From an optimization exercise on the open Yosys and OpenROAD flow, aimed at small area; shortcuts taken in it are not production practice. RTL that was checked went through simulation tests only; none was proved equivalent to the original. The series may have gaps, and a smaller design here may also do less where the tests do not look. For runs 4 and 6, only the layout was checked, not whether the RTL still works.

$ cat flow/flow/run.sh
#!/bin/bash
# The standard layout, with three changes to how it is made:
#  - ports are buffered with the smallest buffer (buf_1) instead of the default choice;
#  - before floorplanning, combinational cells that synthesis upsized are set back to their
#    smallest size (downsize.tcl); the flow's timing repair upsizes again where needed;
#  - clock tree synthesis adds no dummy load cells.
# make's full output goes to flow_make.log; each step's log is under orfs/logs/.
set -euo pipefail
here=$(pwd)
bash standard.sh \
  "BUFFER_PORTS_ARGS=-buffer_cell sky130_fd_sc_hd__buf_1" \
  "PRE_FLOORPLAN_TCL=$here/flow/downsize.tcl" \
  "CTS_ARGS=-sink_clustering_enable -repair_clock_nets -sink_clustering_size 20 -sink_clustering_max_diameter 70 -buf_list sky130_fd_sc_hd__clkbuf_8 -dont_use_dummy_load" \
  finish > "$here/flow_make.log" 2>&1
$ cat flow/standard.sh
#!/bin/bash
# synth_recipe.tcl (not shown) runs the flow's synth.tcl, then flattens the netlist and writes it again
# the make line also repeats each setting of config.mk as NAME=value (left out here)
make -C /OpenROAD-flow-scripts/flow DESIGN_CONFIG=/design/flow/config.mk WORK_HOME=/design/flow/orfs CLKGATE_MAP_FILE= SYNTH_SCRIPT=/design/flow/synth_recipe.tcl "${@:-finish}"
$ cat flow/config.mk
export PLATFORM = sky130hd
export DESIGN_NAME = FIR_filter
export DESIGN_NICKNAME = FIR_filter
export VERILOG_FILES = /design/flow/design.v
export SDC_FILE = /design/flow/constraint.sdc
export NUM_CORES = 4
export LEC_CHECK = 0
export CAP_MARGIN = 0
export CORE_MARGIN = 2
export CORE_UTILIZATION = 65
export GPL_ROUTABILITY_DRIVEN = 0
export SLEW_MARGIN = 0
export SYNTH_HIERARCHICAL = 1
$ cat flow/design.v
`timescale 1ns/1ps
module mac_mult (
	input logic act,
	input logic [15:0] a,
	input logic [23:0] bn,
	input logic [39:0] acc,
	output logic [39:0] p
);
	wire one0 = ~(a[0] ^ 1'b0);
	wire two0 = ~((a[1] & ~a[0] & ~1'b0) | (~a[1] & a[0] & 1'b0));
	wire neg0 = a[1];
	wire pp0_0;
	booth_sel0 u_pp0_0 (one0, neg0, bn[0], pp0_0);
	wire pp0_1;
	booth_sel u_pp0_1 (one0, two0, neg0, bn[1], bn[0], pp0_1);
	wire pp0_2;
	booth_sel u_pp0_2 (one0, two0, neg0, bn[2], bn[1], pp0_2);
	wire pp0_3;
	booth_sel u_pp0_3 (one0, two0, neg0, bn[3], bn[2], pp0_3);
	wire pp0_4;
	booth_sel u_pp0_4 (one0, two0, neg0, bn[4], bn[3], pp0_4);
	wire pp0_5;
	booth_sel u_pp0_5 (one0, two0, neg0, bn[5], bn[4], pp0_5);
	wire pp0_6;
	booth_sel u_pp0_6 (one0, two0, neg0, bn[6], bn[5], pp0_6);
	wire pp0_7;
	booth_sel u_pp0_7 (one0, two0, neg0, bn[7], bn[6], pp0_7);
	wire pp0_8;
	booth_sel u_pp0_8 (one0, two0, neg0, bn[8], bn[7], pp0_8);
	wire pp0_9;
	booth_sel u_pp0_9 (one0, two0, neg0, bn[9], bn[8], pp0_9);
	wire pp0_10;
	booth_sel u_pp0_10 (one0, two0, neg0, bn[10], bn[9], pp0_10);
	wire pp0_11;
	booth_sel u_pp0_11 (one0, two0, neg0, bn[11], bn[10], pp0_11);
	wire pp0_12;
	booth_sel u_pp0_12 (one0, two0, neg0, bn[12], bn[11], pp0_12);
	wire pp0_13;
	booth_sel u_pp0_13 (one0, two0, neg0, bn[13], bn[12], pp0_13);
	wire pp0_14;
	booth_sel u_pp0_14 (one0, two0, neg0, bn[14], bn[13], pp0_14);
	wire pp0_15;
	booth_sel u_pp0_15 (one0, two0, neg0, bn[15], bn[14], pp0_15);
	wire pp0_16;
	booth_sel u_pp0_16 (one0, two0, neg0, bn[16], bn[15], pp0_16);
	wire pp0_17;
	booth_sel u_pp0_17 (one0, two0, neg0, bn[17], bn[16], pp0_17);
	wire pp0_18;
	booth_sel u_pp0_18 (one0, two0, neg0, bn[18], bn[17], pp0_18);
	wire pp0_19;
	booth_sel u_pp0_19 (one0, two0, neg0, bn[19], bn[18], pp0_19);
	wire pp0_20;
	booth_sel u_pp0_20 (one0, two0, neg0, bn[20], bn[19], pp0_20);
	wire pp0_21;
	booth_sel u_pp0_21 (one0, two0, neg0, bn[21], bn[20], pp0_21);
	wire pp0_22;
	booth_sel u_pp0_22 (one0, two0, neg0, bn[22], bn[21], pp0_22);
	wire pp0_23;
	booth_sel u_pp0_23 (one0, two0, neg0, bn[23], bn[22], pp0_23);
	wire pp0_24;
	booth_sel_n u_pp0_24 (act, one0, two0, neg0, bn[23], bn[23], pp0_24);
	wire one1 = ~(a[2] ^ a[1]);
	wire two1 = ~((a[3] & ~a[2] & ~a[1]) | (~a[3] & a[2] & a[1]));
	wire neg1 = a[3];
	wire pp1_0;
	booth_sel0 u_pp1_0 (one1, neg1, bn[0], pp1_0);
	wire pp1_1;
	booth_sel u_pp1_1 (one1, two1, neg1, bn[1], bn[0], pp1_1);
	wire pp1_2;
	booth_sel u_pp1_2 (one1, two1, neg1, bn[2], bn[1], pp1_2);
	wire pp1_3;
	booth_sel u_pp1_3 (one1, two1, neg1, bn[3], bn[2], pp1_3);
	wire pp1_4;
	booth_sel u_pp1_4 (one1, two1, neg1, bn[4], bn[3], pp1_4);
	wire pp1_5;
	booth_sel u_pp1_5 (one1, two1, neg1, bn[5], bn[4], pp1_5);
	wire pp1_6;
	booth_sel u_pp1_6 (one1, two1, neg1, bn[6], bn[5], pp1_6);
	wire pp1_7;
	booth_sel u_pp1_7 (one1, two1, neg1, bn[7], bn[6], pp1_7);
	wire pp1_8;
	booth_sel u_pp1_8 (one1, two1, neg1, bn[8], bn[7], pp1_8);
	wire pp1_9;
	booth_sel u_pp1_9 (one1, two1, neg1, bn[9], bn[8], pp1_9);
	wire pp1_10;
	booth_sel u_pp1_10 (one1, two1, neg1, bn[10], bn[9], pp1_10);
	wire pp1_11;
	booth_sel u_pp1_11 (one1, two1, neg1, bn[11], bn[10], pp1_11);
	wire pp1_12;
	booth_sel u_pp1_12 (one1, two1, neg1, bn[12], bn[11], pp1_12);
	wire pp1_13;
	booth_sel u_pp1_13 (one1, two1, neg1, bn[13], bn[12], pp1_13);
	wire pp1_14;
	booth_sel u_pp1_14 (one1, two1, neg1, bn[14], bn[13], pp1_14);
	wire pp1_15;
	booth_sel u_pp1_15 (one1, two1, neg1, bn[15], bn[14], pp1_15);
	wire pp1_16;
	booth_sel u_pp1_16 (one1, two1, neg1, bn[16], bn[15], pp1_16);
	wire pp1_17;
	booth_sel u_pp1_17 (one1, two1, neg1, bn[17], bn[16], pp1_17);
	wire pp1_18;
	booth_sel u_pp1_18 (one1, two1, neg1, bn[18], bn[17], pp1_18);
	wire pp1_19;
	booth_sel u_pp1_19 (one1, two1, neg1, bn[19], bn[18], pp1_19);
	wire pp1_20;
	booth_sel u_pp1_20 (one1, two1, neg1, bn[20], bn[19], pp1_20);
	wire pp1_21;
	booth_sel u_pp1_21 (one1, two1, neg1, bn[21], bn[20], pp1_21);
	wire pp1_22;
	booth_sel u_pp1_22 (one1, two1, neg1, bn[22], bn[21], pp1_22);
	wire pp1_23;
	booth_sel u_pp1_23 (one1, two1, neg1, bn[23], bn[22], pp1_23);
	wire pp1_24;
	booth_sel_n u_pp1_24 (act, one1, two1, neg1, bn[23], bn[23], pp1_24);
	wire one2 = ~(a[4] ^ a[3]);
	wire two2 = ~((a[5] & ~a[4] & ~a[3]) | (~a[5] & a[4] & a[3]));
	wire neg2 = a[5];
	wire pp2_0;
	booth_sel0 u_pp2_0 (one2, neg2, bn[0], pp2_0);
	wire pp2_1;
	booth_sel u_pp2_1 (one2, two2, neg2, bn[1], bn[0], pp2_1);
	wire pp2_2;
	booth_sel u_pp2_2 (one2, two2, neg2, bn[2], bn[1], pp2_2);
	wire pp2_3;
	booth_sel u_pp2_3 (one2, two2, neg2, bn[3], bn[2], pp2_3);
	wire pp2_4;
	booth_sel u_pp2_4 (one2, two2, neg2, bn[4], bn[3], pp2_4);
	wire pp2_5;
	booth_sel u_pp2_5 (one2, two2, neg2, bn[5], bn[4], pp2_5);
	wire pp2_6;
	booth_sel u_pp2_6 (one2, two2, neg2, bn[6], bn[5], pp2_6);
	wire pp2_7;
	booth_sel u_pp2_7 (one2, two2, neg2, bn[7], bn[6], pp2_7);
	wire pp2_8;
	booth_sel u_pp2_8 (one2, two2, neg2, bn[8], bn[7], pp2_8);
	wire pp2_9;
	booth_sel u_pp2_9 (one2, two2, neg2, bn[9], bn[8], pp2_9);
	wire pp2_10;
	booth_sel u_pp2_10 (one2, two2, neg2, bn[10], bn[9], pp2_10);
	wire pp2_11;
	booth_sel u_pp2_11 (one2, two2, neg2, bn[11], bn[10], pp2_11);
	wire pp2_12;
	booth_sel u_pp2_12 (one2, two2, neg2, bn[12], bn[11], pp2_12);
	wire pp2_13;
	booth_sel u_pp2_13 (one2, two2, neg2, bn[13], bn[12], pp2_13);
	wire pp2_14;
	booth_sel u_pp2_14 (one2, two2, neg2, bn[14], bn[13], pp2_14);
	wire pp2_15;
	booth_sel u_pp2_15 (one2, two2, neg2, bn[15], bn[14], pp2_15);
	wire pp2_16;
	booth_sel u_pp2_16 (one2, two2, neg2, bn[16], bn[15], pp2_16);
	wire pp2_17;
	booth_sel u_pp2_17 (one2, two2, neg2, bn[17], bn[16], pp2_17);
	wire pp2_18;
	booth_sel u_pp2_18 (one2, two2, neg2, bn[18], bn[17], pp2_18);
	wire pp2_19;
	booth_sel u_pp2_19 (one2, two2, neg2, bn[19], bn[18], pp2_19);
	wire pp2_20;
	booth_sel u_pp2_20 (one2, two2, neg2, bn[20], bn[19], pp2_20);
	wire pp2_21;
	booth_sel u_pp2_21 (one2, two2, neg2, bn[21], bn[20], pp2_21);
	wire pp2_22;
	booth_sel u_pp2_22 (one2, two2, neg2, bn[22], bn[21], pp2_22);
	wire pp2_23;
	booth_sel u_pp2_23 (one2, two2, neg2, bn[23], bn[22], pp2_23);
	wire pp2_24;
	booth_sel_n u_pp2_24 (act, one2, two2, neg2, bn[23], bn[23], pp2_24);
	wire one3 = ~(a[6] ^ a[5]);
	wire two3 = ~((a[7] & ~a[6] & ~a[5]) | (~a[7] & a[6] & a[5]));
	wire neg3 = a[7];
	wire pp3_0;
	booth_sel0 u_pp3_0 (one3, neg3, bn[0], pp3_0);
	wire pp3_1;
	booth_sel u_pp3_1 (one3, two3, neg3, bn[1], bn[0], pp3_1);
	wire pp3_2;
	booth_sel u_pp3_2 (one3, two3, neg3, bn[2], bn[1], pp3_2);
	wire pp3_3;
	booth_sel u_pp3_3 (one3, two3, neg3, bn[3], bn[2], pp3_3);
	wire pp3_4;
	booth_sel u_pp3_4 (one3, two3, neg3, bn[4], bn[3], pp3_4);
	wire pp3_5;
	booth_sel u_pp3_5 (one3, two3, neg3, bn[5], bn[4], pp3_5);
	wire pp3_6;
	booth_sel u_pp3_6 (one3, two3, neg3, bn[6], bn[5], pp3_6);
	wire pp3_7;
	booth_sel u_pp3_7 (one3, two3, neg3, bn[7], bn[6], pp3_7);
	wire pp3_8;
	booth_sel u_pp3_8 (one3, two3, neg3, bn[8], bn[7], pp3_8);
	wire pp3_9;
	booth_sel u_pp3_9 (one3, two3, neg3, bn[9], bn[8], pp3_9);
	wire pp3_10;
	booth_sel u_pp3_10 (one3, two3, neg3, bn[10], bn[9], pp3_10);
	wire pp3_11;
	booth_sel u_pp3_11 (one3, two3, neg3, bn[11], bn[10], pp3_11);
	wire pp3_12;
	booth_sel u_pp3_12 (one3, two3, neg3, bn[12], bn[11], pp3_12);
	wire pp3_13;
	booth_sel u_pp3_13 (one3, two3, neg3, bn[13], bn[12], pp3_13);
	wire pp3_14;
	booth_sel u_pp3_14 (one3, two3, neg3, bn[14], bn[13], pp3_14);
	wire pp3_15;
	booth_sel u_pp3_15 (one3, two3, neg3, bn[15], bn[14], pp3_15);
	wire pp3_16;
	booth_sel u_pp3_16 (one3, two3, neg3, bn[16], bn[15], pp3_16);
	wire pp3_17;
	booth_sel u_pp3_17 (one3, two3, neg3, bn[17], bn[16], pp3_17);
	wire pp3_18;
	booth_sel u_pp3_18 (one3, two3, neg3, bn[18], bn[17], pp3_18);
	wire pp3_19;
	booth_sel u_pp3_19 (one3, two3, neg3, bn[19], bn[18], pp3_19);
	wire pp3_20;
	booth_sel u_pp3_20 (one3, two3, neg3, bn[20], bn[19], pp3_20);
	wire pp3_21;
	booth_sel u_pp3_21 (one3, two3, neg3, bn[21], bn[20], pp3_21);
	wire pp3_22;
	booth_sel u_pp3_22 (one3, two3, neg3, bn[22], bn[21], pp3_22);
	wire pp3_23;
	booth_sel u_pp3_23 (one3, two3, neg3, bn[23], bn[22], pp3_23);
	wire pp3_24;
	booth_sel_n u_pp3_24 (act, one3, two3, neg3, bn[23], bn[23], pp3_24);
	wire one4 = ~(a[8] ^ a[7]);
	wire two4 = ~((a[9] & ~a[8] & ~a[7]) | (~a[9] & a[8] & a[7]));
	wire neg4 = a[9];
	wire pp4_0;
	booth_sel0 u_pp4_0 (one4, neg4, bn[0], pp4_0);
	wire pp4_1;
	booth_sel u_pp4_1 (one4, two4, neg4, bn[1], bn[0], pp4_1);
	wire pp4_2;
	booth_sel u_pp4_2 (one4, two4, neg4, bn[2], bn[1], pp4_2);
	wire pp4_3;
	booth_sel u_pp4_3 (one4, two4, neg4, bn[3], bn[2], pp4_3);
	wire pp4_4;
	booth_sel u_pp4_4 (one4, two4, neg4, bn[4], bn[3], pp4_4);
	wire pp4_5;
	booth_sel u_pp4_5 (one4, two4, neg4, bn[5], bn[4], pp4_5);
	wire pp4_6;
	booth_sel u_pp4_6 (one4, two4, neg4, bn[6], bn[5], pp4_6);
	wire pp4_7;
	booth_sel u_pp4_7 (one4, two4, neg4, bn[7], bn[6], pp4_7);
	wire pp4_8;
	booth_sel u_pp4_8 (one4, two4, neg4, bn[8], bn[7], pp4_8);
	wire pp4_9;
	booth_sel u_pp4_9 (one4, two4, neg4, bn[9], bn[8], pp4_9);
	wire pp4_10;
	booth_sel u_pp4_10 (one4, two4, neg4, bn[10], bn[9], pp4_10);
	wire pp4_11;
	booth_sel u_pp4_11 (one4, two4, neg4, bn[11], bn[10], pp4_11);
	wire pp4_12;
	booth_sel u_pp4_12 (one4, two4, neg4, bn[12], bn[11], pp4_12);
	wire pp4_13;
	booth_sel u_pp4_13 (one4, two4, neg4, bn[13], bn[12], pp4_13);
	wire pp4_14;
	booth_sel u_pp4_14 (one4, two4, neg4, bn[14], bn[13], pp4_14);
	wire pp4_15;
	booth_sel u_pp4_15 (one4, two4, neg4, bn[15], bn[14], pp4_15);
	wire pp4_16;
	booth_sel u_pp4_16 (one4, two4, neg4, bn[16], bn[15], pp4_16);
	wire pp4_17;
	booth_sel u_pp4_17 (one4, two4, neg4, bn[17], bn[16], pp4_17);
	wire pp4_18;
	booth_sel u_pp4_18 (one4, two4, neg4, bn[18], bn[17], pp4_18);
	wire pp4_19;
	booth_sel u_pp4_19 (one4, two4, neg4, bn[19], bn[18], pp4_19);
	wire pp4_20;
	booth_sel u_pp4_20 (one4, two4, neg4, bn[20], bn[19], pp4_20);
	wire pp4_21;
	booth_sel u_pp4_21 (one4, two4, neg4, bn[21], bn[20], pp4_21);
	wire pp4_22;
	booth_sel u_pp4_22 (one4, two4, neg4, bn[22], bn[21], pp4_22);
	wire pp4_23;
	booth_sel u_pp4_23 (one4, two4, neg4, bn[23], bn[22], pp4_23);
	wire pp4_24;
	booth_sel_n u_pp4_24 (act, one4, two4, neg4, bn[23], bn[23], pp4_24);
	wire one5 = ~(a[10] ^ a[9]);
	wire two5 = ~((a[11] & ~a[10] & ~a[9]) | (~a[11] & a[10] & a[9]));
	wire neg5 = a[11];
	wire pp5_0;
	booth_sel0 u_pp5_0 (one5, neg5, bn[0], pp5_0);
	wire pp5_1;
	booth_sel u_pp5_1 (one5, two5, neg5, bn[1], bn[0], pp5_1);
	wire pp5_2;
	booth_sel u_pp5_2 (one5, two5, neg5, bn[2], bn[1], pp5_2);
	wire pp5_3;
	booth_sel u_pp5_3 (one5, two5, neg5, bn[3], bn[2], pp5_3);
	wire pp5_4;
	booth_sel u_pp5_4 (one5, two5, neg5, bn[4], bn[3], pp5_4);
	wire pp5_5;
	booth_sel u_pp5_5 (one5, two5, neg5, bn[5], bn[4], pp5_5);
	wire pp5_6;
	booth_sel u_pp5_6 (one5, two5, neg5, bn[6], bn[5], pp5_6);
	wire pp5_7;
	booth_sel u_pp5_7 (one5, two5, neg5, bn[7], bn[6], pp5_7);
	wire pp5_8;
	booth_sel u_pp5_8 (one5, two5, neg5, bn[8], bn[7], pp5_8);
	wire pp5_9;
	booth_sel u_pp5_9 (one5, two5, neg5, bn[9], bn[8], pp5_9);
	wire pp5_10;
	booth_sel u_pp5_10 (one5, two5, neg5, bn[10], bn[9], pp5_10);
	wire pp5_11;
	booth_sel u_pp5_11 (one5, two5, neg5, bn[11], bn[10], pp5_11);
	wire pp5_12;
	booth_sel u_pp5_12 (one5, two5, neg5, bn[12], bn[11], pp5_12);
	wire pp5_13;
	booth_sel u_pp5_13 (one5, two5, neg5, bn[13], bn[12], pp5_13);
	wire pp5_14;
	booth_sel u_pp5_14 (one5, two5, neg5, bn[14], bn[13], pp5_14);
	wire pp5_15;
	booth_sel u_pp5_15 (one5, two5, neg5, bn[15], bn[14], pp5_15);
	wire pp5_16;
	booth_sel u_pp5_16 (one5, two5, neg5, bn[16], bn[15], pp5_16);
	wire pp5_17;
	booth_sel u_pp5_17 (one5, two5, neg5, bn[17], bn[16], pp5_17);
	wire pp5_18;
	booth_sel u_pp5_18 (one5, two5, neg5, bn[18], bn[17], pp5_18);
	wire pp5_19;
	booth_sel u_pp5_19 (one5, two5, neg5, bn[19], bn[18], pp5_19);
	wire pp5_20;
	booth_sel u_pp5_20 (one5, two5, neg5, bn[20], bn[19], pp5_20);
	wire pp5_21;
	booth_sel u_pp5_21 (one5, two5, neg5, bn[21], bn[20], pp5_21);
	wire pp5_22;
	booth_sel u_pp5_22 (one5, two5, neg5, bn[22], bn[21], pp5_22);
	wire pp5_23;
	booth_sel u_pp5_23 (one5, two5, neg5, bn[23], bn[22], pp5_23);
	wire pp5_24;
	booth_sel_n u_pp5_24 (act, one5, two5, neg5, bn[23], bn[23], pp5_24);
	wire one6 = ~(a[12] ^ a[11]);
	wire two6 = ~((a[13] & ~a[12] & ~a[11]) | (~a[13] & a[12] & a[11]));
	wire neg6 = a[13];
	wire pp6_0;
	booth_sel0 u_pp6_0 (one6, neg6, bn[0], pp6_0);
	wire pp6_1;
	booth_sel u_pp6_1 (one6, two6, neg6, bn[1], bn[0], pp6_1);
	wire pp6_2;
	booth_sel u_pp6_2 (one6, two6, neg6, bn[2], bn[1], pp6_2);
	wire pp6_3;
	booth_sel u_pp6_3 (one6, two6, neg6, bn[3], bn[2], pp6_3);
	wire pp6_4;
	booth_sel u_pp6_4 (one6, two6, neg6, bn[4], bn[3], pp6_4);
	wire pp6_5;
	booth_sel u_pp6_5 (one6, two6, neg6, bn[5], bn[4], pp6_5);
	wire pp6_6;
	booth_sel u_pp6_6 (one6, two6, neg6, bn[6], bn[5], pp6_6);
	wire pp6_7;
	booth_sel u_pp6_7 (one6, two6, neg6, bn[7], bn[6], pp6_7);
	wire pp6_8;
	booth_sel u_pp6_8 (one6, two6, neg6, bn[8], bn[7], pp6_8);
	wire pp6_9;
	booth_sel u_pp6_9 (one6, two6, neg6, bn[9], bn[8], pp6_9);
	wire pp6_10;
	booth_sel u_pp6_10 (one6, two6, neg6, bn[10], bn[9], pp6_10);
	wire pp6_11;
	booth_sel u_pp6_11 (one6, two6, neg6, bn[11], bn[10], pp6_11);
	wire pp6_12;
	booth_sel u_pp6_12 (one6, two6, neg6, bn[12], bn[11], pp6_12);
	wire pp6_13;
	booth_sel u_pp6_13 (one6, two6, neg6, bn[13], bn[12], pp6_13);
	wire pp6_14;
	booth_sel u_pp6_14 (one6, two6, neg6, bn[14], bn[13], pp6_14);
	wire pp6_15;
	booth_sel u_pp6_15 (one6, two6, neg6, bn[15], bn[14], pp6_15);
	wire pp6_16;
	booth_sel u_pp6_16 (one6, two6, neg6, bn[16], bn[15], pp6_16);
	wire pp6_17;
	booth_sel u_pp6_17 (one6, two6, neg6, bn[17], bn[16], pp6_17);
	wire pp6_18;
	booth_sel u_pp6_18 (one6, two6, neg6, bn[18], bn[17], pp6_18);
	wire pp6_19;
	booth_sel u_pp6_19 (one6, two6, neg6, bn[19], bn[18], pp6_19);
	wire pp6_20;
	booth_sel u_pp6_20 (one6, two6, neg6, bn[20], bn[19], pp6_20);
	wire pp6_21;
	booth_sel u_pp6_21 (one6, two6, neg6, bn[21], bn[20], pp6_21);
	wire pp6_22;
	booth_sel u_pp6_22 (one6, two6, neg6, bn[22], bn[21], pp6_22);
	wire pp6_23;
	booth_sel u_pp6_23 (one6, two6, neg6, bn[23], bn[22], pp6_23);
	wire pp6_24;
	booth_sel_n u_pp6_24 (act, one6, two6, neg6, bn[23], bn[23], pp6_24);
	wire one7 = ~(a[14] ^ a[13]);
	wire two7 = ~((a[15] & ~a[14] & ~a[13]) | (~a[15] & a[14] & a[13]));
	wire neg7 = a[15];
	wire pp7_0;
	booth_sel0 u_pp7_0 (one7, neg7, bn[0], pp7_0);
	wire pp7_1;
	booth_sel u_pp7_1 (one7, two7, neg7, bn[1], bn[0], pp7_1);
	wire pp7_2;
	booth_sel u_pp7_2 (one7, two7, neg7, bn[2], bn[1], pp7_2);
	wire pp7_3;
	booth_sel u_pp7_3 (one7, two7, neg7, bn[3], bn[2], pp7_3);
	wire pp7_4;
	booth_sel u_pp7_4 (one7, two7, neg7, bn[4], bn[3], pp7_4);
	wire pp7_5;
	booth_sel u_pp7_5 (one7, two7, neg7, bn[5], bn[4], pp7_5);
	wire pp7_6;
	booth_sel u_pp7_6 (one7, two7, neg7, bn[6], bn[5], pp7_6);
	wire pp7_7;
	booth_sel u_pp7_7 (one7, two7, neg7, bn[7], bn[6], pp7_7);
	wire pp7_8;
	booth_sel u_pp7_8 (one7, two7, neg7, bn[8], bn[7], pp7_8);
	wire pp7_9;
	booth_sel u_pp7_9 (one7, two7, neg7, bn[9], bn[8], pp7_9);
	wire pp7_10;
	booth_sel u_pp7_10 (one7, two7, neg7, bn[10], bn[9], pp7_10);
	wire pp7_11;
	booth_sel u_pp7_11 (one7, two7, neg7, bn[11], bn[10], pp7_11);
	wire pp7_12;
	booth_sel u_pp7_12 (one7, two7, neg7, bn[12], bn[11], pp7_12);
	wire pp7_13;
	booth_sel u_pp7_13 (one7, two7, neg7, bn[13], bn[12], pp7_13);
	wire pp7_14;
	booth_sel u_pp7_14 (one7, two7, neg7, bn[14], bn[13], pp7_14);
	wire pp7_15;
	booth_sel u_pp7_15 (one7, two7, neg7, bn[15], bn[14], pp7_15);
	wire pp7_16;
	booth_sel u_pp7_16 (one7, two7, neg7, bn[16], bn[15], pp7_16);
	wire pp7_17;
	booth_sel u_pp7_17 (one7, two7, neg7, bn[17], bn[16], pp7_17);
	wire pp7_18;
	booth_sel u_pp7_18 (one7, two7, neg7, bn[18], bn[17], pp7_18);
	wire pp7_19;
	booth_sel u_pp7_19 (one7, two7, neg7, bn[19], bn[18], pp7_19);
	wire pp7_20;
	booth_sel u_pp7_20 (one7, two7, neg7, bn[20], bn[19], pp7_20);
	wire pp7_21;
	booth_sel u_pp7_21 (one7, two7, neg7, bn[21], bn[20], pp7_21);
	wire pp7_22;
	booth_sel u_pp7_22 (one7, two7, neg7, bn[22], bn[21], pp7_22);
	wire pp7_23;
	booth_sel u_pp7_23 (one7, two7, neg7, bn[23], bn[22], pp7_23);
	wire pp7_24;
	booth_sel_n u_pp7_24 (act, one7, two7, neg7, bn[23], bn[23], pp7_24);
	wire hs0, hc0;
	ha_cell u_hs0 (acc[14], neg7, hs0, hc0);
	wire hs1, hc1;
	ha_cell u_hs1 (acc[15], pp0_15, hs1, hc1);
	wire hs2, hc2;
	ha_cell u_hs2 (acc[16], pp0_16, hs2, hc2);
	wire hs3, hc3;
	ha_cell u_hs3 (acc[17], pp0_17, hs3, hc3);
	wire hs4, hc4;
	ha_cell u_hs4 (acc[18], pp0_18, hs4, hc4);
	wire hs5, hc5;
	ha_cell u_hs5 (acc[19], pp0_19, hs5, hc5);
	wire hs6, hc6;
	ha_cell u_hs6 (acc[20], pp0_20, hs6, hc6);
	wire hs7, hc7;
	ha_cell u_hs7 (acc[21], pp0_21, hs7, hc7);
	wire hs8, hc8;
	ha_cell u_hs8 (acc[22], pp0_22, hs8, hc8);
	wire hs9, hc9;
	ha_cell u_hs9 (acc[23], pp0_23, hs9, hc9);
	wire hs10, hc10;
	ha_cell u_hs10 (acc[24], pp0_24, hs10, hc10);
	wire hs11, hc11;
	ha_cell u_hs11 (acc[8], neg4, hs11, hc11);
	wire hs12, hc12;
	ha_cell u_hs12 (acc[9], pp0_9, hs12, hc12);
	wire s0, c0;
	fa_cell u_s0 (acc[10], neg5, pp0_10, s0, c0);
	wire hs13, hc13;
	ha_cell u_hs13 (pp1_8, pp2_6, hs13, hc13);
	wire s1, c1;
	fa_cell u_s1 (acc[11], pp0_11, pp1_9, s1, c1);
	wire hs14, hc14;
	ha_cell u_hs14 (pp2_7, pp3_5, hs14, hc14);
	wire s2, c2;
	fa_cell u_s2 (acc[12], neg6, pp0_12, s2, c2);
	wire s3, c3;
	fa_cell u_s3 (pp1_10, pp2_8, pp3_6, s3, c3);
	wire hs15, hc15;
	ha_cell u_hs15 (pp4_4, pp5_2, hs15, hc15);
	wire s4, c4;
	fa_cell u_s4 (acc[13], pp0_13, pp1_11, s4, c4);
	wire s5, c5;
	fa_cell u_s5 (pp2_9, pp3_7, pp4_5, s5, c5);
	wire hs16, hc16;
	ha_cell u_hs16 (pp5_3, pp6_1, hs16, hc16);
	wire s6, c6;
	fa_cell u_s6 (pp0_14, pp1_12, pp2_10, s6, c6);
	wire s7, c7;
	fa_cell u_s7 (pp3_8, pp4_6, pp5_4, s7, c7);
	wire s8, c8;
	fa_cell u_s8 (pp6_2, pp7_0, hs0, s8, c8);
	wire s9, c9;
	fa_cell u_s9 (pp1_13, pp2_11, pp3_9, s9, c9);
	wire s10, c10;
	fa_cell u_s10 (pp4_7, pp5_5, pp6_3, s10, c10);
	wire s11, c11;
	fa_cell u_s11 (pp7_1, hc0, hs1, s11, c11);
	wire s12, c12;
	fa_cell u_s12 (pp1_14, pp2_12, pp3_10, s12, c12);
	wire s13, c13;
	fa_cell u_s13 (pp4_8, pp5_6, pp6_4, s13, c13);
	wire s14, c14;
	fa_cell u_s14 (pp7_2, hc1, hs2, s14, c14);
	wire s15, c15;
	fa_cell u_s15 (pp1_15, pp2_13, pp3_11, s15, c15);
	wire s16, c16;
	fa_cell u_s16 (pp4_9, pp5_7, pp6_5, s16, c16);
	wire s17, c17;
	fa_cell u_s17 (pp7_3, hc2, hs3, s17, c17);
	wire s18, c18;
	fa_cell u_s18 (pp1_16, pp2_14, pp3_12, s18, c18);
	wire s19, c19;
	fa_cell u_s19 (pp4_10, pp5_8, pp6_6, s19, c19);
	wire s20, c20;
	fa_cell u_s20 (pp7_4, hc3, hs4, s20, c20);
	wire s21, c21;
	fa_cell u_s21 (pp1_17, pp2_15, pp3_13, s21, c21);
	wire s22, c22;
	fa_cell u_s22 (pp4_11, pp5_9, pp6_7, s22, c22);
	wire s23, c23;
	fa_cell u_s23 (pp7_5, hc4, hs5, s23, c23);
	wire s24, c24;
	fa_cell u_s24 (pp1_18, pp2_16, pp3_14, s24, c24);
	wire s25, c25;
	fa_cell u_s25 (pp4_12, pp5_10, pp6_8, s25, c25);
	wire s26, c26;
	fa_cell u_s26 (pp7_6, hc5, hs6, s26, c26);
	wire s27, c27;
	fa_cell u_s27 (pp1_19, pp2_17, pp3_15, s27, c27);
	wire s28, c28;
	fa_cell u_s28 (pp4_13, pp5_11, pp6_9, s28, c28);
	wire s29, c29;
	fa_cell u_s29 (pp7_7, hc6, hs7, s29, c29);
	wire s30, c30;
	fa_cell u_s30 (pp1_20, pp2_18, pp3_16, s30, c30);
	wire s31, c31;
	fa_cell u_s31 (pp4_14, pp5_12, pp6_10, s31, c31);
	wire s32, c32;
	fa_cell u_s32 (pp7_8, hc7, hs8, s32, c32);
	wire s33, c33;
	fa_cell u_s33 (pp1_21, pp2_19, pp3_17, s33, c33);
	wire s34, c34;
	fa_cell u_s34 (pp4_15, pp5_13, pp6_11, s34, c34);
	wire s35, c35;
	fa_cell u_s35 (pp7_9, hc8, hs9, s35, c35);
	wire s36, c36;
	fa_cell u_s36 (pp1_22, pp2_20, pp3_18, s36, c36);
	wire s37, c37;
	fa_cell u_s37 (pp4_16, pp5_14, pp6_12, s37, c37);
	wire s38, c38;
	fa_cell u_s38 (pp7_10, hc9, hs10, s38, c38);
	wire s39, c39;
	fa_cell u_s39 (acc[25], pp1_23, pp2_21, s39, c39);
	wire s40, c40;
	fa_cell u_s40 (pp3_19, pp4_17, pp5_15, s40, c40);
	wire s41, c41;
	fa_cell u_s41 (pp6_13, pp7_11, hc10, s41, c41);
	wire s42, c42;
	fa_cell u_s42 (acc[26], pp1_24, pp2_22, s42, c42);
	wire s43, c43;
	fa_cell u_s43 (pp3_20, pp4_18, pp5_16, s43, c43);
	wire hs17, hc17;
	ha_cell u_hs17 (pp6_14, pp7_12, hs17, hc17);
	wire s44, c44;
	fa_cell u_s44 (acc[27], pp2_23, pp3_21, s44, c44);
	wire s45, c45;
	fa_cell u_s45 (pp4_19, pp5_17, pp6_15, s45, c45);
	wire s46, c46;
	fa_cell u_s46 (acc[28], pp2_24, pp3_22, s46, c46);
	wire hs18, hc18;
	ha_cell u_hs18 (pp4_20, pp5_18, hs18, hc18);
	wire s47, c47;
	fa_cell u_s47 (acc[29], pp3_23, pp4_21, s47, c47);
	wire hs19, hc19;
	ha_cell u_hs19 (acc[30], pp3_24, hs19, hc19);
	wire hs20, hc20;
	ha_cell u_hs20 (acc[4], neg2, hs20, hc20);
	wire hs21, hc21;
	ha_cell u_hs21 (acc[5], pp0_5, hs21, hc21);
	wire s48, c48;
	fa_cell u_s48 (acc[6], neg3, pp0_6, s48, c48);
	wire hs22, hc22;
	ha_cell u_hs22 (pp1_4, pp2_2, hs22, hc22);
	wire s49, c49;
	fa_cell u_s49 (acc[7], pp0_7, pp1_5, s49, c49);
	wire hs23, hc23;
	ha_cell u_hs23 (pp2_3, pp3_1, hs23, hc23);
	wire s50, c50;
	fa_cell u_s50 (pp0_8, pp1_6, pp2_4, s50, c50);
	wire s51, c51;
	fa_cell u_s51 (pp3_2, pp4_0, hs11, s51, c51);
	wire s52, c52;
	fa_cell u_s52 (pp1_7, pp2_5, pp3_3, s52, c52);
	wire s53, c53;
	fa_cell u_s53 (pp4_1, hc11, hs12, s53, c53);
	wire s54, c54;
	fa_cell u_s54 (pp3_4, pp4_2, pp5_0, s54, c54);
	wire s55, c55;
	fa_cell u_s55 (hc12, hs13, s0, s55, c55);
	wire s56, c56;
	fa_cell u_s56 (pp4_3, pp5_1, hc13, s56, c56);
	wire s57, c57;
	fa_cell u_s57 (hs14, c0, s1, s57, c57);
	wire s58, c58;
	fa_cell u_s58 (pp6_0, hc14, hs15, s58, c58);
	wire s59, c59;
	fa_cell u_s59 (c1, s2, s3, s59, c59);
	wire s60, c60;
	fa_cell u_s60 (hc15, hs16, c2, s60, c60);
	wire s61, c61;
	fa_cell u_s61 (c3, s4, s5, s61, c61);
	wire s62, c62;
	fa_cell u_s62 (hc16, c4, c5, s62, c62);
	wire s63, c63;
	fa_cell u_s63 (s6, s7, s8, s63, c63);
	wire s64, c64;
	fa_cell u_s64 (c6, c7, c8, s64, c64);
	wire s65, c65;
	fa_cell u_s65 (s9, s10, s11, s65, c65);
	wire s66, c66;
	fa_cell u_s66 (c9, c10, s12, s66, c66);
	wire s67, c67;
	fa_cell u_s67 (s13, c11, s14, s67, c67);
	wire s68, c68;
	fa_cell u_s68 (c12, c13, s15, s68, c68);
	wire s69, c69;
	fa_cell u_s69 (s16, c14, s17, s69, c69);
	wire s70, c70;
	fa_cell u_s70 (c15, c16, s18, s70, c70);
	wire s71, c71;
	fa_cell u_s71 (s19, c17, s20, s71, c71);
	wire s72, c72;
	fa_cell u_s72 (c18, c19, s21, s72, c72);
	wire s73, c73;
	fa_cell u_s73 (s22, c20, s23, s73, c73);
	wire s74, c74;
	fa_cell u_s74 (c21, c22, s24, s74, c74);
	wire s75, c75;
	fa_cell u_s75 (s25, c23, s26, s75, c75);
	wire s76, c76;
	fa_cell u_s76 (c24, c25, s27, s76, c76);
	wire s77, c77;
	fa_cell u_s77 (s28, c26, s29, s77, c77);
	wire s78, c78;
	fa_cell u_s78 (c27, c28, s30, s78, c78);
	wire s79, c79;
	fa_cell u_s79 (s31, c29, s32, s79, c79);
	wire s80, c80;
	fa_cell u_s80 (c30, c31, s33, s80, c80);
	wire s81, c81;
	fa_cell u_s81 (s34, c32, s35, s81, c81);
	wire s82, c82;
	fa_cell u_s82 (c33, c34, s36, s82, c82);
	wire s83, c83;
	fa_cell u_s83 (s37, c35, s38, s83, c83);
	wire s84, c84;
	fa_cell u_s84 (c36, c37, s39, s84, c84);
	wire s85, c85;
	fa_cell u_s85 (s40, c38, s41, s85, c85);
	wire s86, c86;
	fa_cell u_s86 (hs17, c39, c40, s86, c86);
	wire s87, c87;
	fa_cell u_s87 (s42, s43, c41, s87, c87);
	wire s88, c88;
	fa_cell u_s88 (pp7_13, hc17, c42, s88, c88);
	wire s89, c89;
	fa_cell u_s89 (c43, s44, s45, s89, c89);
	wire s90, c90;
	fa_cell u_s90 (pp6_16, pp7_14, hs18, s90, c90);
	wire s91, c91;
	fa_cell u_s91 (c44, c45, s46, s91, c91);
	wire s92, c92;
	fa_cell u_s92 (pp5_19, pp6_17, pp7_15, s92, c92);
	wire s93, c93;
	fa_cell u_s93 (hc18, c46, s47, s93, c93);
	wire s94, c94;
	fa_cell u_s94 (pp4_22, pp5_20, pp6_18, s94, c94);
	wire s95, c95;
	fa_cell u_s95 (pp7_16, hs19, c47, s95, c95);
	wire s96, c96;
	fa_cell u_s96 (acc[31], pp4_23, pp5_21, s96, c96);
	wire s97, c97;
	fa_cell u_s97 (pp6_19, pp7_17, hc19, s97, c97);
	wire s98, c98;
	fa_cell u_s98 (acc[32], pp4_24, pp5_22, s98, c98);
	wire hs24, hc24;
	ha_cell u_hs24 (pp6_20, pp7_18, hs24, hc24);
	wire s99, c99;
	fa_cell u_s99 (acc[33], pp5_23, pp6_21, s99, c99);
	wire hs25, hc25;
	ha_cell u_hs25 (acc[34], pp5_24, hs25, hc25);
	wire hs26, hc26;
	ha_cell u_hs26 (acc[2], neg1, hs26, hc26);
	wire hs27, hc27;
	ha_cell u_hs27 (acc[3], pp0_3, hs27, hc27);
	wire s100, c100;
	fa_cell u_s100 (pp0_4, pp1_2, pp2_0, s100, c100);
	wire s101, c101;
	fa_cell u_s101 (pp1_3, pp2_1, hc20, s101, c101);
	wire s102, c102;
	fa_cell u_s102 (pp3_0, hc21, hs22, s102, c102);
	wire s103, c103;
	fa_cell u_s103 (hc22, hs23, c48, s103, c103);
	wire s104, c104;
	fa_cell u_s104 (hc23, c49, s50, s104, c104);
	wire s105, c105;
	fa_cell u_s105 (c50, c51, s52, s105, c105);
	wire s106, c106;
	fa_cell u_s106 (c52, s54, c53, s106, c106);
	wire s107, c107;
	fa_cell u_s107 (c54, s56, c55, s107, c107);
	wire s108, c108;
	fa_cell u_s108 (c56, s58, c57, s108, c108);
	wire s109, c109;
	fa_cell u_s109 (c58, c59, s60, s109, c109);
	wire s110, c110;
	fa_cell u_s110 (c60, c61, s62, s110, c110);
	wire s111, c111;
	fa_cell u_s111 (c62, c63, s64, s111, c111);
	wire s112, c112;
	fa_cell u_s112 (c64, s66, c65, s112, c112);
	wire s113, c113;
	fa_cell u_s113 (c66, s68, c67, s113, c113);
	wire s114, c114;
	fa_cell u_s114 (c68, s70, c69, s114, c114);
	wire s115, c115;
	fa_cell u_s115 (c70, s72, c71, s115, c115);
	wire s116, c116;
	fa_cell u_s116 (c72, s74, c73, s116, c116);
	wire s117, c117;
	fa_cell u_s117 (c74, s76, c75, s117, c117);
	wire s118, c118;
	fa_cell u_s118 (c76, s78, c77, s118, c118);
	wire s119, c119;
	fa_cell u_s119 (c78, s80, c79, s119, c119);
	wire s120, c120;
	fa_cell u_s120 (c80, s82, c81, s120, c120);
	wire s121, c121;
	fa_cell u_s121 (c82, s84, c83, s121, c121);
	wire s122, c122;
	fa_cell u_s122 (c84, s86, c85, s122, c122);
	wire s123, c123;
	fa_cell u_s123 (c86, s88, s89, s123, c123);
	wire s124, c124;
	fa_cell u_s124 (c88, s90, c89, s124, c124);
	wire s125, c125;
	fa_cell u_s125 (s92, c90, c91, s125, c125);
	wire s126, c126;
	fa_cell u_s126 (c92, s94, c93, s126, c126);
	wire s127, c127;
	fa_cell u_s127 (c94, s96, s97, s127, c127);
	wire s128, c128;
	fa_cell u_s128 (hs24, c96, s98, s128, c128);
	wire s129, c129;
	fa_cell u_s129 (pp7_19, hc24, c98, s129, c129);
	wire s130, c130;
	fa_cell u_s130 (pp6_22, pp7_20, hs25, s130, c130);
	wire s131, c131;
	fa_cell u_s131 (acc[35], pp6_23, pp7_21, s131, c131);
	wire hs28, hc28;
	ha_cell u_hs28 (acc[36], pp6_24, hs28, hc28);
	wire hs29, hc29;
	ha_cell u_hs29 (acc[0], neg0, hs29, hc29);
	wire hs30, hc30;
	ha_cell u_hs30 (acc[1], pp0_1, hs30, hc30);
	wire s132, c132;
	fa_cell u_s132 (pp0_2, pp1_0, hs26, s132, c132);
	wire s133, c133;
	fa_cell u_s133 (pp1_1, hc26, hs27, s133, c133);
	wire s134, c134;
	fa_cell u_s134 (hs20, hc27, s100, s134, c134);
	wire s135, c135;
	fa_cell u_s135 (hs21, c100, s101, s135, c135);
	wire s136, c136;
	fa_cell u_s136 (c101, s48, s102, s136, c136);
	wire s137, c137;
	fa_cell u_s137 (s49, c102, s103, s137, c137);
	wire s138, c138;
	fa_cell u_s138 (s51, c103, s104, s138, c138);
	wire s139, c139;
	fa_cell u_s139 (s53, c104, s105, s139, c139);
	wire s140, c140;
	fa_cell u_s140 (c105, s55, s106, s140, c140);
	wire s141, c141;
	fa_cell u_s141 (s57, c106, s107, s141, c141);
	wire s142, c142;
	fa_cell u_s142 (s59, c107, s108, s142, c142);
	wire s143, c143;
	fa_cell u_s143 (s61, c108, s109, s143, c143);
	wire s144, c144;
	fa_cell u_s144 (s63, c109, s110, s144, c144);
	wire s145, c145;
	fa_cell u_s145 (c110, s65, s111, s145, c145);
	wire s146, c146;
	fa_cell u_s146 (s67, c111, s112, s146, c146);
	wire s147, c147;
	fa_cell u_s147 (s69, c112, s113, s147, c147);
	wire s148, c148;
	fa_cell u_s148 (s71, c113, s114, s148, c148);
	wire s149, c149;
	fa_cell u_s149 (s73, c114, s115, s149, c149);
	wire s150, c150;
	fa_cell u_s150 (s75, c115, s116, s150, c150);
	wire s151, c151;
	fa_cell u_s151 (s77, c116, s117, s151, c151);
	wire s152, c152;
	fa_cell u_s152 (s79, c117, s118, s152, c152);
	wire s153, c153;
	fa_cell u_s153 (s81, c118, s119, s153, c153);
	wire s154, c154;
	fa_cell u_s154 (s83, c119, s120, s154, c154);
	wire s155, c155;
	fa_cell u_s155 (s85, c120, s121, s155, c155);
	wire s156, c156;
	fa_cell u_s156 (s87, c121, s122, s156, c156);
	wire s157, c157;
	fa_cell u_s157 (c87, s123, c122, s157, c157);
	wire s158, c158;
	fa_cell u_s158 (s91, s124, c123, s158, c158);
	wire s159, c159;
	fa_cell u_s159 (s93, c124, s125, s159, c159);
	wire s160, c160;
	fa_cell u_s160 (s95, c125, s126, s160, c160);
	wire s161, c161;
	fa_cell u_s161 (c95, s127, c126, s161, c161);
	wire s162, c162;
	fa_cell u_s162 (c97, s128, c127, s162, c162);
	wire s163, c163;
	fa_cell u_s163 (s99, c128, s129, s163, c163);
	wire s164, c164;
	fa_cell u_s164 (c99, c129, s130, s164, c164);
	wire s165, c165;
	fa_cell u_s165 (hc25, s131, c130, s165, c165);
	wire s166, c166;
	fa_cell u_s166 (pp7_22, hs28, c131, s166, c166);
	wire s167, c167;
	fa_cell u_s167 (acc[37], pp7_23, hc28, s167, c167);
	wire hs31, hc31;
	ha_cell u_hs31 (acc[38], pp7_24, hs31, hc31);
	wire hs32, hc32;
	ha_cell u_hs32 (pp0_0, hs29, hs32, hc32);
	assign p[0] = hs32;
	wire s168, c168;
	fa_cell u_s168 (hc29, hs30, hc32, s168, c168);
	assign p[1] = s168;
	wire s169, c169;
	fa_cell u_s169 (hc30, s132, c168, s169, c169);
	assign p[2] = s169;
	wire s170, c170;
	fa_cell u_s170 (c132, s133, c169, s170, c170);
	assign p[3] = s170;
	wire s171, c171;
	fa_cell u_s171 (c133, s134, c170, s171, c171);
	assign p[4] = s171;
	wire s172, c172;
	fa_cell u_s172 (c134, s135, c171, s172, c172);
	assign p[5] = s172;
	wire s173, c173;
	fa_cell u_s173 (c135, s136, c172, s173, c173);
	assign p[6] = s173;
	wire s174, c174;
	fa_cell u_s174 (c136, s137, c173, s174, c174);
	assign p[7] = s174;
	wire g8, p8;
	assign {g8, p8} = c137 + s138;
	wire g9, p9;
	assign {g9, p9} = c138 + s139;
	wire g10, p10;
	assign {g10, p10} = c139 + s140;
	wire g11, p11;
	assign {g11, p11} = c140 + s141;
	wire g12, p12;
	assign {g12, p12} = c141 + s142;
	wire g13, p13;
	assign {g13, p13} = c142 + s143;
	wire g14, p14;
	assign {g14, p14} = c143 + s144;
	wire g15, p15;
	assign {g15, p15} = c144 + s145;
	wire g16, p16;
	assign {g16, p16} = c145 + s146;
	wire g17, p17;
	assign {g17, p17} = c146 + s147;
	wire g18, p18;
	assign {g18, p18} = c147 + s148;
	wire g19, p19;
	assign {g19, p19} = c148 + s149;
	wire g20, p20;
	assign {g20, p20} = c149 + s150;
	wire g21, p21;
	assign {g21, p21} = c150 + s151;
	wire g22, p22;
	assign {g22, p22} = c151 + s152;
	wire g23, p23;
	assign {g23, p23} = c152 + s153;
	wire g24, p24;
	assign {g24, p24} = c153 + s154;
	wire g25, p25;
	assign {g25, p25} = c154 + s155;
	wire g26, p26;
	assign {g26, p26} = c155 + s156;
	wire g27, p27;
	assign {g27, p27} = s157 + c156;
	wire g28, p28;
	assign {g28, p28} = s158 + c157;
	wire g29, p29;
	assign {g29, p29} = c158 + s159;
	wire g30, p30;
	assign {g30, p30} = c159 + s160;
	wire g31, p31;
	assign {g31, p31} = c160 + s161;
	wire g32, p32;
	assign {g32, p32} = s162 + c161;
	wire g33, p33;
	assign {g33, p33} = s163 + c162;
	wire g34, p34;
	assign {g34, p34} = c163 + s164;
	wire g35, p35;
	assign {g35, p35} = c164 + s165;
	wire g36, p36;
	assign {g36, p36} = s166 + c165;
	wire g37, p37;
	assign {g37, p37} = s167 + c166;
	wire g38, p38;
	assign {g38, p38} = hs31 + c167;
	wire g39, p39;
	assign {g39, p39} = acc[39] + hc31;
	wire G0 = g8 | (p8 & c174);
	wire P0 = p8 & 1'b0;
	wire G1 = g10 | (p10 & g9);
	wire P1 = p10 & p9;
	wire G2 = g12 | (p12 & g11);
	wire P2 = p12 & p11;
	wire G3 = g14 | (p14 & g13);
	wire P3 = p14 & p13;
	wire G4 = g16 | (p16 & g15);
	wire P4 = p16 & p15;
	wire G5 = g18 | (p18 & g17);
	wire P5 = p18 & p17;
	wire G6 = g20 | (p20 & g19);
	wire P6 = p20 & p19;
	wire G7 = g22 | (p22 & g21);
	wire P7 = p22 & p21;
	wire G8 = g24 | (p24 & g23);
	wire P8 = p24 & p23;
	wire G9 = g26 | (p26 & g25);
	wire P9 = p26 & p25;
	wire G10 = g28 | (p28 & g27);
	wire P10 = p28 & p27;
	wire G11 = g30 | (p30 & g29);
	wire P11 = p30 & p29;
	wire G12 = g32 | (p32 & g31);
	wire P12 = p32 & p31;
	wire G13 = g34 | (p34 & g33);
	wire P13 = p34 & p33;
	wire G14 = g36 | (p36 & g35);
	wire P14 = p36 & p35;
	wire G15 = g38 | (p38 & g37);
	wire P15 = p38 & p37;
	wire G16 = G1 | (P1 & G0);
	wire P16 = P1 & P0;
	wire G17 = G3 | (P3 & G2);
	wire P17 = P3 & P2;
	wire G18 = G5 | (P5 & G4);
	wire P18 = P5 & P4;
	wire G19 = G7 | (P7 & G6);
	wire P19 = P7 & P6;
	wire G20 = G9 | (P9 & G8);
	wire P20 = P9 & P8;
	wire G21 = G11 | (P11 & G10);
	wire P21 = P11 & P10;
	wire G22 = G13 | (P13 & G12);
	wire P22 = P13 & P12;
	wire G23 = G15 | (P15 & G14);
	wire P23 = P15 & P14;
	wire G24 = G17 | (P17 & G16);
	wire P24 = P17 & P16;
	wire G25 = G19 | (P19 & G18);
	wire P25 = P19 & P18;
	wire G26 = G21 | (P21 & G20);
	wire P26 = P21 & P20;
	wire G27 = G23 | (P23 & G22);
	wire P27 = P23 & P22;
	wire G28 = G25 | (P25 & G24);
	wire P28 = P25 & P24;
	wire G29 = G27 | (P27 & G26);
	wire P29 = P27 & P26;
	wire G30 = G29 | (P29 & G28);
	wire P30 = P29 & P28;
	wire G31 = G26 | (P26 & G28);
	wire P31 = P26 & P28;
	wire G32 = G18 | (P18 & G24);
	wire P32 = P18 & P24;
	wire G33 = G20 | (P20 & G28);
	wire P33 = P20 & P28;
	wire G34 = G22 | (P22 & G31);
	wire P34 = P22 & P31;
	wire G35 = G2 | (P2 & G16);
	wire P35 = P2 & P16;
	wire G36 = G4 | (P4 & G24);
	wire P36 = P4 & P24;
	wire G37 = G6 | (P6 & G32);
	wire P37 = P6 & P32;
	wire G38 = G8 | (P8 & G28);
	wire P38 = P8 & P28;
	wire G39 = G10 | (P10 & G33);
	wire P39 = P10 & P33;
	wire G40 = G12 | (P12 & G31);
	wire P40 = P12 & P31;
	wire G41 = G14 | (P14 & G34);
	wire P41 = P14 & P34;
	wire G42 = g9 | (p9 & G0);
	wire P42 = p9 & P0;
	wire G43 = g11 | (p11 & G16);
	wire P43 = p11 & P16;
	wire G44 = g13 | (p13 & G35);
	wire P44 = p13 & P35;
	wire G45 = g15 | (p15 & G24);
	wire P45 = p15 & P24;
	wire G46 = g17 | (p17 & G36);
	wire P46 = p17 & P36;
	wire G47 = g19 | (p19 & G32);
	wire P47 = p19 & P32;
	wire G48 = g21 | (p21 & G37);
	wire P48 = p21 & P37;
	wire G49 = g23 | (p23 & G28);
	wire P49 = p23 & P28;
	wire G50 = g25 | (p25 & G38);
	wire P50 = p25 & P38;
	wire G51 = g27 | (p27 & G33);
	wire P51 = p27 & P33;
	wire G52 = g29 | (p29 & G39);
	wire P52 = p29 & P39;
	wire G53 = g31 | (p31 & G31);
	wire P53 = p31 & P31;
	wire G54 = g33 | (p33 & G40);
	wire P54 = p33 & P40;
	wire G55 = g35 | (p35 & G34);
	wire P55 = p35 & P34;
	wire G56 = g37 | (p37 & G41);
	wire P56 = p37 & P41;
	wire G57 = g39 | (p39 & G30);
	wire P57 = p39 & P30;
	assign p[8] = p8 ^ c174;
	assign p[9] = p9 ^ G0;
	assign p[10] = p10 ^ G42;
	assign p[11] = p11 ^ G16;
	assign p[12] = p12 ^ G43;
	assign p[13] = p13 ^ G35;
	assign p[14] = p14 ^ G44;
	assign p[15] = p15 ^ G24;
	assign p[16] = p16 ^ G45;
	assign p[17] = p17 ^ G36;
	assign p[18] = p18 ^ G46;
	assign p[19] = p19 ^ G32;
	assign p[20] = p20 ^ G47;
	assign p[21] = p21 ^ G37;
	assign p[22] = p22 ^ G48;
	assign p[23] = p23 ^ G28;
	assign p[24] = p24 ^ G49;
	assign p[25] = p25 ^ G38;
	assign p[26] = p26 ^ G50;
	assign p[27] = p27 ^ G33;
	assign p[28] = p28 ^ G51;
	assign p[29] = p29 ^ G39;
	assign p[30] = p30 ^ G52;
	assign p[31] = p31 ^ G31;
	assign p[32] = p32 ^ G53;
	assign p[33] = p33 ^ G40;
	assign p[34] = p34 ^ G54;
	assign p[35] = p35 ^ G34;
	assign p[36] = p36 ^ G55;
	assign p[37] = p37 ^ G41;
	assign p[38] = p38 ^ G56;
	assign p[39] = p39 ^ G30;
endmodule
`timescale 1ns/1ps
module fa_cell (
	input logic a,
	input logic b,
	input logic c,
	output logic s,
	output logic co
);
	assign {co, s} = a + b + c;
endmodule
module ha_cell (
	input logic a,
	input logic b,
	output logic s,
	output logic co
);
	assign {co, s} = a + b;
endmodule
module booth_sel (
	input logic one_n,
	input logic two_n,
	input logic neg,
	input logic b0_n,
	input logic b1_n,
	output logic p
);
	assign p = ((~one_n & ~b0_n) | (~two_n & ~b1_n)) ^ neg;
endmodule
module booth_sel_n (
	input logic act,
	input logic one_n,
	input logic two_n,
	input logic neg,
	input logic b0_n,
	input logic b1_n,
	output logic p
);
	assign p = act & ~(((~one_n & ~b0_n) | (~two_n & ~b1_n)) ^ neg);
endmodule
module booth_sel0 (
	input logic one_n,
	input logic neg,
	input logic b0_n,
	output logic p
);
	assign p = (~one_n & ~b0_n) ^ neg;
endmodule
module sel_or10 (
	input logic [9:0] sel,
	input logic [9:0] d,
	output logic y
);
	logic n0, n1, n2, n3;
	aoi222_cell u_a0 (sel[0], d[0], sel[1], d[1], sel[2], d[2], n0);
	aoi222_cell u_a1 (sel[3], d[3], sel[4], d[4], sel[5], d[5], n1);
	aoi222_cell u_a2 (sel[6], d[6], sel[7], d[7], sel[8], d[8], n2);
	assign n3 = ~(sel[9] & d[9]);
	assign y = ~(n0 & n1 & n2 & n3);
endmodule
module aoi222_cell (
	input logic a1,
	input logic a2,
	input logic b1,
	input logic b2,
	input logic c1,
	input logic c2,
	output logic y
);
	assign y = ~((a1 & a2) | (b1 & b2) | (c1 & c2));
endmodule
`timescale 1ns/1ps
module FIR_filter #(parameter order = 10)(
	input logic clk,
	input logic reset,
	input logic x_valid,
	input logic signed [23:0] x,
	input logic [16*order - 1:0] h,
	output logic signed [39:0] y
);
	localparam int R = order - 1;		 
	logic [23:0] ring [0:R - 1];		 
	logic [23:0] hold;			 
	logic [3:0] age;			 
	logic pend;				 
	logic ins;				 
	logic last;				 
	logic [3:0] left;			 
	logic [3:0] nvalid;			 
	logic [3:0] k;				 
	logic use_k;				 
	logic [39:0] acc;
	wire [23:0] tail = ring[R - 1];
	wire [23:0] smp_n = last ? hold : tail;
	logic [3:0] age_n, left_n, nvalid_n, k_n;
	logic pend_n, use_n;
	always_comb begin
		if (reset) begin
			pend_n = 1'b0;
			left_n = '0;
			nvalid_n = '0;
			age_n = R - 1;
		end else if (x_valid) begin
			pend_n = 1'b1;
			left_n = order;
			nvalid_n = (nvalid == order) ? nvalid : nvalid + 4'd1;
			age_n = (age == 0) ? R : age;
		end else begin
			pend_n = pend & ~ins;
			left_n = (left != 0) ? left - 4'd1 : left;
			nvalid_n = nvalid;
			if (pend && !ins)
				age_n = (age == 1) ? R : age - 4'd1;	 
			else
				age_n = (age == 0) ? R - 1 : age - 4'd1;	 
		end
		k_n = (left_n == 1) ? 4'd0 : age_n;
		use_n = (left_n != 0) && (k_n < nvalid_n);
	end
	logic [order - 1:0] sel;		 
	always_comb
		for (int j = 0; j < order; j++) sel[j] = use_k && k == j;
	logic [15:0] tap;
	genvar b;
	generate
	for (b = 0; b < 16; b++) begin : tap_mux
		sel_or10 u_mux (.sel(sel), .d({h[144 + b], h[128 + b], h[112 + b], h[96 + b], h[80 + b],
			h[64 + b], h[48 + b], h[32 + b], h[16 + b], h[b]}), .y(tap[b]));
	end
	endgenerate
	logic [39:0] sum;
	mac_mult u_mult (.act(left != 0), .a(tap), .bn(smp_n), .acc(acc), .p(sum));
	always_ff @(posedge clk) begin
		ring[0] <= ins ? hold : tail;
		for (int i = 1; i < R; i++) ring[i] <= ring[i - 1];
		if (x_valid) hold <= ~x;
		acc <= x_valid ? 40'hAAAE000000 : sum;
		k <= k_n;
		use_k <= use_n;
		pend <= pend_n;
		ins <= pend_n && age_n == R;
		last <= left_n == 1;
		left <= left_n;
		nvalid <= nvalid_n;
		age <= age_n;
	end
	assign y = acc;
endmodule
$ cat flow/flow/downsize.tcl
# Set every combinational cell that is not a buffer, delay or clock cell to the smallest
# size of its kind (for example a22oi_2 -> a22oi_1). Sequential cells are left alone.
set db [ord::get_db]
set n 0
foreach inst [[ord::get_db_block] getInsts] {
  set master [$inst getMaster]
  set name [$master getName]
  if { ![regexp {^sky130_fd_sc_hd__([a-z0-9]+)_([0-9]+)$} $name -> base drive] } { continue }
  if { [regexp {^(df|edf|sdf|sedf|dl|clk|buf|dly|conb|tap|fill|decap|diode|probe|lpflow)} $base] } { continue }
  set best $master
  foreach d {0 1 2} {
    set cand [$db findMaster "sky130_fd_sc_hd__${base}_$d"]
    if { $cand ne "NULL" && [$cand getWidth] < [[set best] getWidth] } { set best $cand }
  }
  if { $best ne $master } {
    replace_cell [$inst getName] [$best getName]
    incr n
  }
}
puts "downsize.tcl: resized $n instances"
$ cat flow/constraint.sdc
create_clock -name core_clock -period 10.0 [get_ports {clk}]
set_input_delay 2.0000 -clock core_clock [delete_from_list [all_inputs] [get_ports {clk}]]
set_output_delay 2.0000 -clock core_clock [all_outputs]
set_load 0.01 [all_outputs]
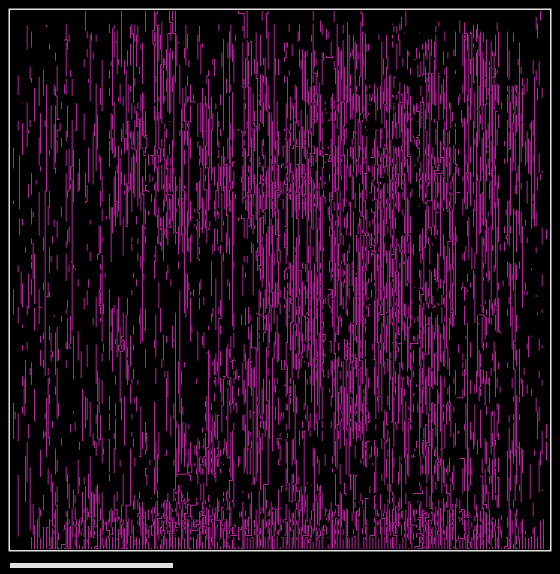
run_1/layer_met2.png
Scale bar: 50 µm.
wire length on this layer	20.3 mm
longest straight run	59.2 µm
main direction	vertical
overall routed net length: 45.7 mm
Vias: 12932
GR met2 Demand/Resource: 49.8%

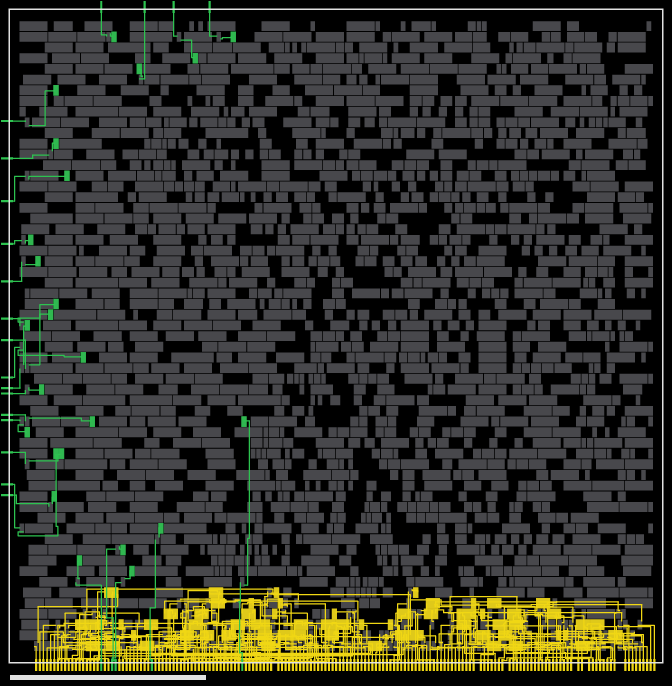
run_1/io_fan.png
Scale bar: 50 µm.
color	port	direction	end cells	buffers	wire
yellow	`h`	input	64	160	3970 µm
green	`x`	input	24	24	527 µm
Top Ports: 227
IO buf count: 226

==> impl_metrics.tcl, run 1 <==
set metrics [dict create \
    grt_util_all_layers_pct 33.0 \
    dp.final_hpwl_mm 33.5 \
    grt_first_pass_wirelength_mm 72.1 \
    final.min_clock_period_ps 9130 \
    dpl.cell_count 2011 \
    dieArea_um2 27500 \
    worst_ep_arrival_time_ps 9590 \
    worstMarginPinSlew_ps 1370 \
    tritoncts_clock_tree "done" \
    pin_count_of_the_biggest_net_entering_global_routing 60 \
    placed_cell_areas_um2 18600 \
    detailedRoute.firstIterationViolations 1520 \
    wl_per_cell_um 22.5 \
    path_buf_inv 0 \
    floorplan.initialDensity_pct 65.8 \
    finalClockSkew_ps 53.6 \
    drt_pass1_iterations 12 \
    clk-insertion-delay-late_ps 580 \
    setup-tns-final_ps 0 \
    worstSetupPathType "reg2reg" \
    htree_levels 1 \
    multi_input_area_um2 10600 \
    r2r_setup_slk_ps 870 \
    synthCells 1434 \
    place_worst_setup_slack_ps 599 \
    slew_headroom_pct 8.26 \
    hold_wc_path_type "reg2reg" \
    grt.overflow.total 0 \
    cts_hold_buffers 0 \
    vias_per_cell 6.36 \
    postRouteAntennaNets 0 \
    outcome "timing/DRC/antenna clean" \
    worst_path_dominant_cell_family "adder cells" \
    finish.net_count 2149 \
    number_of_antenna_violations_at_the_first_check_in_global_routing 0 \
]
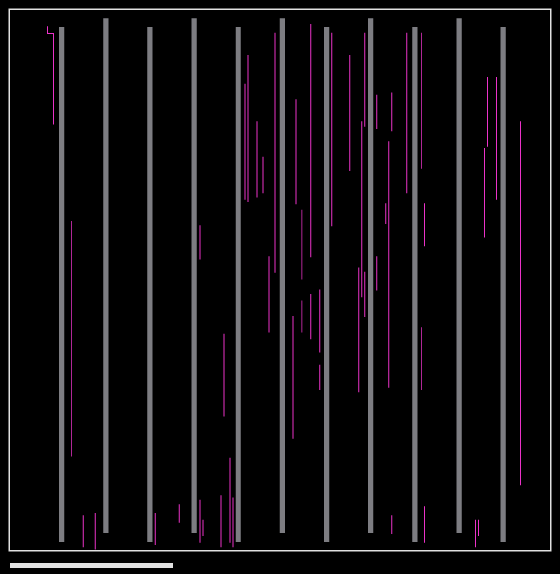
run_1/layer_met4.png
Scale bar: 50 µm. Supply wires on this layer in gray.
wire length on this layer	1360 µm
nets with wire on the layer	45
main direction	vertical

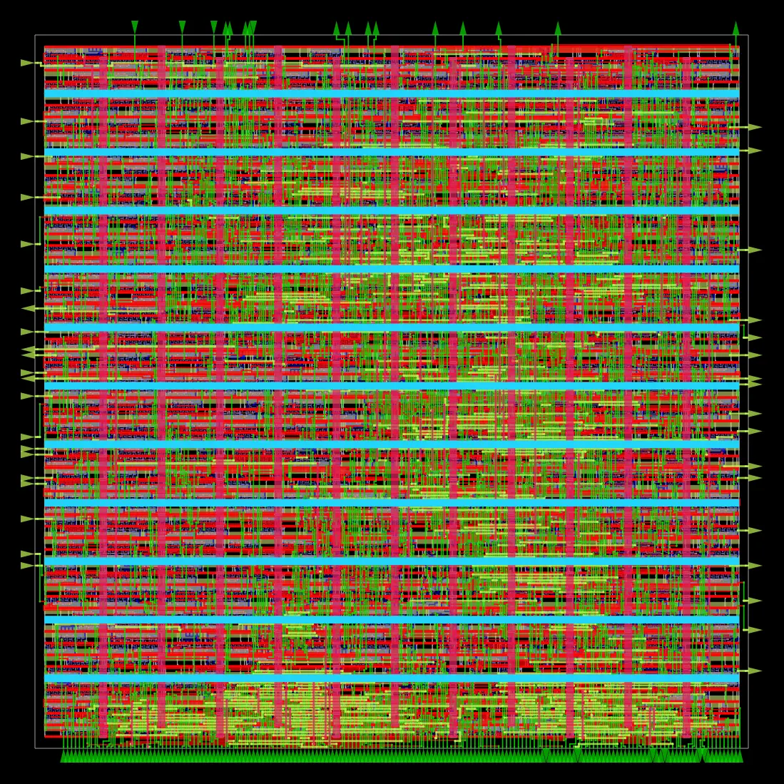
run_1/chip.png
number of standard cells in the final layout excluding fillers: 2033
post-route design area: 18900 µm²
floorplan die width: 166 µm
die height: 166 µm

[run 1: metal layers]
| metal | wire length (µm) | track usage [%] |
|---|---|---|
| met3 | 4860 | 7.67 |
| met5 | 0 | 0 |
| met1 | 19200 | 47.6 |
| met4 | 1360 | 11.0 |
| met2 | 20300 | 49.8 |
[run 1: registers in the layout (all words and copies together), names as in the netlist, 4 cells and up]
signal  flops
age         4
hold       24
k           4
left        4
acc        40
ring      216
nvalid      4
[run 1: path summary, 6_finish.rpt]
path | from | endpoint | cells past startpoint
worst max-delay path | use_k | acc[33] | 24
worst min-delay path | ring[1][3] | ring[2][3] | 0
worst max register to register | use_k | acc[33] | 24
worst min register to register | ring[1][3] | ring[2][3] | 0
[run 1: final cells by class]
cell class | instances | share of cell area [%]
inverter | 59 | 1.17
multi-input combinational | 1053 | 55.9
clock buffer | 22 | 1.60
timing repair buffer | 264 | 6.01
tap | 335 | 2.22
sequential | 300 | 33.1
--- run 2 (diff from run 1) ---
--- a/flow/flow/run.sh
+++ b/flow/flow/run.sh
@@ -11,4 +11,4 @@
   "BUFFER_PORTS_ARGS=-buffer_cell sky130_fd_sc_hd__buf_1" \
   "PRE_FLOORPLAN_TCL=$here/flow/downsize.tcl" \
-  "CTS_ARGS=-sink_clustering_enable -repair_clock_nets -sink_clustering_size 20 -sink_clustering_max_diameter 70 -buf_list sky130_fd_sc_hd__clkbuf_8 -dont_use_dummy_load" \
+  "CTS_ARGS=-sink_clustering_enable -repair_clock_nets -sink_clustering_size 30 -sink_clustering_max_diameter 100 -buf_list sky130_fd_sc_hd__clkbuf_16 -dont_use_dummy_load" \
   finish > "$here/flow_make.log" 2>&1
--- a/flow/config.mk
+++ b/flow/config.mk
@@ -8,6 +8,5 @@
 export CAP_MARGIN = 0
 export CORE_MARGIN = 2
-export CORE_UTILIZATION = 65
-export GPL_ROUTABILITY_DRIVEN = 0
+export CORE_UTILIZATION = 60
 export SLEW_MARGIN = 0
 export SYNTH_HIERARCHICAL = 1
==> impl_metrics.tcl, run 2 <==
set metrics [dict create \
    outcome "timing/DRC/antenna clean" \
    min-delay-start "ring[5][17]" \
    vias_per_cell 6.10 \
    r2r_setup_slk_ps 1460 \
    depth_of_the_worst_register_to_register_path 22 \
    synthCells 1434 \
    floorplan.initialDensity_pct 61.2 \
    number_of_instances_on_the_worst_hold_path 0 \
    number_of_antenna_violations_at_the_first_check_in_global_routing 0 \
    largest_register "ring" \
    slew_headroom_pct 20.7 \
    grt_util_all_layers_pct 30.1 \
    detailedRoute.firstIterationViolations 1384 \
    clk-insertion-delay-late_ps 520 \
    dp.final_hpwl_mm 33.2 \
    worstReg2RegStart "k[1]" \
    dpl.cell_count 2058 \
    largestRegisters "ring (216), acc (40), hold (24)" \
    htree_levels 1 \
    place.port_buffers 226 \
    final.min_clock_period_ps 9190 \
    crit_start "h[101]" \
    cts_hold_buffers 0 \
    finish.net_count 2146 \
    layoutNonFillerInstCount 2073 \
    tritoncts_clock_tree "done" \
    finalClockSkew_ps 65.9 \
    dieArea_um2 29800 \
    worstMarginPinSlew_ps 1160 \
    grt.overflow.total 0 \
    largest_register_ff_count 216 \
    top_level_ports 227 \
    worst_reg2reg_endpoint "acc[33]" \
    pin_count_of_the_biggest_net_entering_global_routing 62 \
    worstSetupPathType "in2reg" \
    postRouteAntennaNets 0 \
]
[run 2: critical path, delay by kind of cell]
kind                       cells  cell delay (ps)
adders and majority gates      6             2670
and+or+nand+nor                5             1620
AOI/OAI and AO/OA              5             1810
buffers and inverters          2              430
xor gates and xnor gates       2             1000
[run 2: cell type report]
cell class	count	area [µm²]	area share, %
inverter	59	221	1.16
timing repair buffer	268	1160	6.12
multi-input combinational	1053	10600	55.5
tap	378	473	2.48
sequential	300	6250	32.8
clock buffer	15	375	1.97
[run 2: worst max-delay path by stage]
stage	end	cells after the start
6_report	acc[33]	20
5_1_grt	acc[33]	20
2_1_floorplan	acc[26]	22
4_1_cts	acc[33]	20
3_5_place_dp	acc[35]	20
3_3_place_gp	acc[37]	20
[run 2: stage by stage]
step	setup TNS [ps]	setup slack (ps)	instance area, µm²
2_1_floorplan	-5.95	-5.95	17100
3_3_place_gp	0	434	18700
3_5_place_dp	0	381	18700
4_1_cts	0	883	19000
5_1_grt	0	586	19000
6_report	0	813	19000
[run 2: layer usage]
layer	GRT usage [%]	wire [µm]	vias up
met4	7.80	1160	0
met2	45.1	19500	638
met5	0	0	-
met1	43.9	20100	6213
li1	-	-	5692
met3	7.96	4280	104
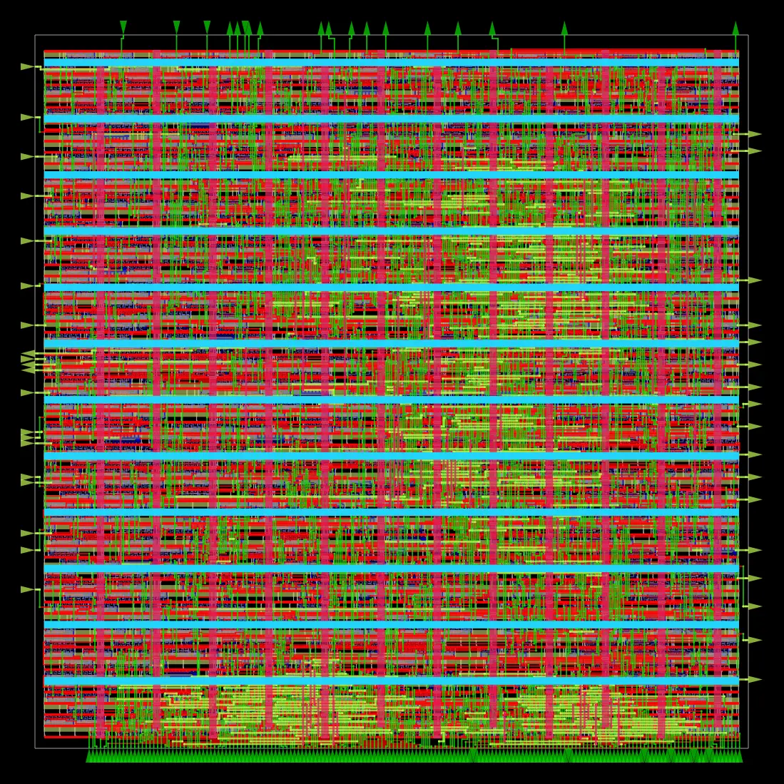
run_2/chip.png
die height: 173 µm
floorplan die width: 173 µm
post-route design area: 19000 µm²
number of placement rows: 61
final core occ: 68.3%

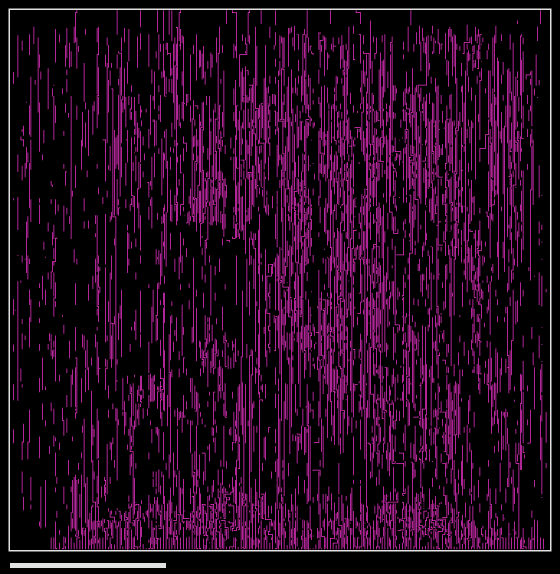
run_2/layer_met2.png
Scale bar: 50 µm.
main direction	vertical
wire length on this layer	19500 µm
share of all routed wire	43%
overall routed net length: 45.0 mm
GR met2 Demand/Resource: 45.1%
Vias: 12647

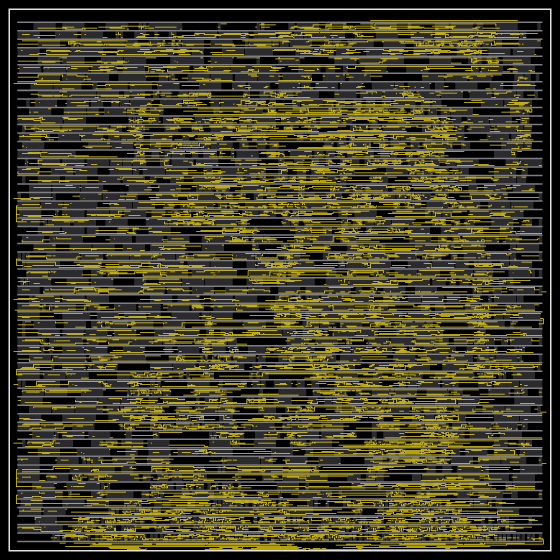
run_2/layer_met1.png
Supply wires on this layer in gray.
share of all routed wire	45%
wire length on this layer	20.1 mm
met1 track utilization from global routing: 43.9%

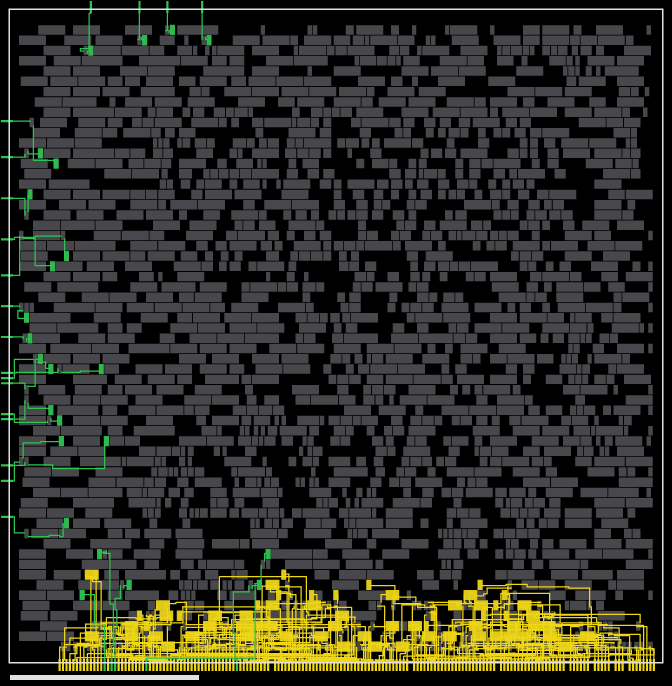
run_2/io_fan.png
Scale bar: 50 µm.
color	port	direction	end cells	buffers	wire
yellow	`h`	input	64	160	4290 µm
green	`x`	input	24	24	470 µm

--- run 3 (diff from run 2) ---
--- a/flow/flow/run.sh
+++ b/flow/flow/run.sh
@@ -11,4 +11,4 @@
   "BUFFER_PORTS_ARGS=-buffer_cell sky130_fd_sc_hd__buf_1" \
   "PRE_FLOORPLAN_TCL=$here/flow/downsize.tcl" \
-  "CTS_ARGS=-sink_clustering_enable -repair_clock_nets -sink_clustering_size 30 -sink_clustering_max_diameter 100 -buf_list sky130_fd_sc_hd__clkbuf_16 -dont_use_dummy_load" \
+  "CTS_ARGS=-sink_clustering_enable -repair_clock_nets -sink_clustering_size 18 -sink_clustering_max_diameter 60 -buf_list sky130_fd_sc_hd__clkbuf_8 -dont_use_dummy_load" \
   finish > "$here/flow_make.log" 2>&1
--- a/flow/config.mk
+++ b/flow/config.mk
@@ -8,5 +8,5 @@
 export CAP_MARGIN = 0
 export CORE_MARGIN = 2
-export CORE_UTILIZATION = 60
+export CORE_UTILIZATION = 65
 export SLEW_MARGIN = 0
 export SYNTH_HIERARCHICAL = 1
==> impl_metrics.tcl, run 3 <==
set metrics [dict create \
    outcome "timing/DRC/antenna clean" \
    met3_length_mm 5.03 \
    floorplan.initialDensity_pct 65.8 \
    worstSetupPathType "in2reg" \
    finalClockSkew_ps 62.7 \
    clk-insertion-delay-late_ps 590 \
    dpl.cell_count 2009 \
    num_rows 59 \
    tritoncts_clock_tree "done" \
    postRouteAntennaNets 0 \
    worst_reg2reg_endpoint "acc[33]" \
    highest_signal_layer "met5" \
    top_level_ports 227 \
    dieWidth_um 166 \
    finish.net_count 2150 \
    grt_util_all_layers_pct 33.3 \
    largest_register "ring" \
    number_of_antenna_violations_at_the_first_check_in_global_routing 0 \
    layoutNonFillerInstCount 2034 \
    met1_length_mm 18.7 \
    min-delay-start "ring[7][22]" \
    slew_headroom_pct 11.0 \
    hold_wc_path_type "reg2reg" \
    largest_register_ff_count 216 \
    post-route-worst-setup-slack_ps 662 \
    place.port_buffers 226 \
    number_of_instances_on_the_worst_hold_path 0 \
    r2r_setup_slk_ps 920 \
    total_met2_wirelength_after_detailed_routing_mm 20.3 \
    depth_of_the_worst_register_to_register_path 22 \
    final.min_clock_period_ps 9340 \
    dp.final_hpwl_mm 33.3 \
    largestRegisters "ring (216), acc (40), hold (24)" \
    setup-tns-final_ps 0 \
    worstReg2RegStart "use_k" \
    worstMarginPinSlew_ps 1330 \
    htree_levels 1 \
    vias_per_cell 6.31 \
    dieHeight_um 166 \
]
==> run 3: worst max-delay path by stage <==
stage	from	end	slack, ps	depth (start not counted)
floorplan	h[97]	acc[26]	-6	22
global placement	h[3]	acc[37]	600	20
detailed placement	h[3]	acc[37]	500	20
CTS	h[3]	acc[33]	1080	20
global route	h[3]	acc[33]	600	20
finish	h[3]	acc[33]	660	20
==> run 3: area by class of cell <==
class | instances | area [µm²] | area share (%)
tap | 335 | 419 | 2.22
clock buffer | 25 | 344 | 1.82
multi-input combinational | 1053 | 10600 | 55.8
timing repair buffer | 262 | 1120 | 5.92
inverter | 59 | 221 | 1.17
sequential | 300 | 6250 | 33.0
==> run 3: per-stage QoR <==
step | instance area [µm²] | util (%)
6_report | 18900 | 73.0
5_1_grt | 18900 | 73.0
4_1_cts | 18900 | 73.0
3_5_place_dp | 18600 | 71.6
3_3_place_gp | 18600 | 71.6
2_1_floorplan | 17100 | -
==> run 3: per-layer routing <==
layer  vias to the layer above  track usage [%]
met3                       147             10.0
met2                       753             50.4
met5                         -             1.91
met1                      6235             46.2
li1                       5704                -
met4                         2             11.2
==> run 3: worst max-delay path: cells and delay by family <==
kind | cells | cell delay [ps]
AO/OA/AOI/OAI | 5 | 1990
XOR/XNOR | 2 | 1000
adder cells (fa/ha/maj) | 6 | 2760
buffers and inverters | 2 | 410
AND/OR/NAND/NOR | 5 | 1570
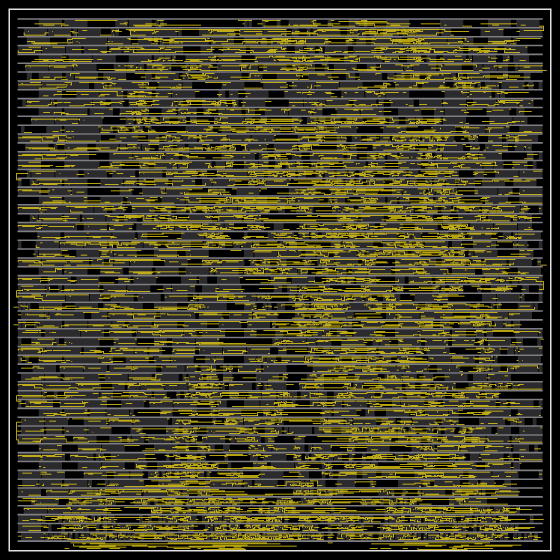
run_3/layer_met1.png
Supply wires on this layer in gray.
nets with wire on the layer	1970
longest straight run	58.4 µm
share of all routed wire	41%
wire length on this layer	18700 µm
main direction	horizontal
Vias: 12841
met1 track utilization from global routing: 46.2%
overall routed net length: 45.6 mm

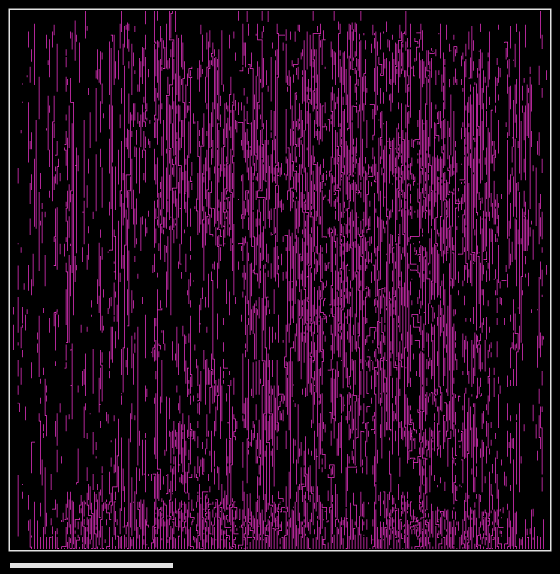
run_3/layer_met2.png
Scale bar: 50 µm.
share of all routed wire	45%
wire length on this layer	20.3 mm
GR met2 Demand/Resource: 50.4%

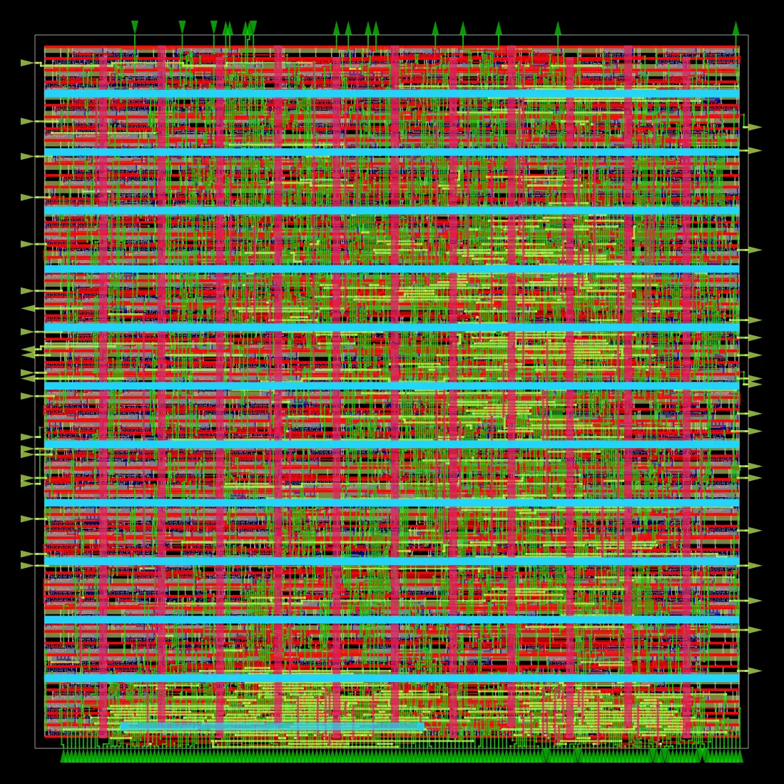
run_3/chip.png
post-route design area: 18900 µm²
final core occ: 73.0%
overall die area: 27500 µm²

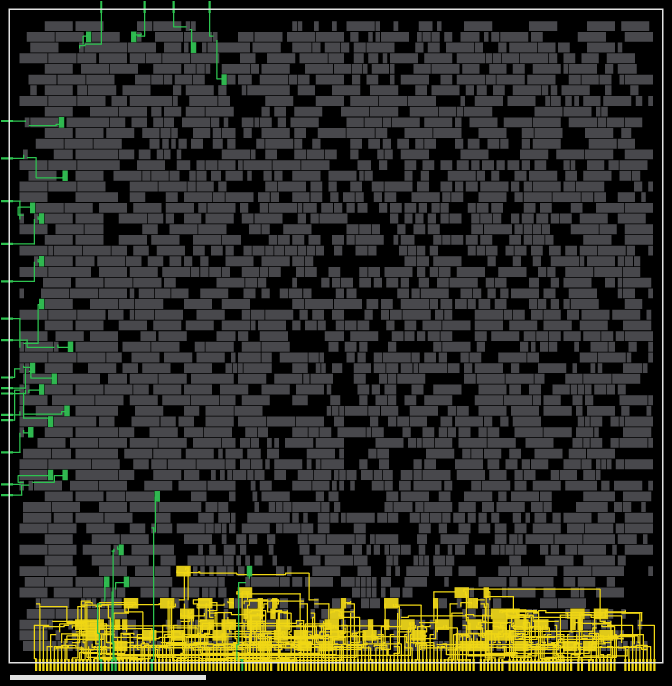
run_3/io_fan.png
Scale bar: 50 µm.
color	port	direction	end cells	buffers	wire
yellow	`h`	input	64	160	4050 µm
green	`x`	input	24	24	422 µm

--- run 4 (diff from run 3) ---
--- a/flow/design.v
+++ b/flow/design.v
@@ -1157,10 +1157,9 @@
 	logic [3:0] nvalid;			 
 	logic [3:0] k;				 
-	logic use_k;				 
 	logic [39:0] acc;
 	wire [23:0] tail = ring[R - 1];
 	wire [23:0] smp_n = last ? hold : tail;
 	logic [3:0] age_n, left_n, nvalid_n, k_n;
-	logic pend_n, use_n;
+	logic pend_n;
 	always_comb begin
 		if (reset) begin
@@ -1184,9 +1183,9 @@
 		end
 		k_n = (left_n == 1) ? 4'd0 : age_n;
-		use_n = (left_n != 0) && (k_n < nvalid_n);
+		if (left_n == 0 || k_n >= nvalid_n) k_n = 4'd15;	 
 	end
 	logic [order - 1:0] sel;		 
 	always_comb
-		for (int j = 0; j < order; j++) sel[j] = use_k && k == j;
+		for (int j = 0; j < order; j++) sel[j] = k == j;
 	logic [15:0] tap;
 	genvar b;
@@ -1205,5 +1204,4 @@
 		acc <= x_valid ? 40'hAAAE000000 : sum;
 		k <= k_n;
-		use_k <= use_n;
 		pend <= pend_n;
 		ins <= pend_n && age_n == R;
--- a/flow/flow/run.sh
+++ b/flow/flow/run.sh
@@ -11,4 +11,4 @@
   "BUFFER_PORTS_ARGS=-buffer_cell sky130_fd_sc_hd__buf_1" \
   "PRE_FLOORPLAN_TCL=$here/flow/downsize.tcl" \
-  "CTS_ARGS=-sink_clustering_enable -repair_clock_nets -sink_clustering_size 18 -sink_clustering_max_diameter 60 -buf_list sky130_fd_sc_hd__clkbuf_8 -dont_use_dummy_load" \
+  "CTS_ARGS=-sink_clustering_enable -repair_clock_nets -sink_clustering_size 20 -sink_clustering_max_diameter 70 -buf_list sky130_fd_sc_hd__clkbuf_8 -dont_use_dummy_load" \
   finish > "$here/flow_make.log" 2>&1
--- a/flow/config.mk
+++ b/flow/config.mk
@@ -8,5 +8,5 @@
 export CAP_MARGIN = 0
 export CORE_MARGIN = 2
-export CORE_UTILIZATION = 65
+export CORE_UTILIZATION = 55
 export SLEW_MARGIN = 0
 export SYNTH_HIERARCHICAL = 1
==> impl_metrics.tcl, run 4 <==
set metrics [dict create \
    dp.final_hpwl_mm 32.9 \
    post-route-worst-setup-slack_ps 1210 \
    placeableCoreArea_um2 30600 \
    top_level_ports 227 \
    place.port_buffers 226 \
    postRouteAntennaNets 0 \
    outcome "timing/DRC/antenna clean" \
    htree_levels 1 \
    finalClockSkew_ps 109 \
    largestRegisters "ring (216), acc (40), hold (24)" \
    worst_reg2reg_endpoint "acc[38]" \
    dpl.cell_count 2082 \
    number_of_antenna_violations_at_the_first_check_in_global_routing 1 \
    grt_util_all_layers_pct 27.3 \
    vias_per_cell 5.88 \
    largest_register_ff_count 216 \
    depth_of_the_worst_register_to_register_path 27 \
    clk-insertion-delay-late_ps 590 \
    largest_register "ring" \
    finalCoreUtilization_pct 62.3 \
    grt_first_pass_wirelength_mm 70.6 \
    worstMarginPinSlew_ps 1070 \
    num_rows 64 \
    finish.net_count 2160 \
    post-cts-setup-buffers 0 \
    tritoncts_clock_tree "done" \
    r2r_setup_slk_ps 1570 \
    setup-tns-final_ps 0 \
    grt.overflow.total 0 \
    floorplan.initialDensity_pct 55.9 \
    crit_start "h[49]" \
    endpoint "acc[38]" \
    placed_cell_areas_um2 18700 \
    worstReg2RegStart "k[2]" \
    final.min_clock_period_ps 8790 \
]
==> run 4: cell types whose count changed in the layout (fill, tap and decap cells not counted), sizes merged, moves of 4 or more <==
cell	previous run	this run
nor3	5	11
nand3	8	3
o211ai	3	7
nor3b	0	5
buf	262	268
==> run 4: cell type report <==
type	count	area [µm²]	share of cell area, %
Inverter	56	210	1.10
Timing Repair Buffer	268	1160	6.11
Clock buffer	22	303	1.59
Tap cell	396	495	2.60
Sequential cell	299	6230	32.7
Antenna cell	1	2.50	0.0131
Multi-Input combinational cell	1063	10600	55.9
==> run 4: worst max-delay path: stages <==
cell and delay [ps]:
sky130_fd_sc_hd__buf_1 70, sky130_fd_sc_hd__a222oi_1 340, sky130_fd_sc_hd__nand4_1 460, sky130_fd_sc_hd__nand2_1 240
sky130_fd_sc_hd__buf_4 280, sky130_fd_sc_hd__o22ai_1 120, sky130_fd_sc_hd__xor2_1 180, sky130_fd_sc_hd__fa_1 540
sky130_fd_sc_hd__fa_2 380, sky130_fd_sc_hd__fa_2 360, sky130_fd_sc_hd__fa_2 360, sky130_fd_sc_hd__fa_2 350
sky130_fd_sc_hd__fa_2 360, sky130_fd_sc_hd__fa_2 380, sky130_fd_sc_hd__fa_2 400, sky130_fd_sc_hd__a211oi_2 250
sky130_fd_sc_hd__o211ai_1 220, sky130_fd_sc_hd__a21oi_2 310, sky130_fd_sc_hd__nor4_1 160, sky130_fd_sc_hd__o21ai_1 410
sky130_fd_sc_hd__nor2_1 70, sky130_fd_sc_hd__a41o_1 260, sky130_fd_sc_hd__fa_1 370, sky130_fd_sc_hd__xor2_1 160
sky130_fd_sc_hd__nor2b_1 130
==> run 4: worst min path at each step <==
| stage | from | to | cells past startpoint |
|---|---|---|---|
| finish | ring[6][14] | ring[7][14] | 0 |
| global route | ring[3][11] | ring[4][11] | 0 |
| CTS | ring[6][14] | ring[7][14] | 0 |
| detailed placement | ring[1][9] | ring[2][9] | 0 |
| global placement | ring[3][10] | ring[4][10] | 0 |
| floorplan | ring[0][0] | ring[1][0] | 0 |
==> run 4: routing by layer <==
layer  up-vias  global-route usage, %  routed length (µm)
met5         -                      0                   0
met4         0                   9.90                1540
met3        88                   4.77                3130
met2       488                   44.9               20700
met1      6082                   36.5               18700
li1       5725                      -                   -
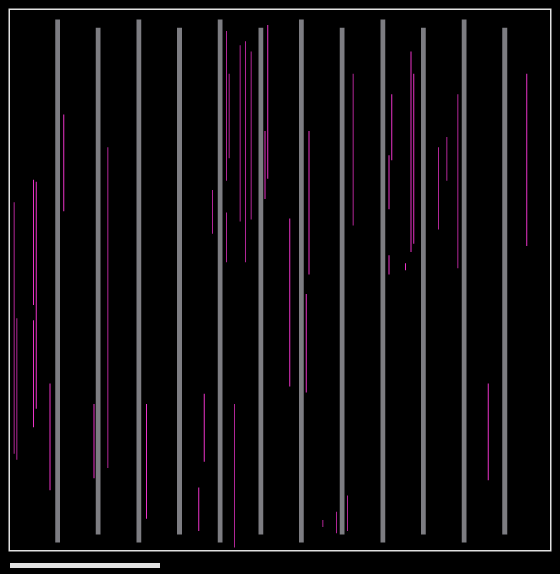
run_4/layer_met4.png
Scale bar: 50 µm. Supply wires on this layer in gray.
wire length on this layer	1540 µm
nets with wire on the layer	34
longest straight run	107 µm
overall routed net length: 44.1 mm
Vias: 12383

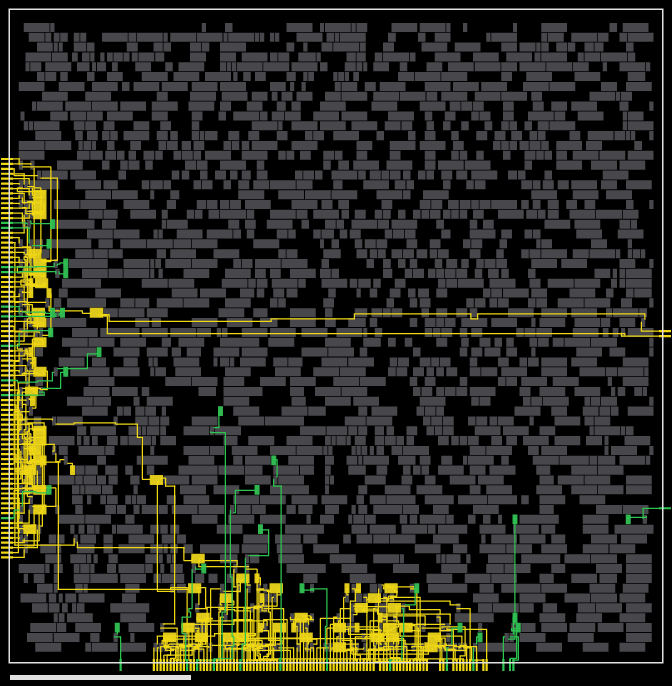
run_4/io_fan.png
Scale bar: 50 µm.
color	port	direction	end cells	buffers	wire
yellow	`h`	input	64	160	3840 µm
green	`x`	input	24	24	610 µm

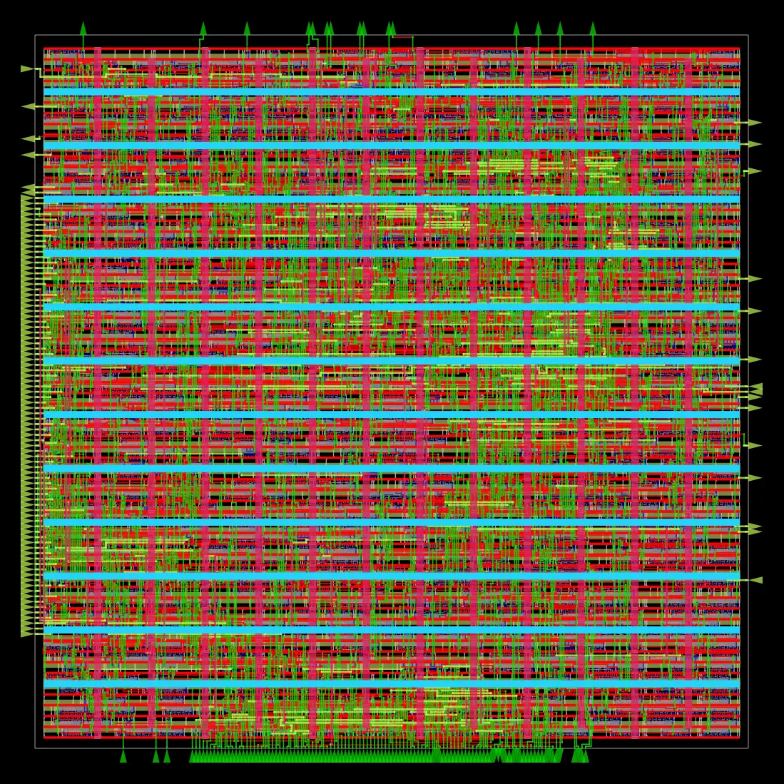
run_4/chip.png
number of standard cells in the final layout excluding fillers: 2105
die height: 180 µm
floorplan die width: 180 µm
post-route design area: 19100 µm²
overall die area: 32500 µm²

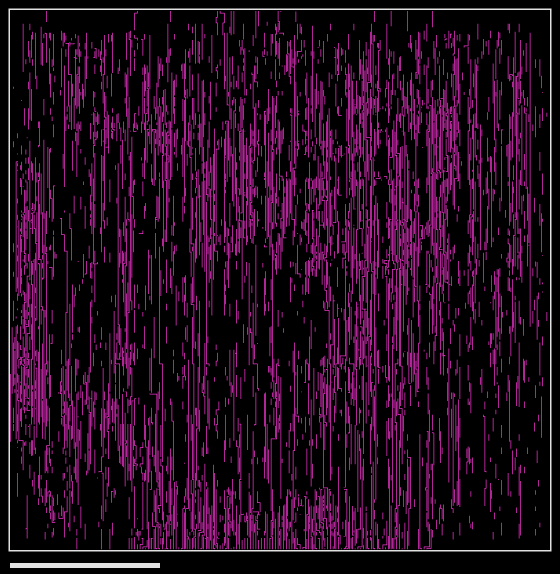
run_4/layer_met2.png
Scale bar: 50 µm.
longest straight run	97.9 µm
main direction	vertical
GR met2 Demand/Resource: 44.9%

--- run 5 (diff from run 4) ---
--- a/flow/design.v
+++ b/flow/design.v
@@ -1115,27 +1115,4 @@
 	assign p = (~one_n & ~b0_n) ^ neg;
 endmodule
-module sel_or10 (
-	input logic [9:0] sel,
-	input logic [9:0] d,
-	output logic y
-);
-	logic n0, n1, n2, n3;
-	aoi222_cell u_a0 (sel[0], d[0], sel[1], d[1], sel[2], d[2], n0);
-	aoi222_cell u_a1 (sel[3], d[3], sel[4], d[4], sel[5], d[5], n1);
-	aoi222_cell u_a2 (sel[6], d[6], sel[7], d[7], sel[8], d[8], n2);
-	assign n3 = ~(sel[9] & d[9]);
-	assign y = ~(n0 & n1 & n2 & n3);
-endmodule
-module aoi222_cell (
-	input logic a1,
-	input logic a2,
-	input logic b1,
-	input logic b2,
-	input logic c1,
-	input logic c2,
-	output logic y
-);
-	assign y = ~((a1 & a2) | (b1 & b2) | (c1 & c2));
-endmodule
 `timescale 1ns/1ps
 module FIR_filter #(parameter order = 10)(
@@ -1157,9 +1134,10 @@
 	logic [3:0] nvalid;			 
 	logic [3:0] k;				 
+	logic use_k;				 
 	logic [39:0] acc;
 	wire [23:0] tail = ring[R - 1];
-	wire [23:0] smp_n = last ? hold : tail;
+	wire [23:0] smp_n = ~(last ? hold : tail);	 
 	logic [3:0] age_n, left_n, nvalid_n, k_n;
-	logic pend_n;
+	logic pend_n, use_n;
 	always_comb begin
 		if (reset) begin
@@ -1183,17 +1161,12 @@
 		end
 		k_n = (left_n == 1) ? 4'd0 : age_n;
-		if (left_n == 0 || k_n >= nvalid_n) k_n = 4'd15;	 
+		use_n = (left_n != 0) && (k_n < nvalid_n);
 	end
-	logic [order - 1:0] sel;		 
-	always_comb
-		for (int j = 0; j < order; j++) sel[j] = k == j;
 	logic [15:0] tap;
-	genvar b;
-	generate
-	for (b = 0; b < 16; b++) begin : tap_mux
-		sel_or10 u_mux (.sel(sel), .d({h[144 + b], h[128 + b], h[112 + b], h[96 + b], h[80 + b],
-			h[64 + b], h[48 + b], h[32 + b], h[16 + b], h[b]}), .y(tap[b]));
+	always_comb begin
+		tap = '0;
+		for (int j = 0; j < order; j++)
+			if (use_k && k == j) tap = tap | h[16*j +: 16];
 	end
-	endgenerate
 	logic [39:0] sum;
 	mac_mult u_mult (.act(left != 0), .a(tap), .bn(smp_n), .acc(acc), .p(sum));
@@ -1201,7 +1174,8 @@
 		ring[0] <= ins ? hold : tail;
 		for (int i = 1; i < R; i++) ring[i] <= ring[i - 1];
-		if (x_valid) hold <= ~x;
+		if (x_valid) hold <= x;
 		acc <= x_valid ? 40'hAAAE000000 : sum;
 		k <= k_n;
+		use_k <= use_n;
 		pend <= pend_n;
 		ins <= pend_n && age_n == R;
--- a/flow/flow/run.sh
+++ b/flow/flow/run.sh
@@ -3,5 +3,5 @@
 #  - ports are buffered with the smallest buffer (buf_1) instead of the default choice;
 #  - before floorplanning, combinational cells that synthesis upsized are set back to their
-#    smallest size (downsize.tcl); the flow's timing repair upsizes again where needed;
+#    smallest size, or size 2 for high fanout (downsize.tcl); timing repair resizes again as needed;
 #  - clock tree synthesis adds no dummy load cells.
 # make's full output goes to flow_make.log; each step's log is under orfs/logs/.
==> flow/flow/downsize.tcl (replaced) <==
# Size every combinational cell that is not a buffer, delay or clock cell by its fanout: the
# smallest size of its kind (for example a22oi_2 -> a22oi_1), or size 2 when its output drives
# FANOUT_BIG or more pins. Sequential cells are left alone. The flow's timing repair resizes
# again where needed.
set FANOUT_BIG 10
set db [ord::get_db]
set n 0
foreach inst [[ord::get_db_block] getInsts] {
  set master [$inst getMaster]
  set name [$master getName]
  if { ![regexp {^sky130_fd_sc_hd__([a-z0-9]+)_([0-9]+)$} $name -> base drive] } { continue }
  if { [regexp {^(df|edf|sdf|sedf|dl|clk|buf|dly|conb|tap|fill|decap|diode|probe|lpflow)} $base] } { continue }
  set fanout 0
  foreach it [$inst getITerms] {
    if { [$it isOutputSignal] && [$it getNet] ne "NULL" } {
      set fanout [expr { $fanout + [llength [[$it getNet] getITerms]] - 1 + [llength [[$it getNet] getBTerms]] }]
    }
  }
  set best $master
  if { $fanout >= $FANOUT_BIG } {
    set cand [$db findMaster "sky130_fd_sc_hd__${base}_2"]
    if { $cand ne "NULL" } { set best $cand }
  } else {
    foreach d {0 1 2} {
      set cand [$db findMaster "sky130_fd_sc_hd__${base}_$d"]
      if { $cand ne "NULL" && [$cand getWidth] < [[set best] getWidth] } { set best $cand }
    }
  }
  if { $best ne $master } {
    replace_cell [$inst getName] [$best getName]
    incr n
  }
}
puts "downsize.tcl: resized $n instances"
--- a/flow/config.mk
+++ b/flow/config.mk
@@ -8,5 +8,5 @@
 export CAP_MARGIN = 0
 export CORE_MARGIN = 2
-export CORE_UTILIZATION = 55
+export CORE_UTILIZATION = 60
 export SLEW_MARGIN = 0
 export SYNTH_HIERARCHICAL = 1
==> impl_metrics.tcl, run 5 <==
set metrics [dict create \
    dieWidth_um 174 \
    critical_path.most_common_cell "sky130_fd_sc_hd__fa_1" \
    largest_register "ring" \
    outcome "timing/DRC/antenna clean" \
    dp.final_hpwl_mm 34.0 \
    placeableCoreArea_um2 28500 \
    clk-insertion-delay-late_ps 590 \
    worstMarginPinSlew_ps 1080 \
    dpl.cell_count 2082 \
    largest_register_ff_count 216 \
    grt.overflow.total 0 \
    cp_slowest_stage_delay_ps 620 \
    worst_path_dominant_cell_family "adder cells" \
    number_of_antenna_violations_at_the_first_check_in_global_routing 0 \
    grt_first_pass_wirelength_mm 71.7 \
    num_antenna_cells 0 \
    post-cts-setup-buffers 0 \
    postRouteAntennaNets 0 \
    tritoncts_clock_tree "done" \
    htree_levels 1 \
    final.min_clock_period_ps 9110 \
    numCtsBuffers 22 \
    final_cell_area_um2 19300 \
    floorplan.initialDensity_pct 60.6 \
    grt_util_all_layers_pct 30.2 \
    top_level_ports 227 \
    place.port_buffers 226 \
    largestRegisters "ring (216), acc (40), hold (24)" \
    post-route-worst-setup-slack_ps 888 \
    dieArea_um2 30200 \
]
-- run 5: final cells by class --
type                            count  area (µm²)  share of cell area [%]
Clock buffer                       22         303                    1.57
Timing Repair Buffer              287        1310                    6.80
Inverter                           37         139                   0.721
Multi-Input combinational cell   1074       10800                    56.0
Tap cell                          384         480                    2.49
Sequential cell                   300        6250                    32.4
-- run 5: path summary, 6_finish.rpt --
check	startpoint	to	slack [ps]	cells after the start
worst max-delay path	h[17]	acc[26]	890	25
worst min-delay path	ring[5][6]	ring[6][6]	300	0
worst max register to register	k[2]	acc[26]	1290	26
worst min register to register	ring[5][6]	ring[6][6]	300	0
-- run 5: layer usage --
metal  up-vias  global-route usage [%]  part of all wire (%)
li1       5744                       -                     -
met1      6294                    42.5                    43
met2       499                    48.2                    46
met3        95                    4.76                   7.2
met4         0                    9.84                   3.6
met5         -                       0                     0
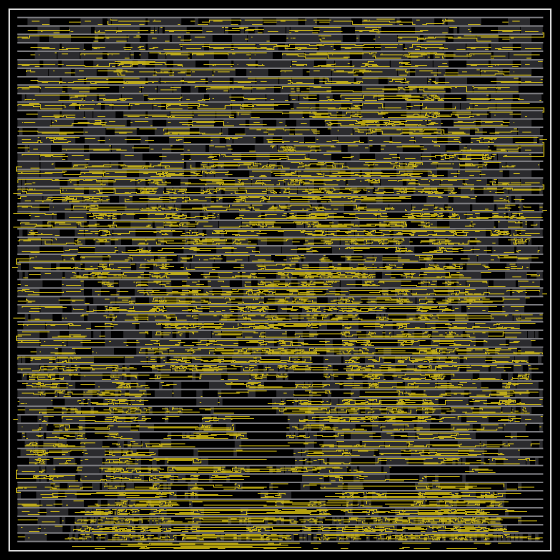
run_5/layer_met1.png
Supply wires on this layer in gray.
nets with wire on the layer	1986
wire length on this layer	19300 µm
longest straight run	53.4 µm
Vias: 12632
overall routed net length: 44.8 mm
met1 track utilization from global routing: 42.5%

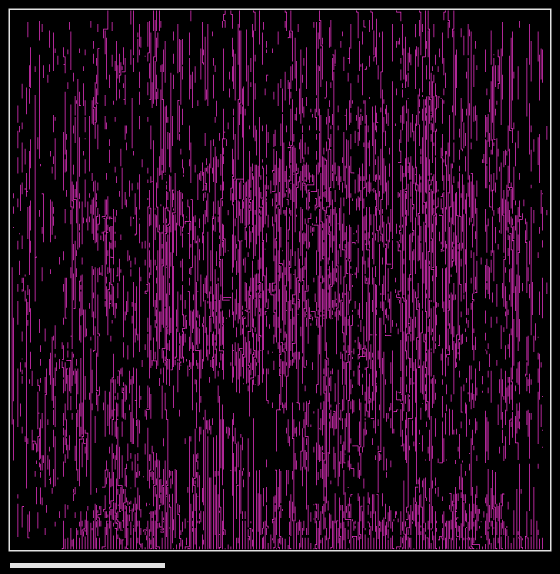
run_5/layer_met2.png
Scale bar: 50 µm.
nets with wire on the layer	1890
share of all routed wire	46%
longest straight run	66.3 µm
main direction	vertical
wire length on this layer	20.7 mm
GR met2 Demand/Resource: 48.2%

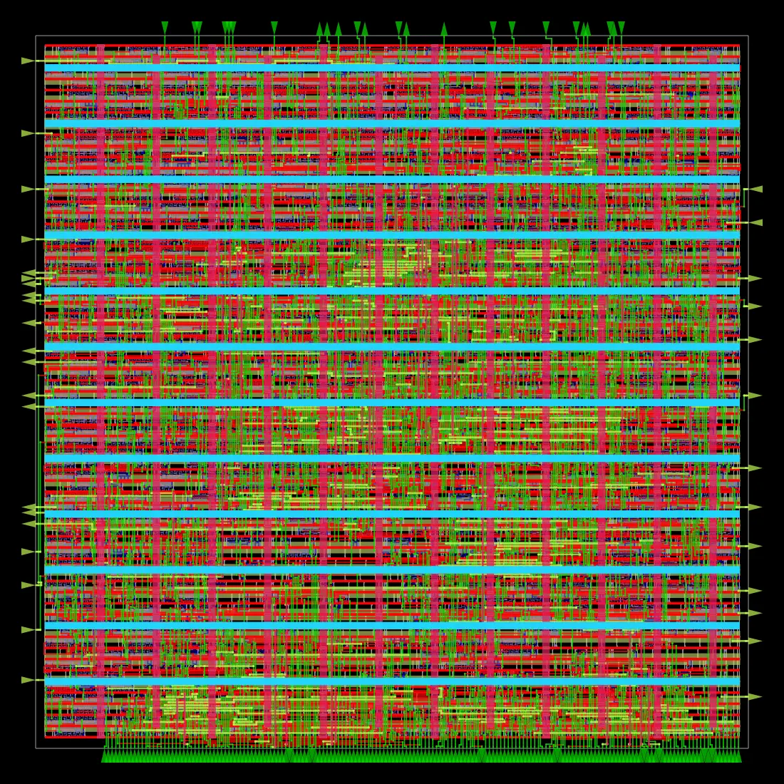
run_5/chip.png
die height: 174 µm
number of standard cells in the final layout excluding fillers: 2104
final core occ: 67.5%
number of placement rows: 62

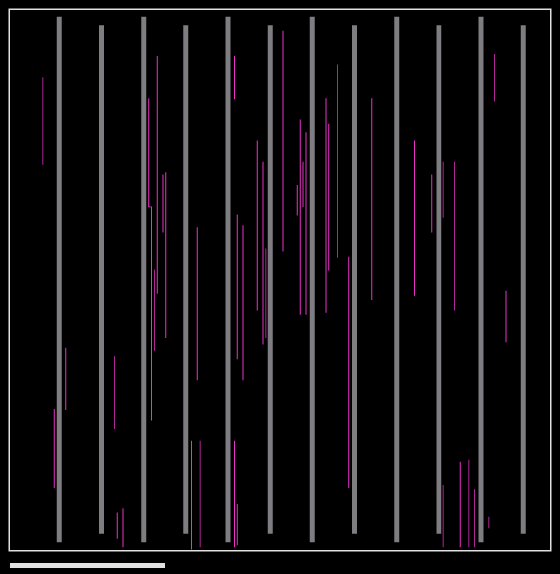
run_5/layer_met4.png
Scale bar: 50 µm. Supply wires on this layer in gray.
main direction	vertical
wire length on this layer	1600 µm
nets with wire on the layer	37
longest straight run	76.2 µm
share of all routed wire	3.6%

==> run 6: too many edits to list; what changed since run 5 <==
flow/design.v: 1188 -> 1204 lines; modules unchanged: 5
  mac_mult: edited, 1068 -> 1056 lines
  sel_or10: new, 12 lines
  aoi222_cell: new, 11 lines
  FIR_filter: edited, 71 -> 76 lines
==> module FIR_filter as of run 6 <==
module FIR_filter #(parameter order = 10)(
	input logic clk,
	input logic reset,
	input logic x_valid,
	input logic signed [23:0] x,
	input logic [16*order - 1:0] h,
	output logic signed [39:0] y
);
	localparam int R = order - 1;		 
	logic [23:0] ring [0:R - 1];		 
	logic [23:0] hold;			 
	logic [3:0] age;			 
	logic pend;				 
	logic ins;				 
	logic last;				 
	logic [3:0] left;			 
	logic [3:0] nvalid;			 
	logic [3:0] k;				 
	logic use_k;				 
	logic [39:0] acc;
	wire [23:0] tail = ring[R - 1];
	wire [23:0] smp_n = last ? hold : tail;
	logic [3:0] age_n, left_n, nvalid_n, k_n;
	logic pend_n, use_n;
	always_comb begin
		if (reset) begin
			pend_n = 1'b0;
			left_n = '0;
			nvalid_n = '0;
			age_n = R - 1;
		end else if (x_valid) begin
			pend_n = 1'b1;
			left_n = order;
			nvalid_n = (nvalid == order) ? nvalid : nvalid + 4'd1;
			age_n = (age == 0) ? R : age;
		end else begin
			pend_n = pend & ~ins;
			left_n = (left != 0) ? left - 4'd1 : left;
			nvalid_n = nvalid;
			if (pend && !ins)
				age_n = (age == 1) ? R : age - 4'd1;	 
			else
				age_n = (age == 0) ? R - 1 : age - 4'd1;	 
		end
		k_n = (left_n == 1) ? 4'd0 : age_n;
		use_n = (left_n != 0) && (k_n < nvalid_n);
	end
	logic [order - 1:0] sel;		 
	always_comb
		for (int j = 0; j < order; j++) sel[j] = use_k && k == j;
	logic [15:0] tap;
	genvar b;
	generate
	for (b = 0; b < 16; b++) begin : tap_mux
		sel_or10 u_mux (.sel(sel), .d({h[144 + b], h[128 + b], h[112 + b], h[96 + b], h[80 + b],
			h[64 + b], h[48 + b], h[32 + b], h[16 + b], h[b]}), .y(tap[b]));
	end
	endgenerate
	logic [39:0] sum;
	mac_mult u_mult (.act(left != 0), .a(tap), .bn(smp_n), .acc(acc), .p(sum));
	always_ff @(posedge clk) begin
		ring[0] <= ins ? hold : tail;
		for (int i = 1; i < R; i++) ring[i] <= ring[i - 1];
		if (x_valid) hold <= ~x;
		acc <= x_valid ? 40'hAAAE000000 : sum;
		k <= k_n;
		use_k <= use_n;
		pend <= pend_n;
		ins <= pend_n && age_n == R;
		last <= left_n == 1;
		left <= left_n;
		nvalid <= nvalid_n;
		age <= age_n;
	end
	assign y = acc;
endmodule
==> module sel_or10 as of run 6 <==
module sel_or10 (
	input logic [9:0] sel,
	input logic [9:0] d,
	output logic y
);
	logic n0, n1, n2, n3;
	aoi222_cell u_a0 (sel[0], d[0], sel[1], d[1], sel[2], d[2], n0);
	aoi222_cell u_a1 (sel[3], d[3], sel[4], d[4], sel[5], d[5], n1);
	aoi222_cell u_a2 (sel[6], d[6], sel[7], d[7], sel[8], d[8], n2);
	assign n3 = ~(sel[9] & d[9]);
	assign y = ~(n0 & n1 & n2 & n3);
endmodule
==> module aoi222_cell as of run 6 <==
module aoi222_cell (
	input logic a1,
	input logic a2,
	input logic b1,
	input logic b2,
	input logic c1,
	input logic c2,
	output logic y
);
	assign y = ~((a1 & a2) | (b1 & b2) | (c1 & c2));
endmodule
--- a/flow/flow/run.sh
+++ b/flow/flow/run.sh
@@ -3,5 +3,5 @@
 #  - ports are buffered with the smallest buffer (buf_1) instead of the default choice;
 #  - before floorplanning, combinational cells that synthesis upsized are set back to their
-#    smallest size, or size 2 for high fanout (downsize.tcl); timing repair resizes again as needed;
+#    smallest size (downsize.tcl); the flow's timing repair upsizes again where needed;
 #  - clock tree synthesis adds no dummy load cells.
 # make's full output goes to flow_make.log; each step's log is under orfs/logs/.
==> flow/flow/downsize.tcl (replaced) <==
# Set every combinational cell that is not a buffer, delay or clock cell to the smallest
# size of its kind (for example a22oi_2 -> a22oi_1). Sequential cells are left alone.
set db [ord::get_db]
set n 0
foreach inst [[ord::get_db_block] getInsts] {
  set master [$inst getMaster]
  set name [$master getName]
  if { ![regexp {^sky130_fd_sc_hd__([a-z0-9]+)_([0-9]+)$} $name -> base drive] } { continue }
  if { [regexp {^(df|edf|sdf|sedf|dl|clk|buf|dly|conb|tap|fill|decap|diode|probe|lpflow)} $base] } { continue }
  set best $master
  foreach d {0 1 2} {
    set cand [$db findMaster "sky130_fd_sc_hd__${base}_$d"]
    if { $cand ne "NULL" && [$cand getWidth] < [[set best] getWidth] } { set best $cand }
  }
  if { $best ne $master } {
    replace_cell [$inst getName] [$best getName]
    incr n
  }
}
puts "downsize.tcl: resized $n instances"
--- a/flow/config.mk
+++ b/flow/config.mk
@@ -8,5 +8,5 @@
 export CAP_MARGIN = 0
 export CORE_MARGIN = 2
-export CORE_UTILIZATION = 60
+export CORE_UTILIZATION = 70
 export SLEW_MARGIN = 0
 export SYNTH_HIERARCHICAL = 1
==> impl_metrics.tcl, run 6 <==
set metrics [dict create \
    highest_signal_layer "met5" \
    worst_reg2reg_endpoint "acc[24]" \
    top_level_ports 227 \
    met3_length_mm 5.55 \
    r2r_setup_slk_ps 1320 \
    total_met2_wirelength_after_detailed_routing_mm 20.9 \
    final.min_clock_period_ps 9300 \
    dieHeight_um 160 \
    num_antenna_cells 0 \
    clk-insertion-delay-late_ps 590 \
    largest_register_ff_count 216 \
    tritoncts_clock_tree "done" \
    met1_length_mm 18.3 \
    number_of_antenna_violations_at_the_first_check_in_global_routing 0 \
    outcome "timing/DRC/antenna clean" \
    min-delay-start "ring[4][13]" \
    dieArea_um2 25600 \
    holdPathEnd "ring[5][13]" \
    worstReg2RegStart "use_k" \
    placeableCoreArea_um2 24100 \
    depth_of_the_worst_register_to_register_path 28 \
    grt.overflow.total 0 \
    htree_levels 1 \
    largest_register "ring" \
    final_cell_area_um2 18900 \
    layout.area.seq_um2 6250 \
    worstMarginPinSlew_ps 909 \
]
## run 6: through the flow
step | instances | setup TNS, ps
floorplan | 1431 | -9770
global placement | 1998 | 0
detailed placement | 1998 | 0
CTS | 2019 | 0
global route | 2019 | 0
finish | 2019 | 0
## run 6: layout make-up
class,count,area share (%)
Tap cell,324,2.14
Multi-Input combinational cell,1047,56.1
Sequential cell,300,33.0
Inverter,60,1.19
Timing Repair Buffer,267,6.11
Clock buffer,21,1.53
## run 6: worst max-delay path by stage
stage                     endpoint  slack, ps  cells after the start
after CTS                  acc[24]        810                     26
after detailed placement   acc[24]        250                     26
after global routing       acc[24]        370                     26
after floorplan            acc[24]       -880                     25
final                      acc[24]        700                     26
after global placement     acc[24]        410                     26
## run 6: metal layers
layer | global-route usage [%] | vias up
met4 | 13.6 | 2
met5 | 1.89 | -
met3 | 10.3 | 195
met2 | 56.7 | 904
met1 | 49.5 | 6401
li1 | - | 5685
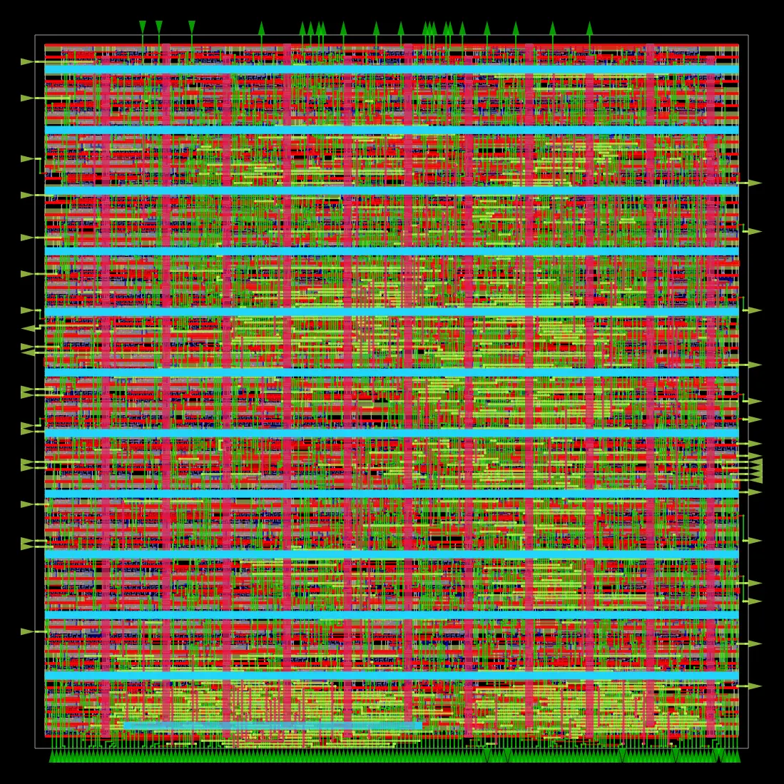
run_6/chip.png
final core occ: 78.6%
overall routed net length: 46.6 mm
number of placement rows: 57

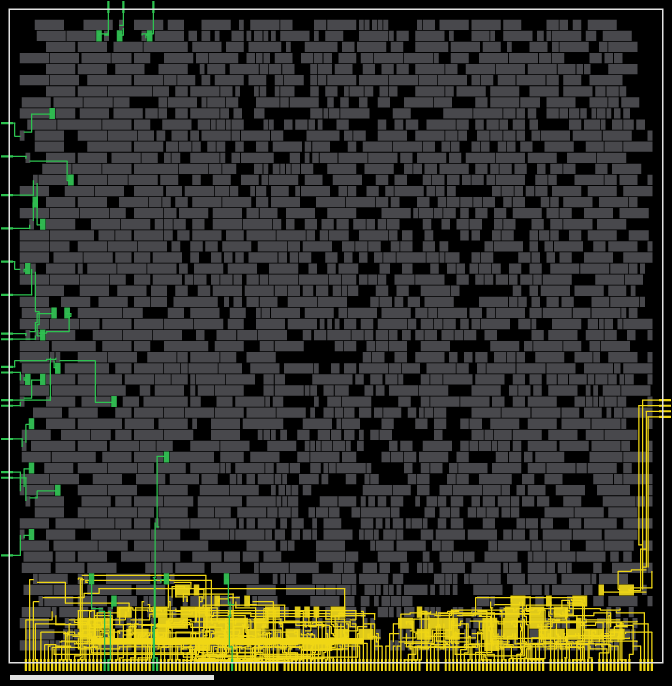
run_6/io_fan.png
Scale bar: 50 µm.
color	port	direction	end cells	buffers	wire
yellow	`h`	input	64	160	4190 µm
green	`x`	input	24	24	425 µm

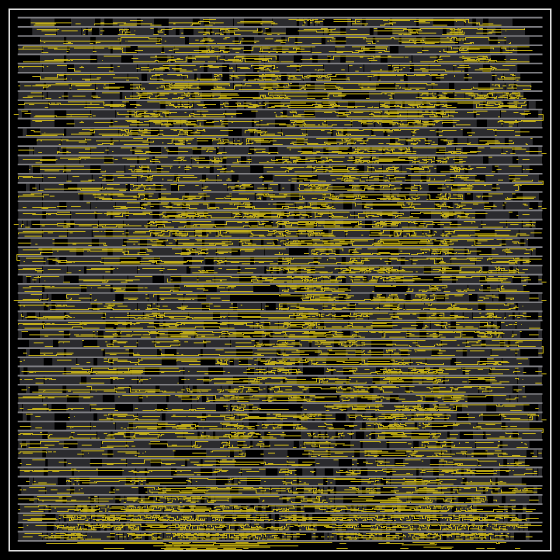
run_6/layer_met1.png
Supply wires on this layer in gray.
share of all routed wire	39%
wire length on this layer	18300 µm
longest straight run	58.0 µm
main direction	horizontal
met1 track utilization from global routing: 49.5%
Vias: 13187

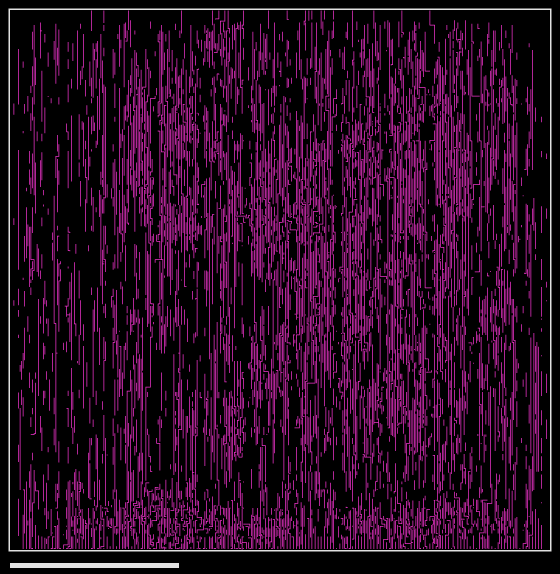
run_6/layer_met2.png
Scale bar: 50 µm.
main direction	vertical
longest straight run	72.4 µm
GR met2 Demand/Resource: 56.7%


==> screenshots <==
Met4 routing.
Scale bar: 50 µm. Supply wires on this layer in gray.
panel A
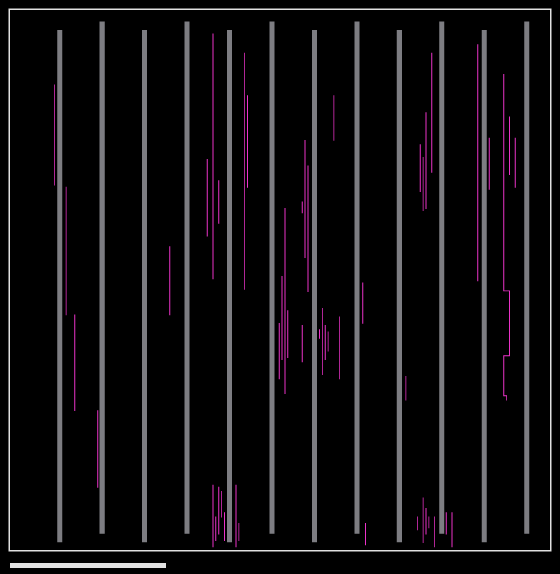
panel B
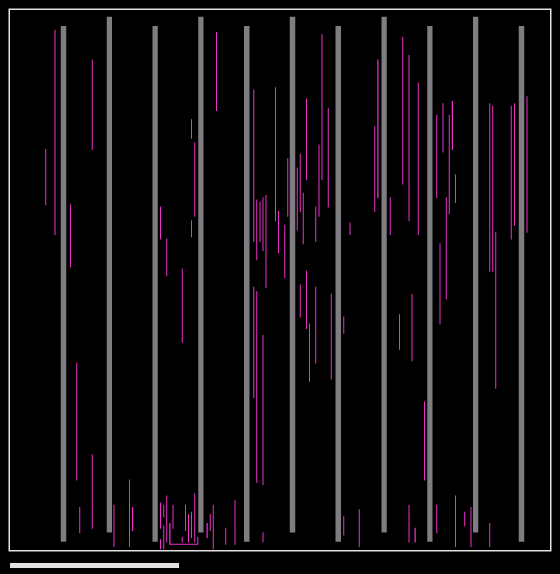
- run 2 = panel A
- run 6 = panel B
- largest die: panel A

## static timing again, ports no longer ideal
The results above use ideal ports. As a check the final layouts listed here were re-extracted and re-timed, cells and wires unchanged.
Step 1, drivers: a clkbuf_16 drives clk and a buf_2 each remaining input, both assumed.
Step 2 moves the port delays by t, midway between the first and last clock arrival at a register: inputs arrive t later, outputs are due t later. That takes back most of the time a late clock gives input paths.
a / b / c = ideal / step 1 / step 2; a / b = the first two.
run | t (ns) | slack for setup (ns) | latest minus earliest clock arrival (ns) | slew at the worst register clock pin (ns) | pins driven straight from the clock port
run 1 | 0.593 | 0.873 / 0.873 / 0.372 | 0.060 / 0.061 | 0.12 / 0.12 | 1
run 2 | 0.536 | 0.813 / 0.845 / 0.309 | 0.066 / 0.066 | 0.11 / 0.11 | 1
run 3 | 0.607 | 0.662 / 0.689 / 0.081 | 0.063 / 0.063 | 0.11 / 0.11 | 1
run 4 | 0.584 | 1.211 / 1.238 / 0.654 | 0.109 / 0.109 | 0.12 / 0.12 | 1
run 5 | 0.577 | 0.888 / 0.912 / 0.336 | 0.117 / 0.117 | 0.11 / 0.11 | 1
run 6 | 0.601 | 0.700 / 0.722 / 0.122 | 0.061 / 0.061 | 0.12 / 0.12 | 1
After both steps every run listed still meets setup and hold. For run 3, which loses most, drivers alone change the setup slack by +0.027 ns; drivers and shift together by -0.581 ns.
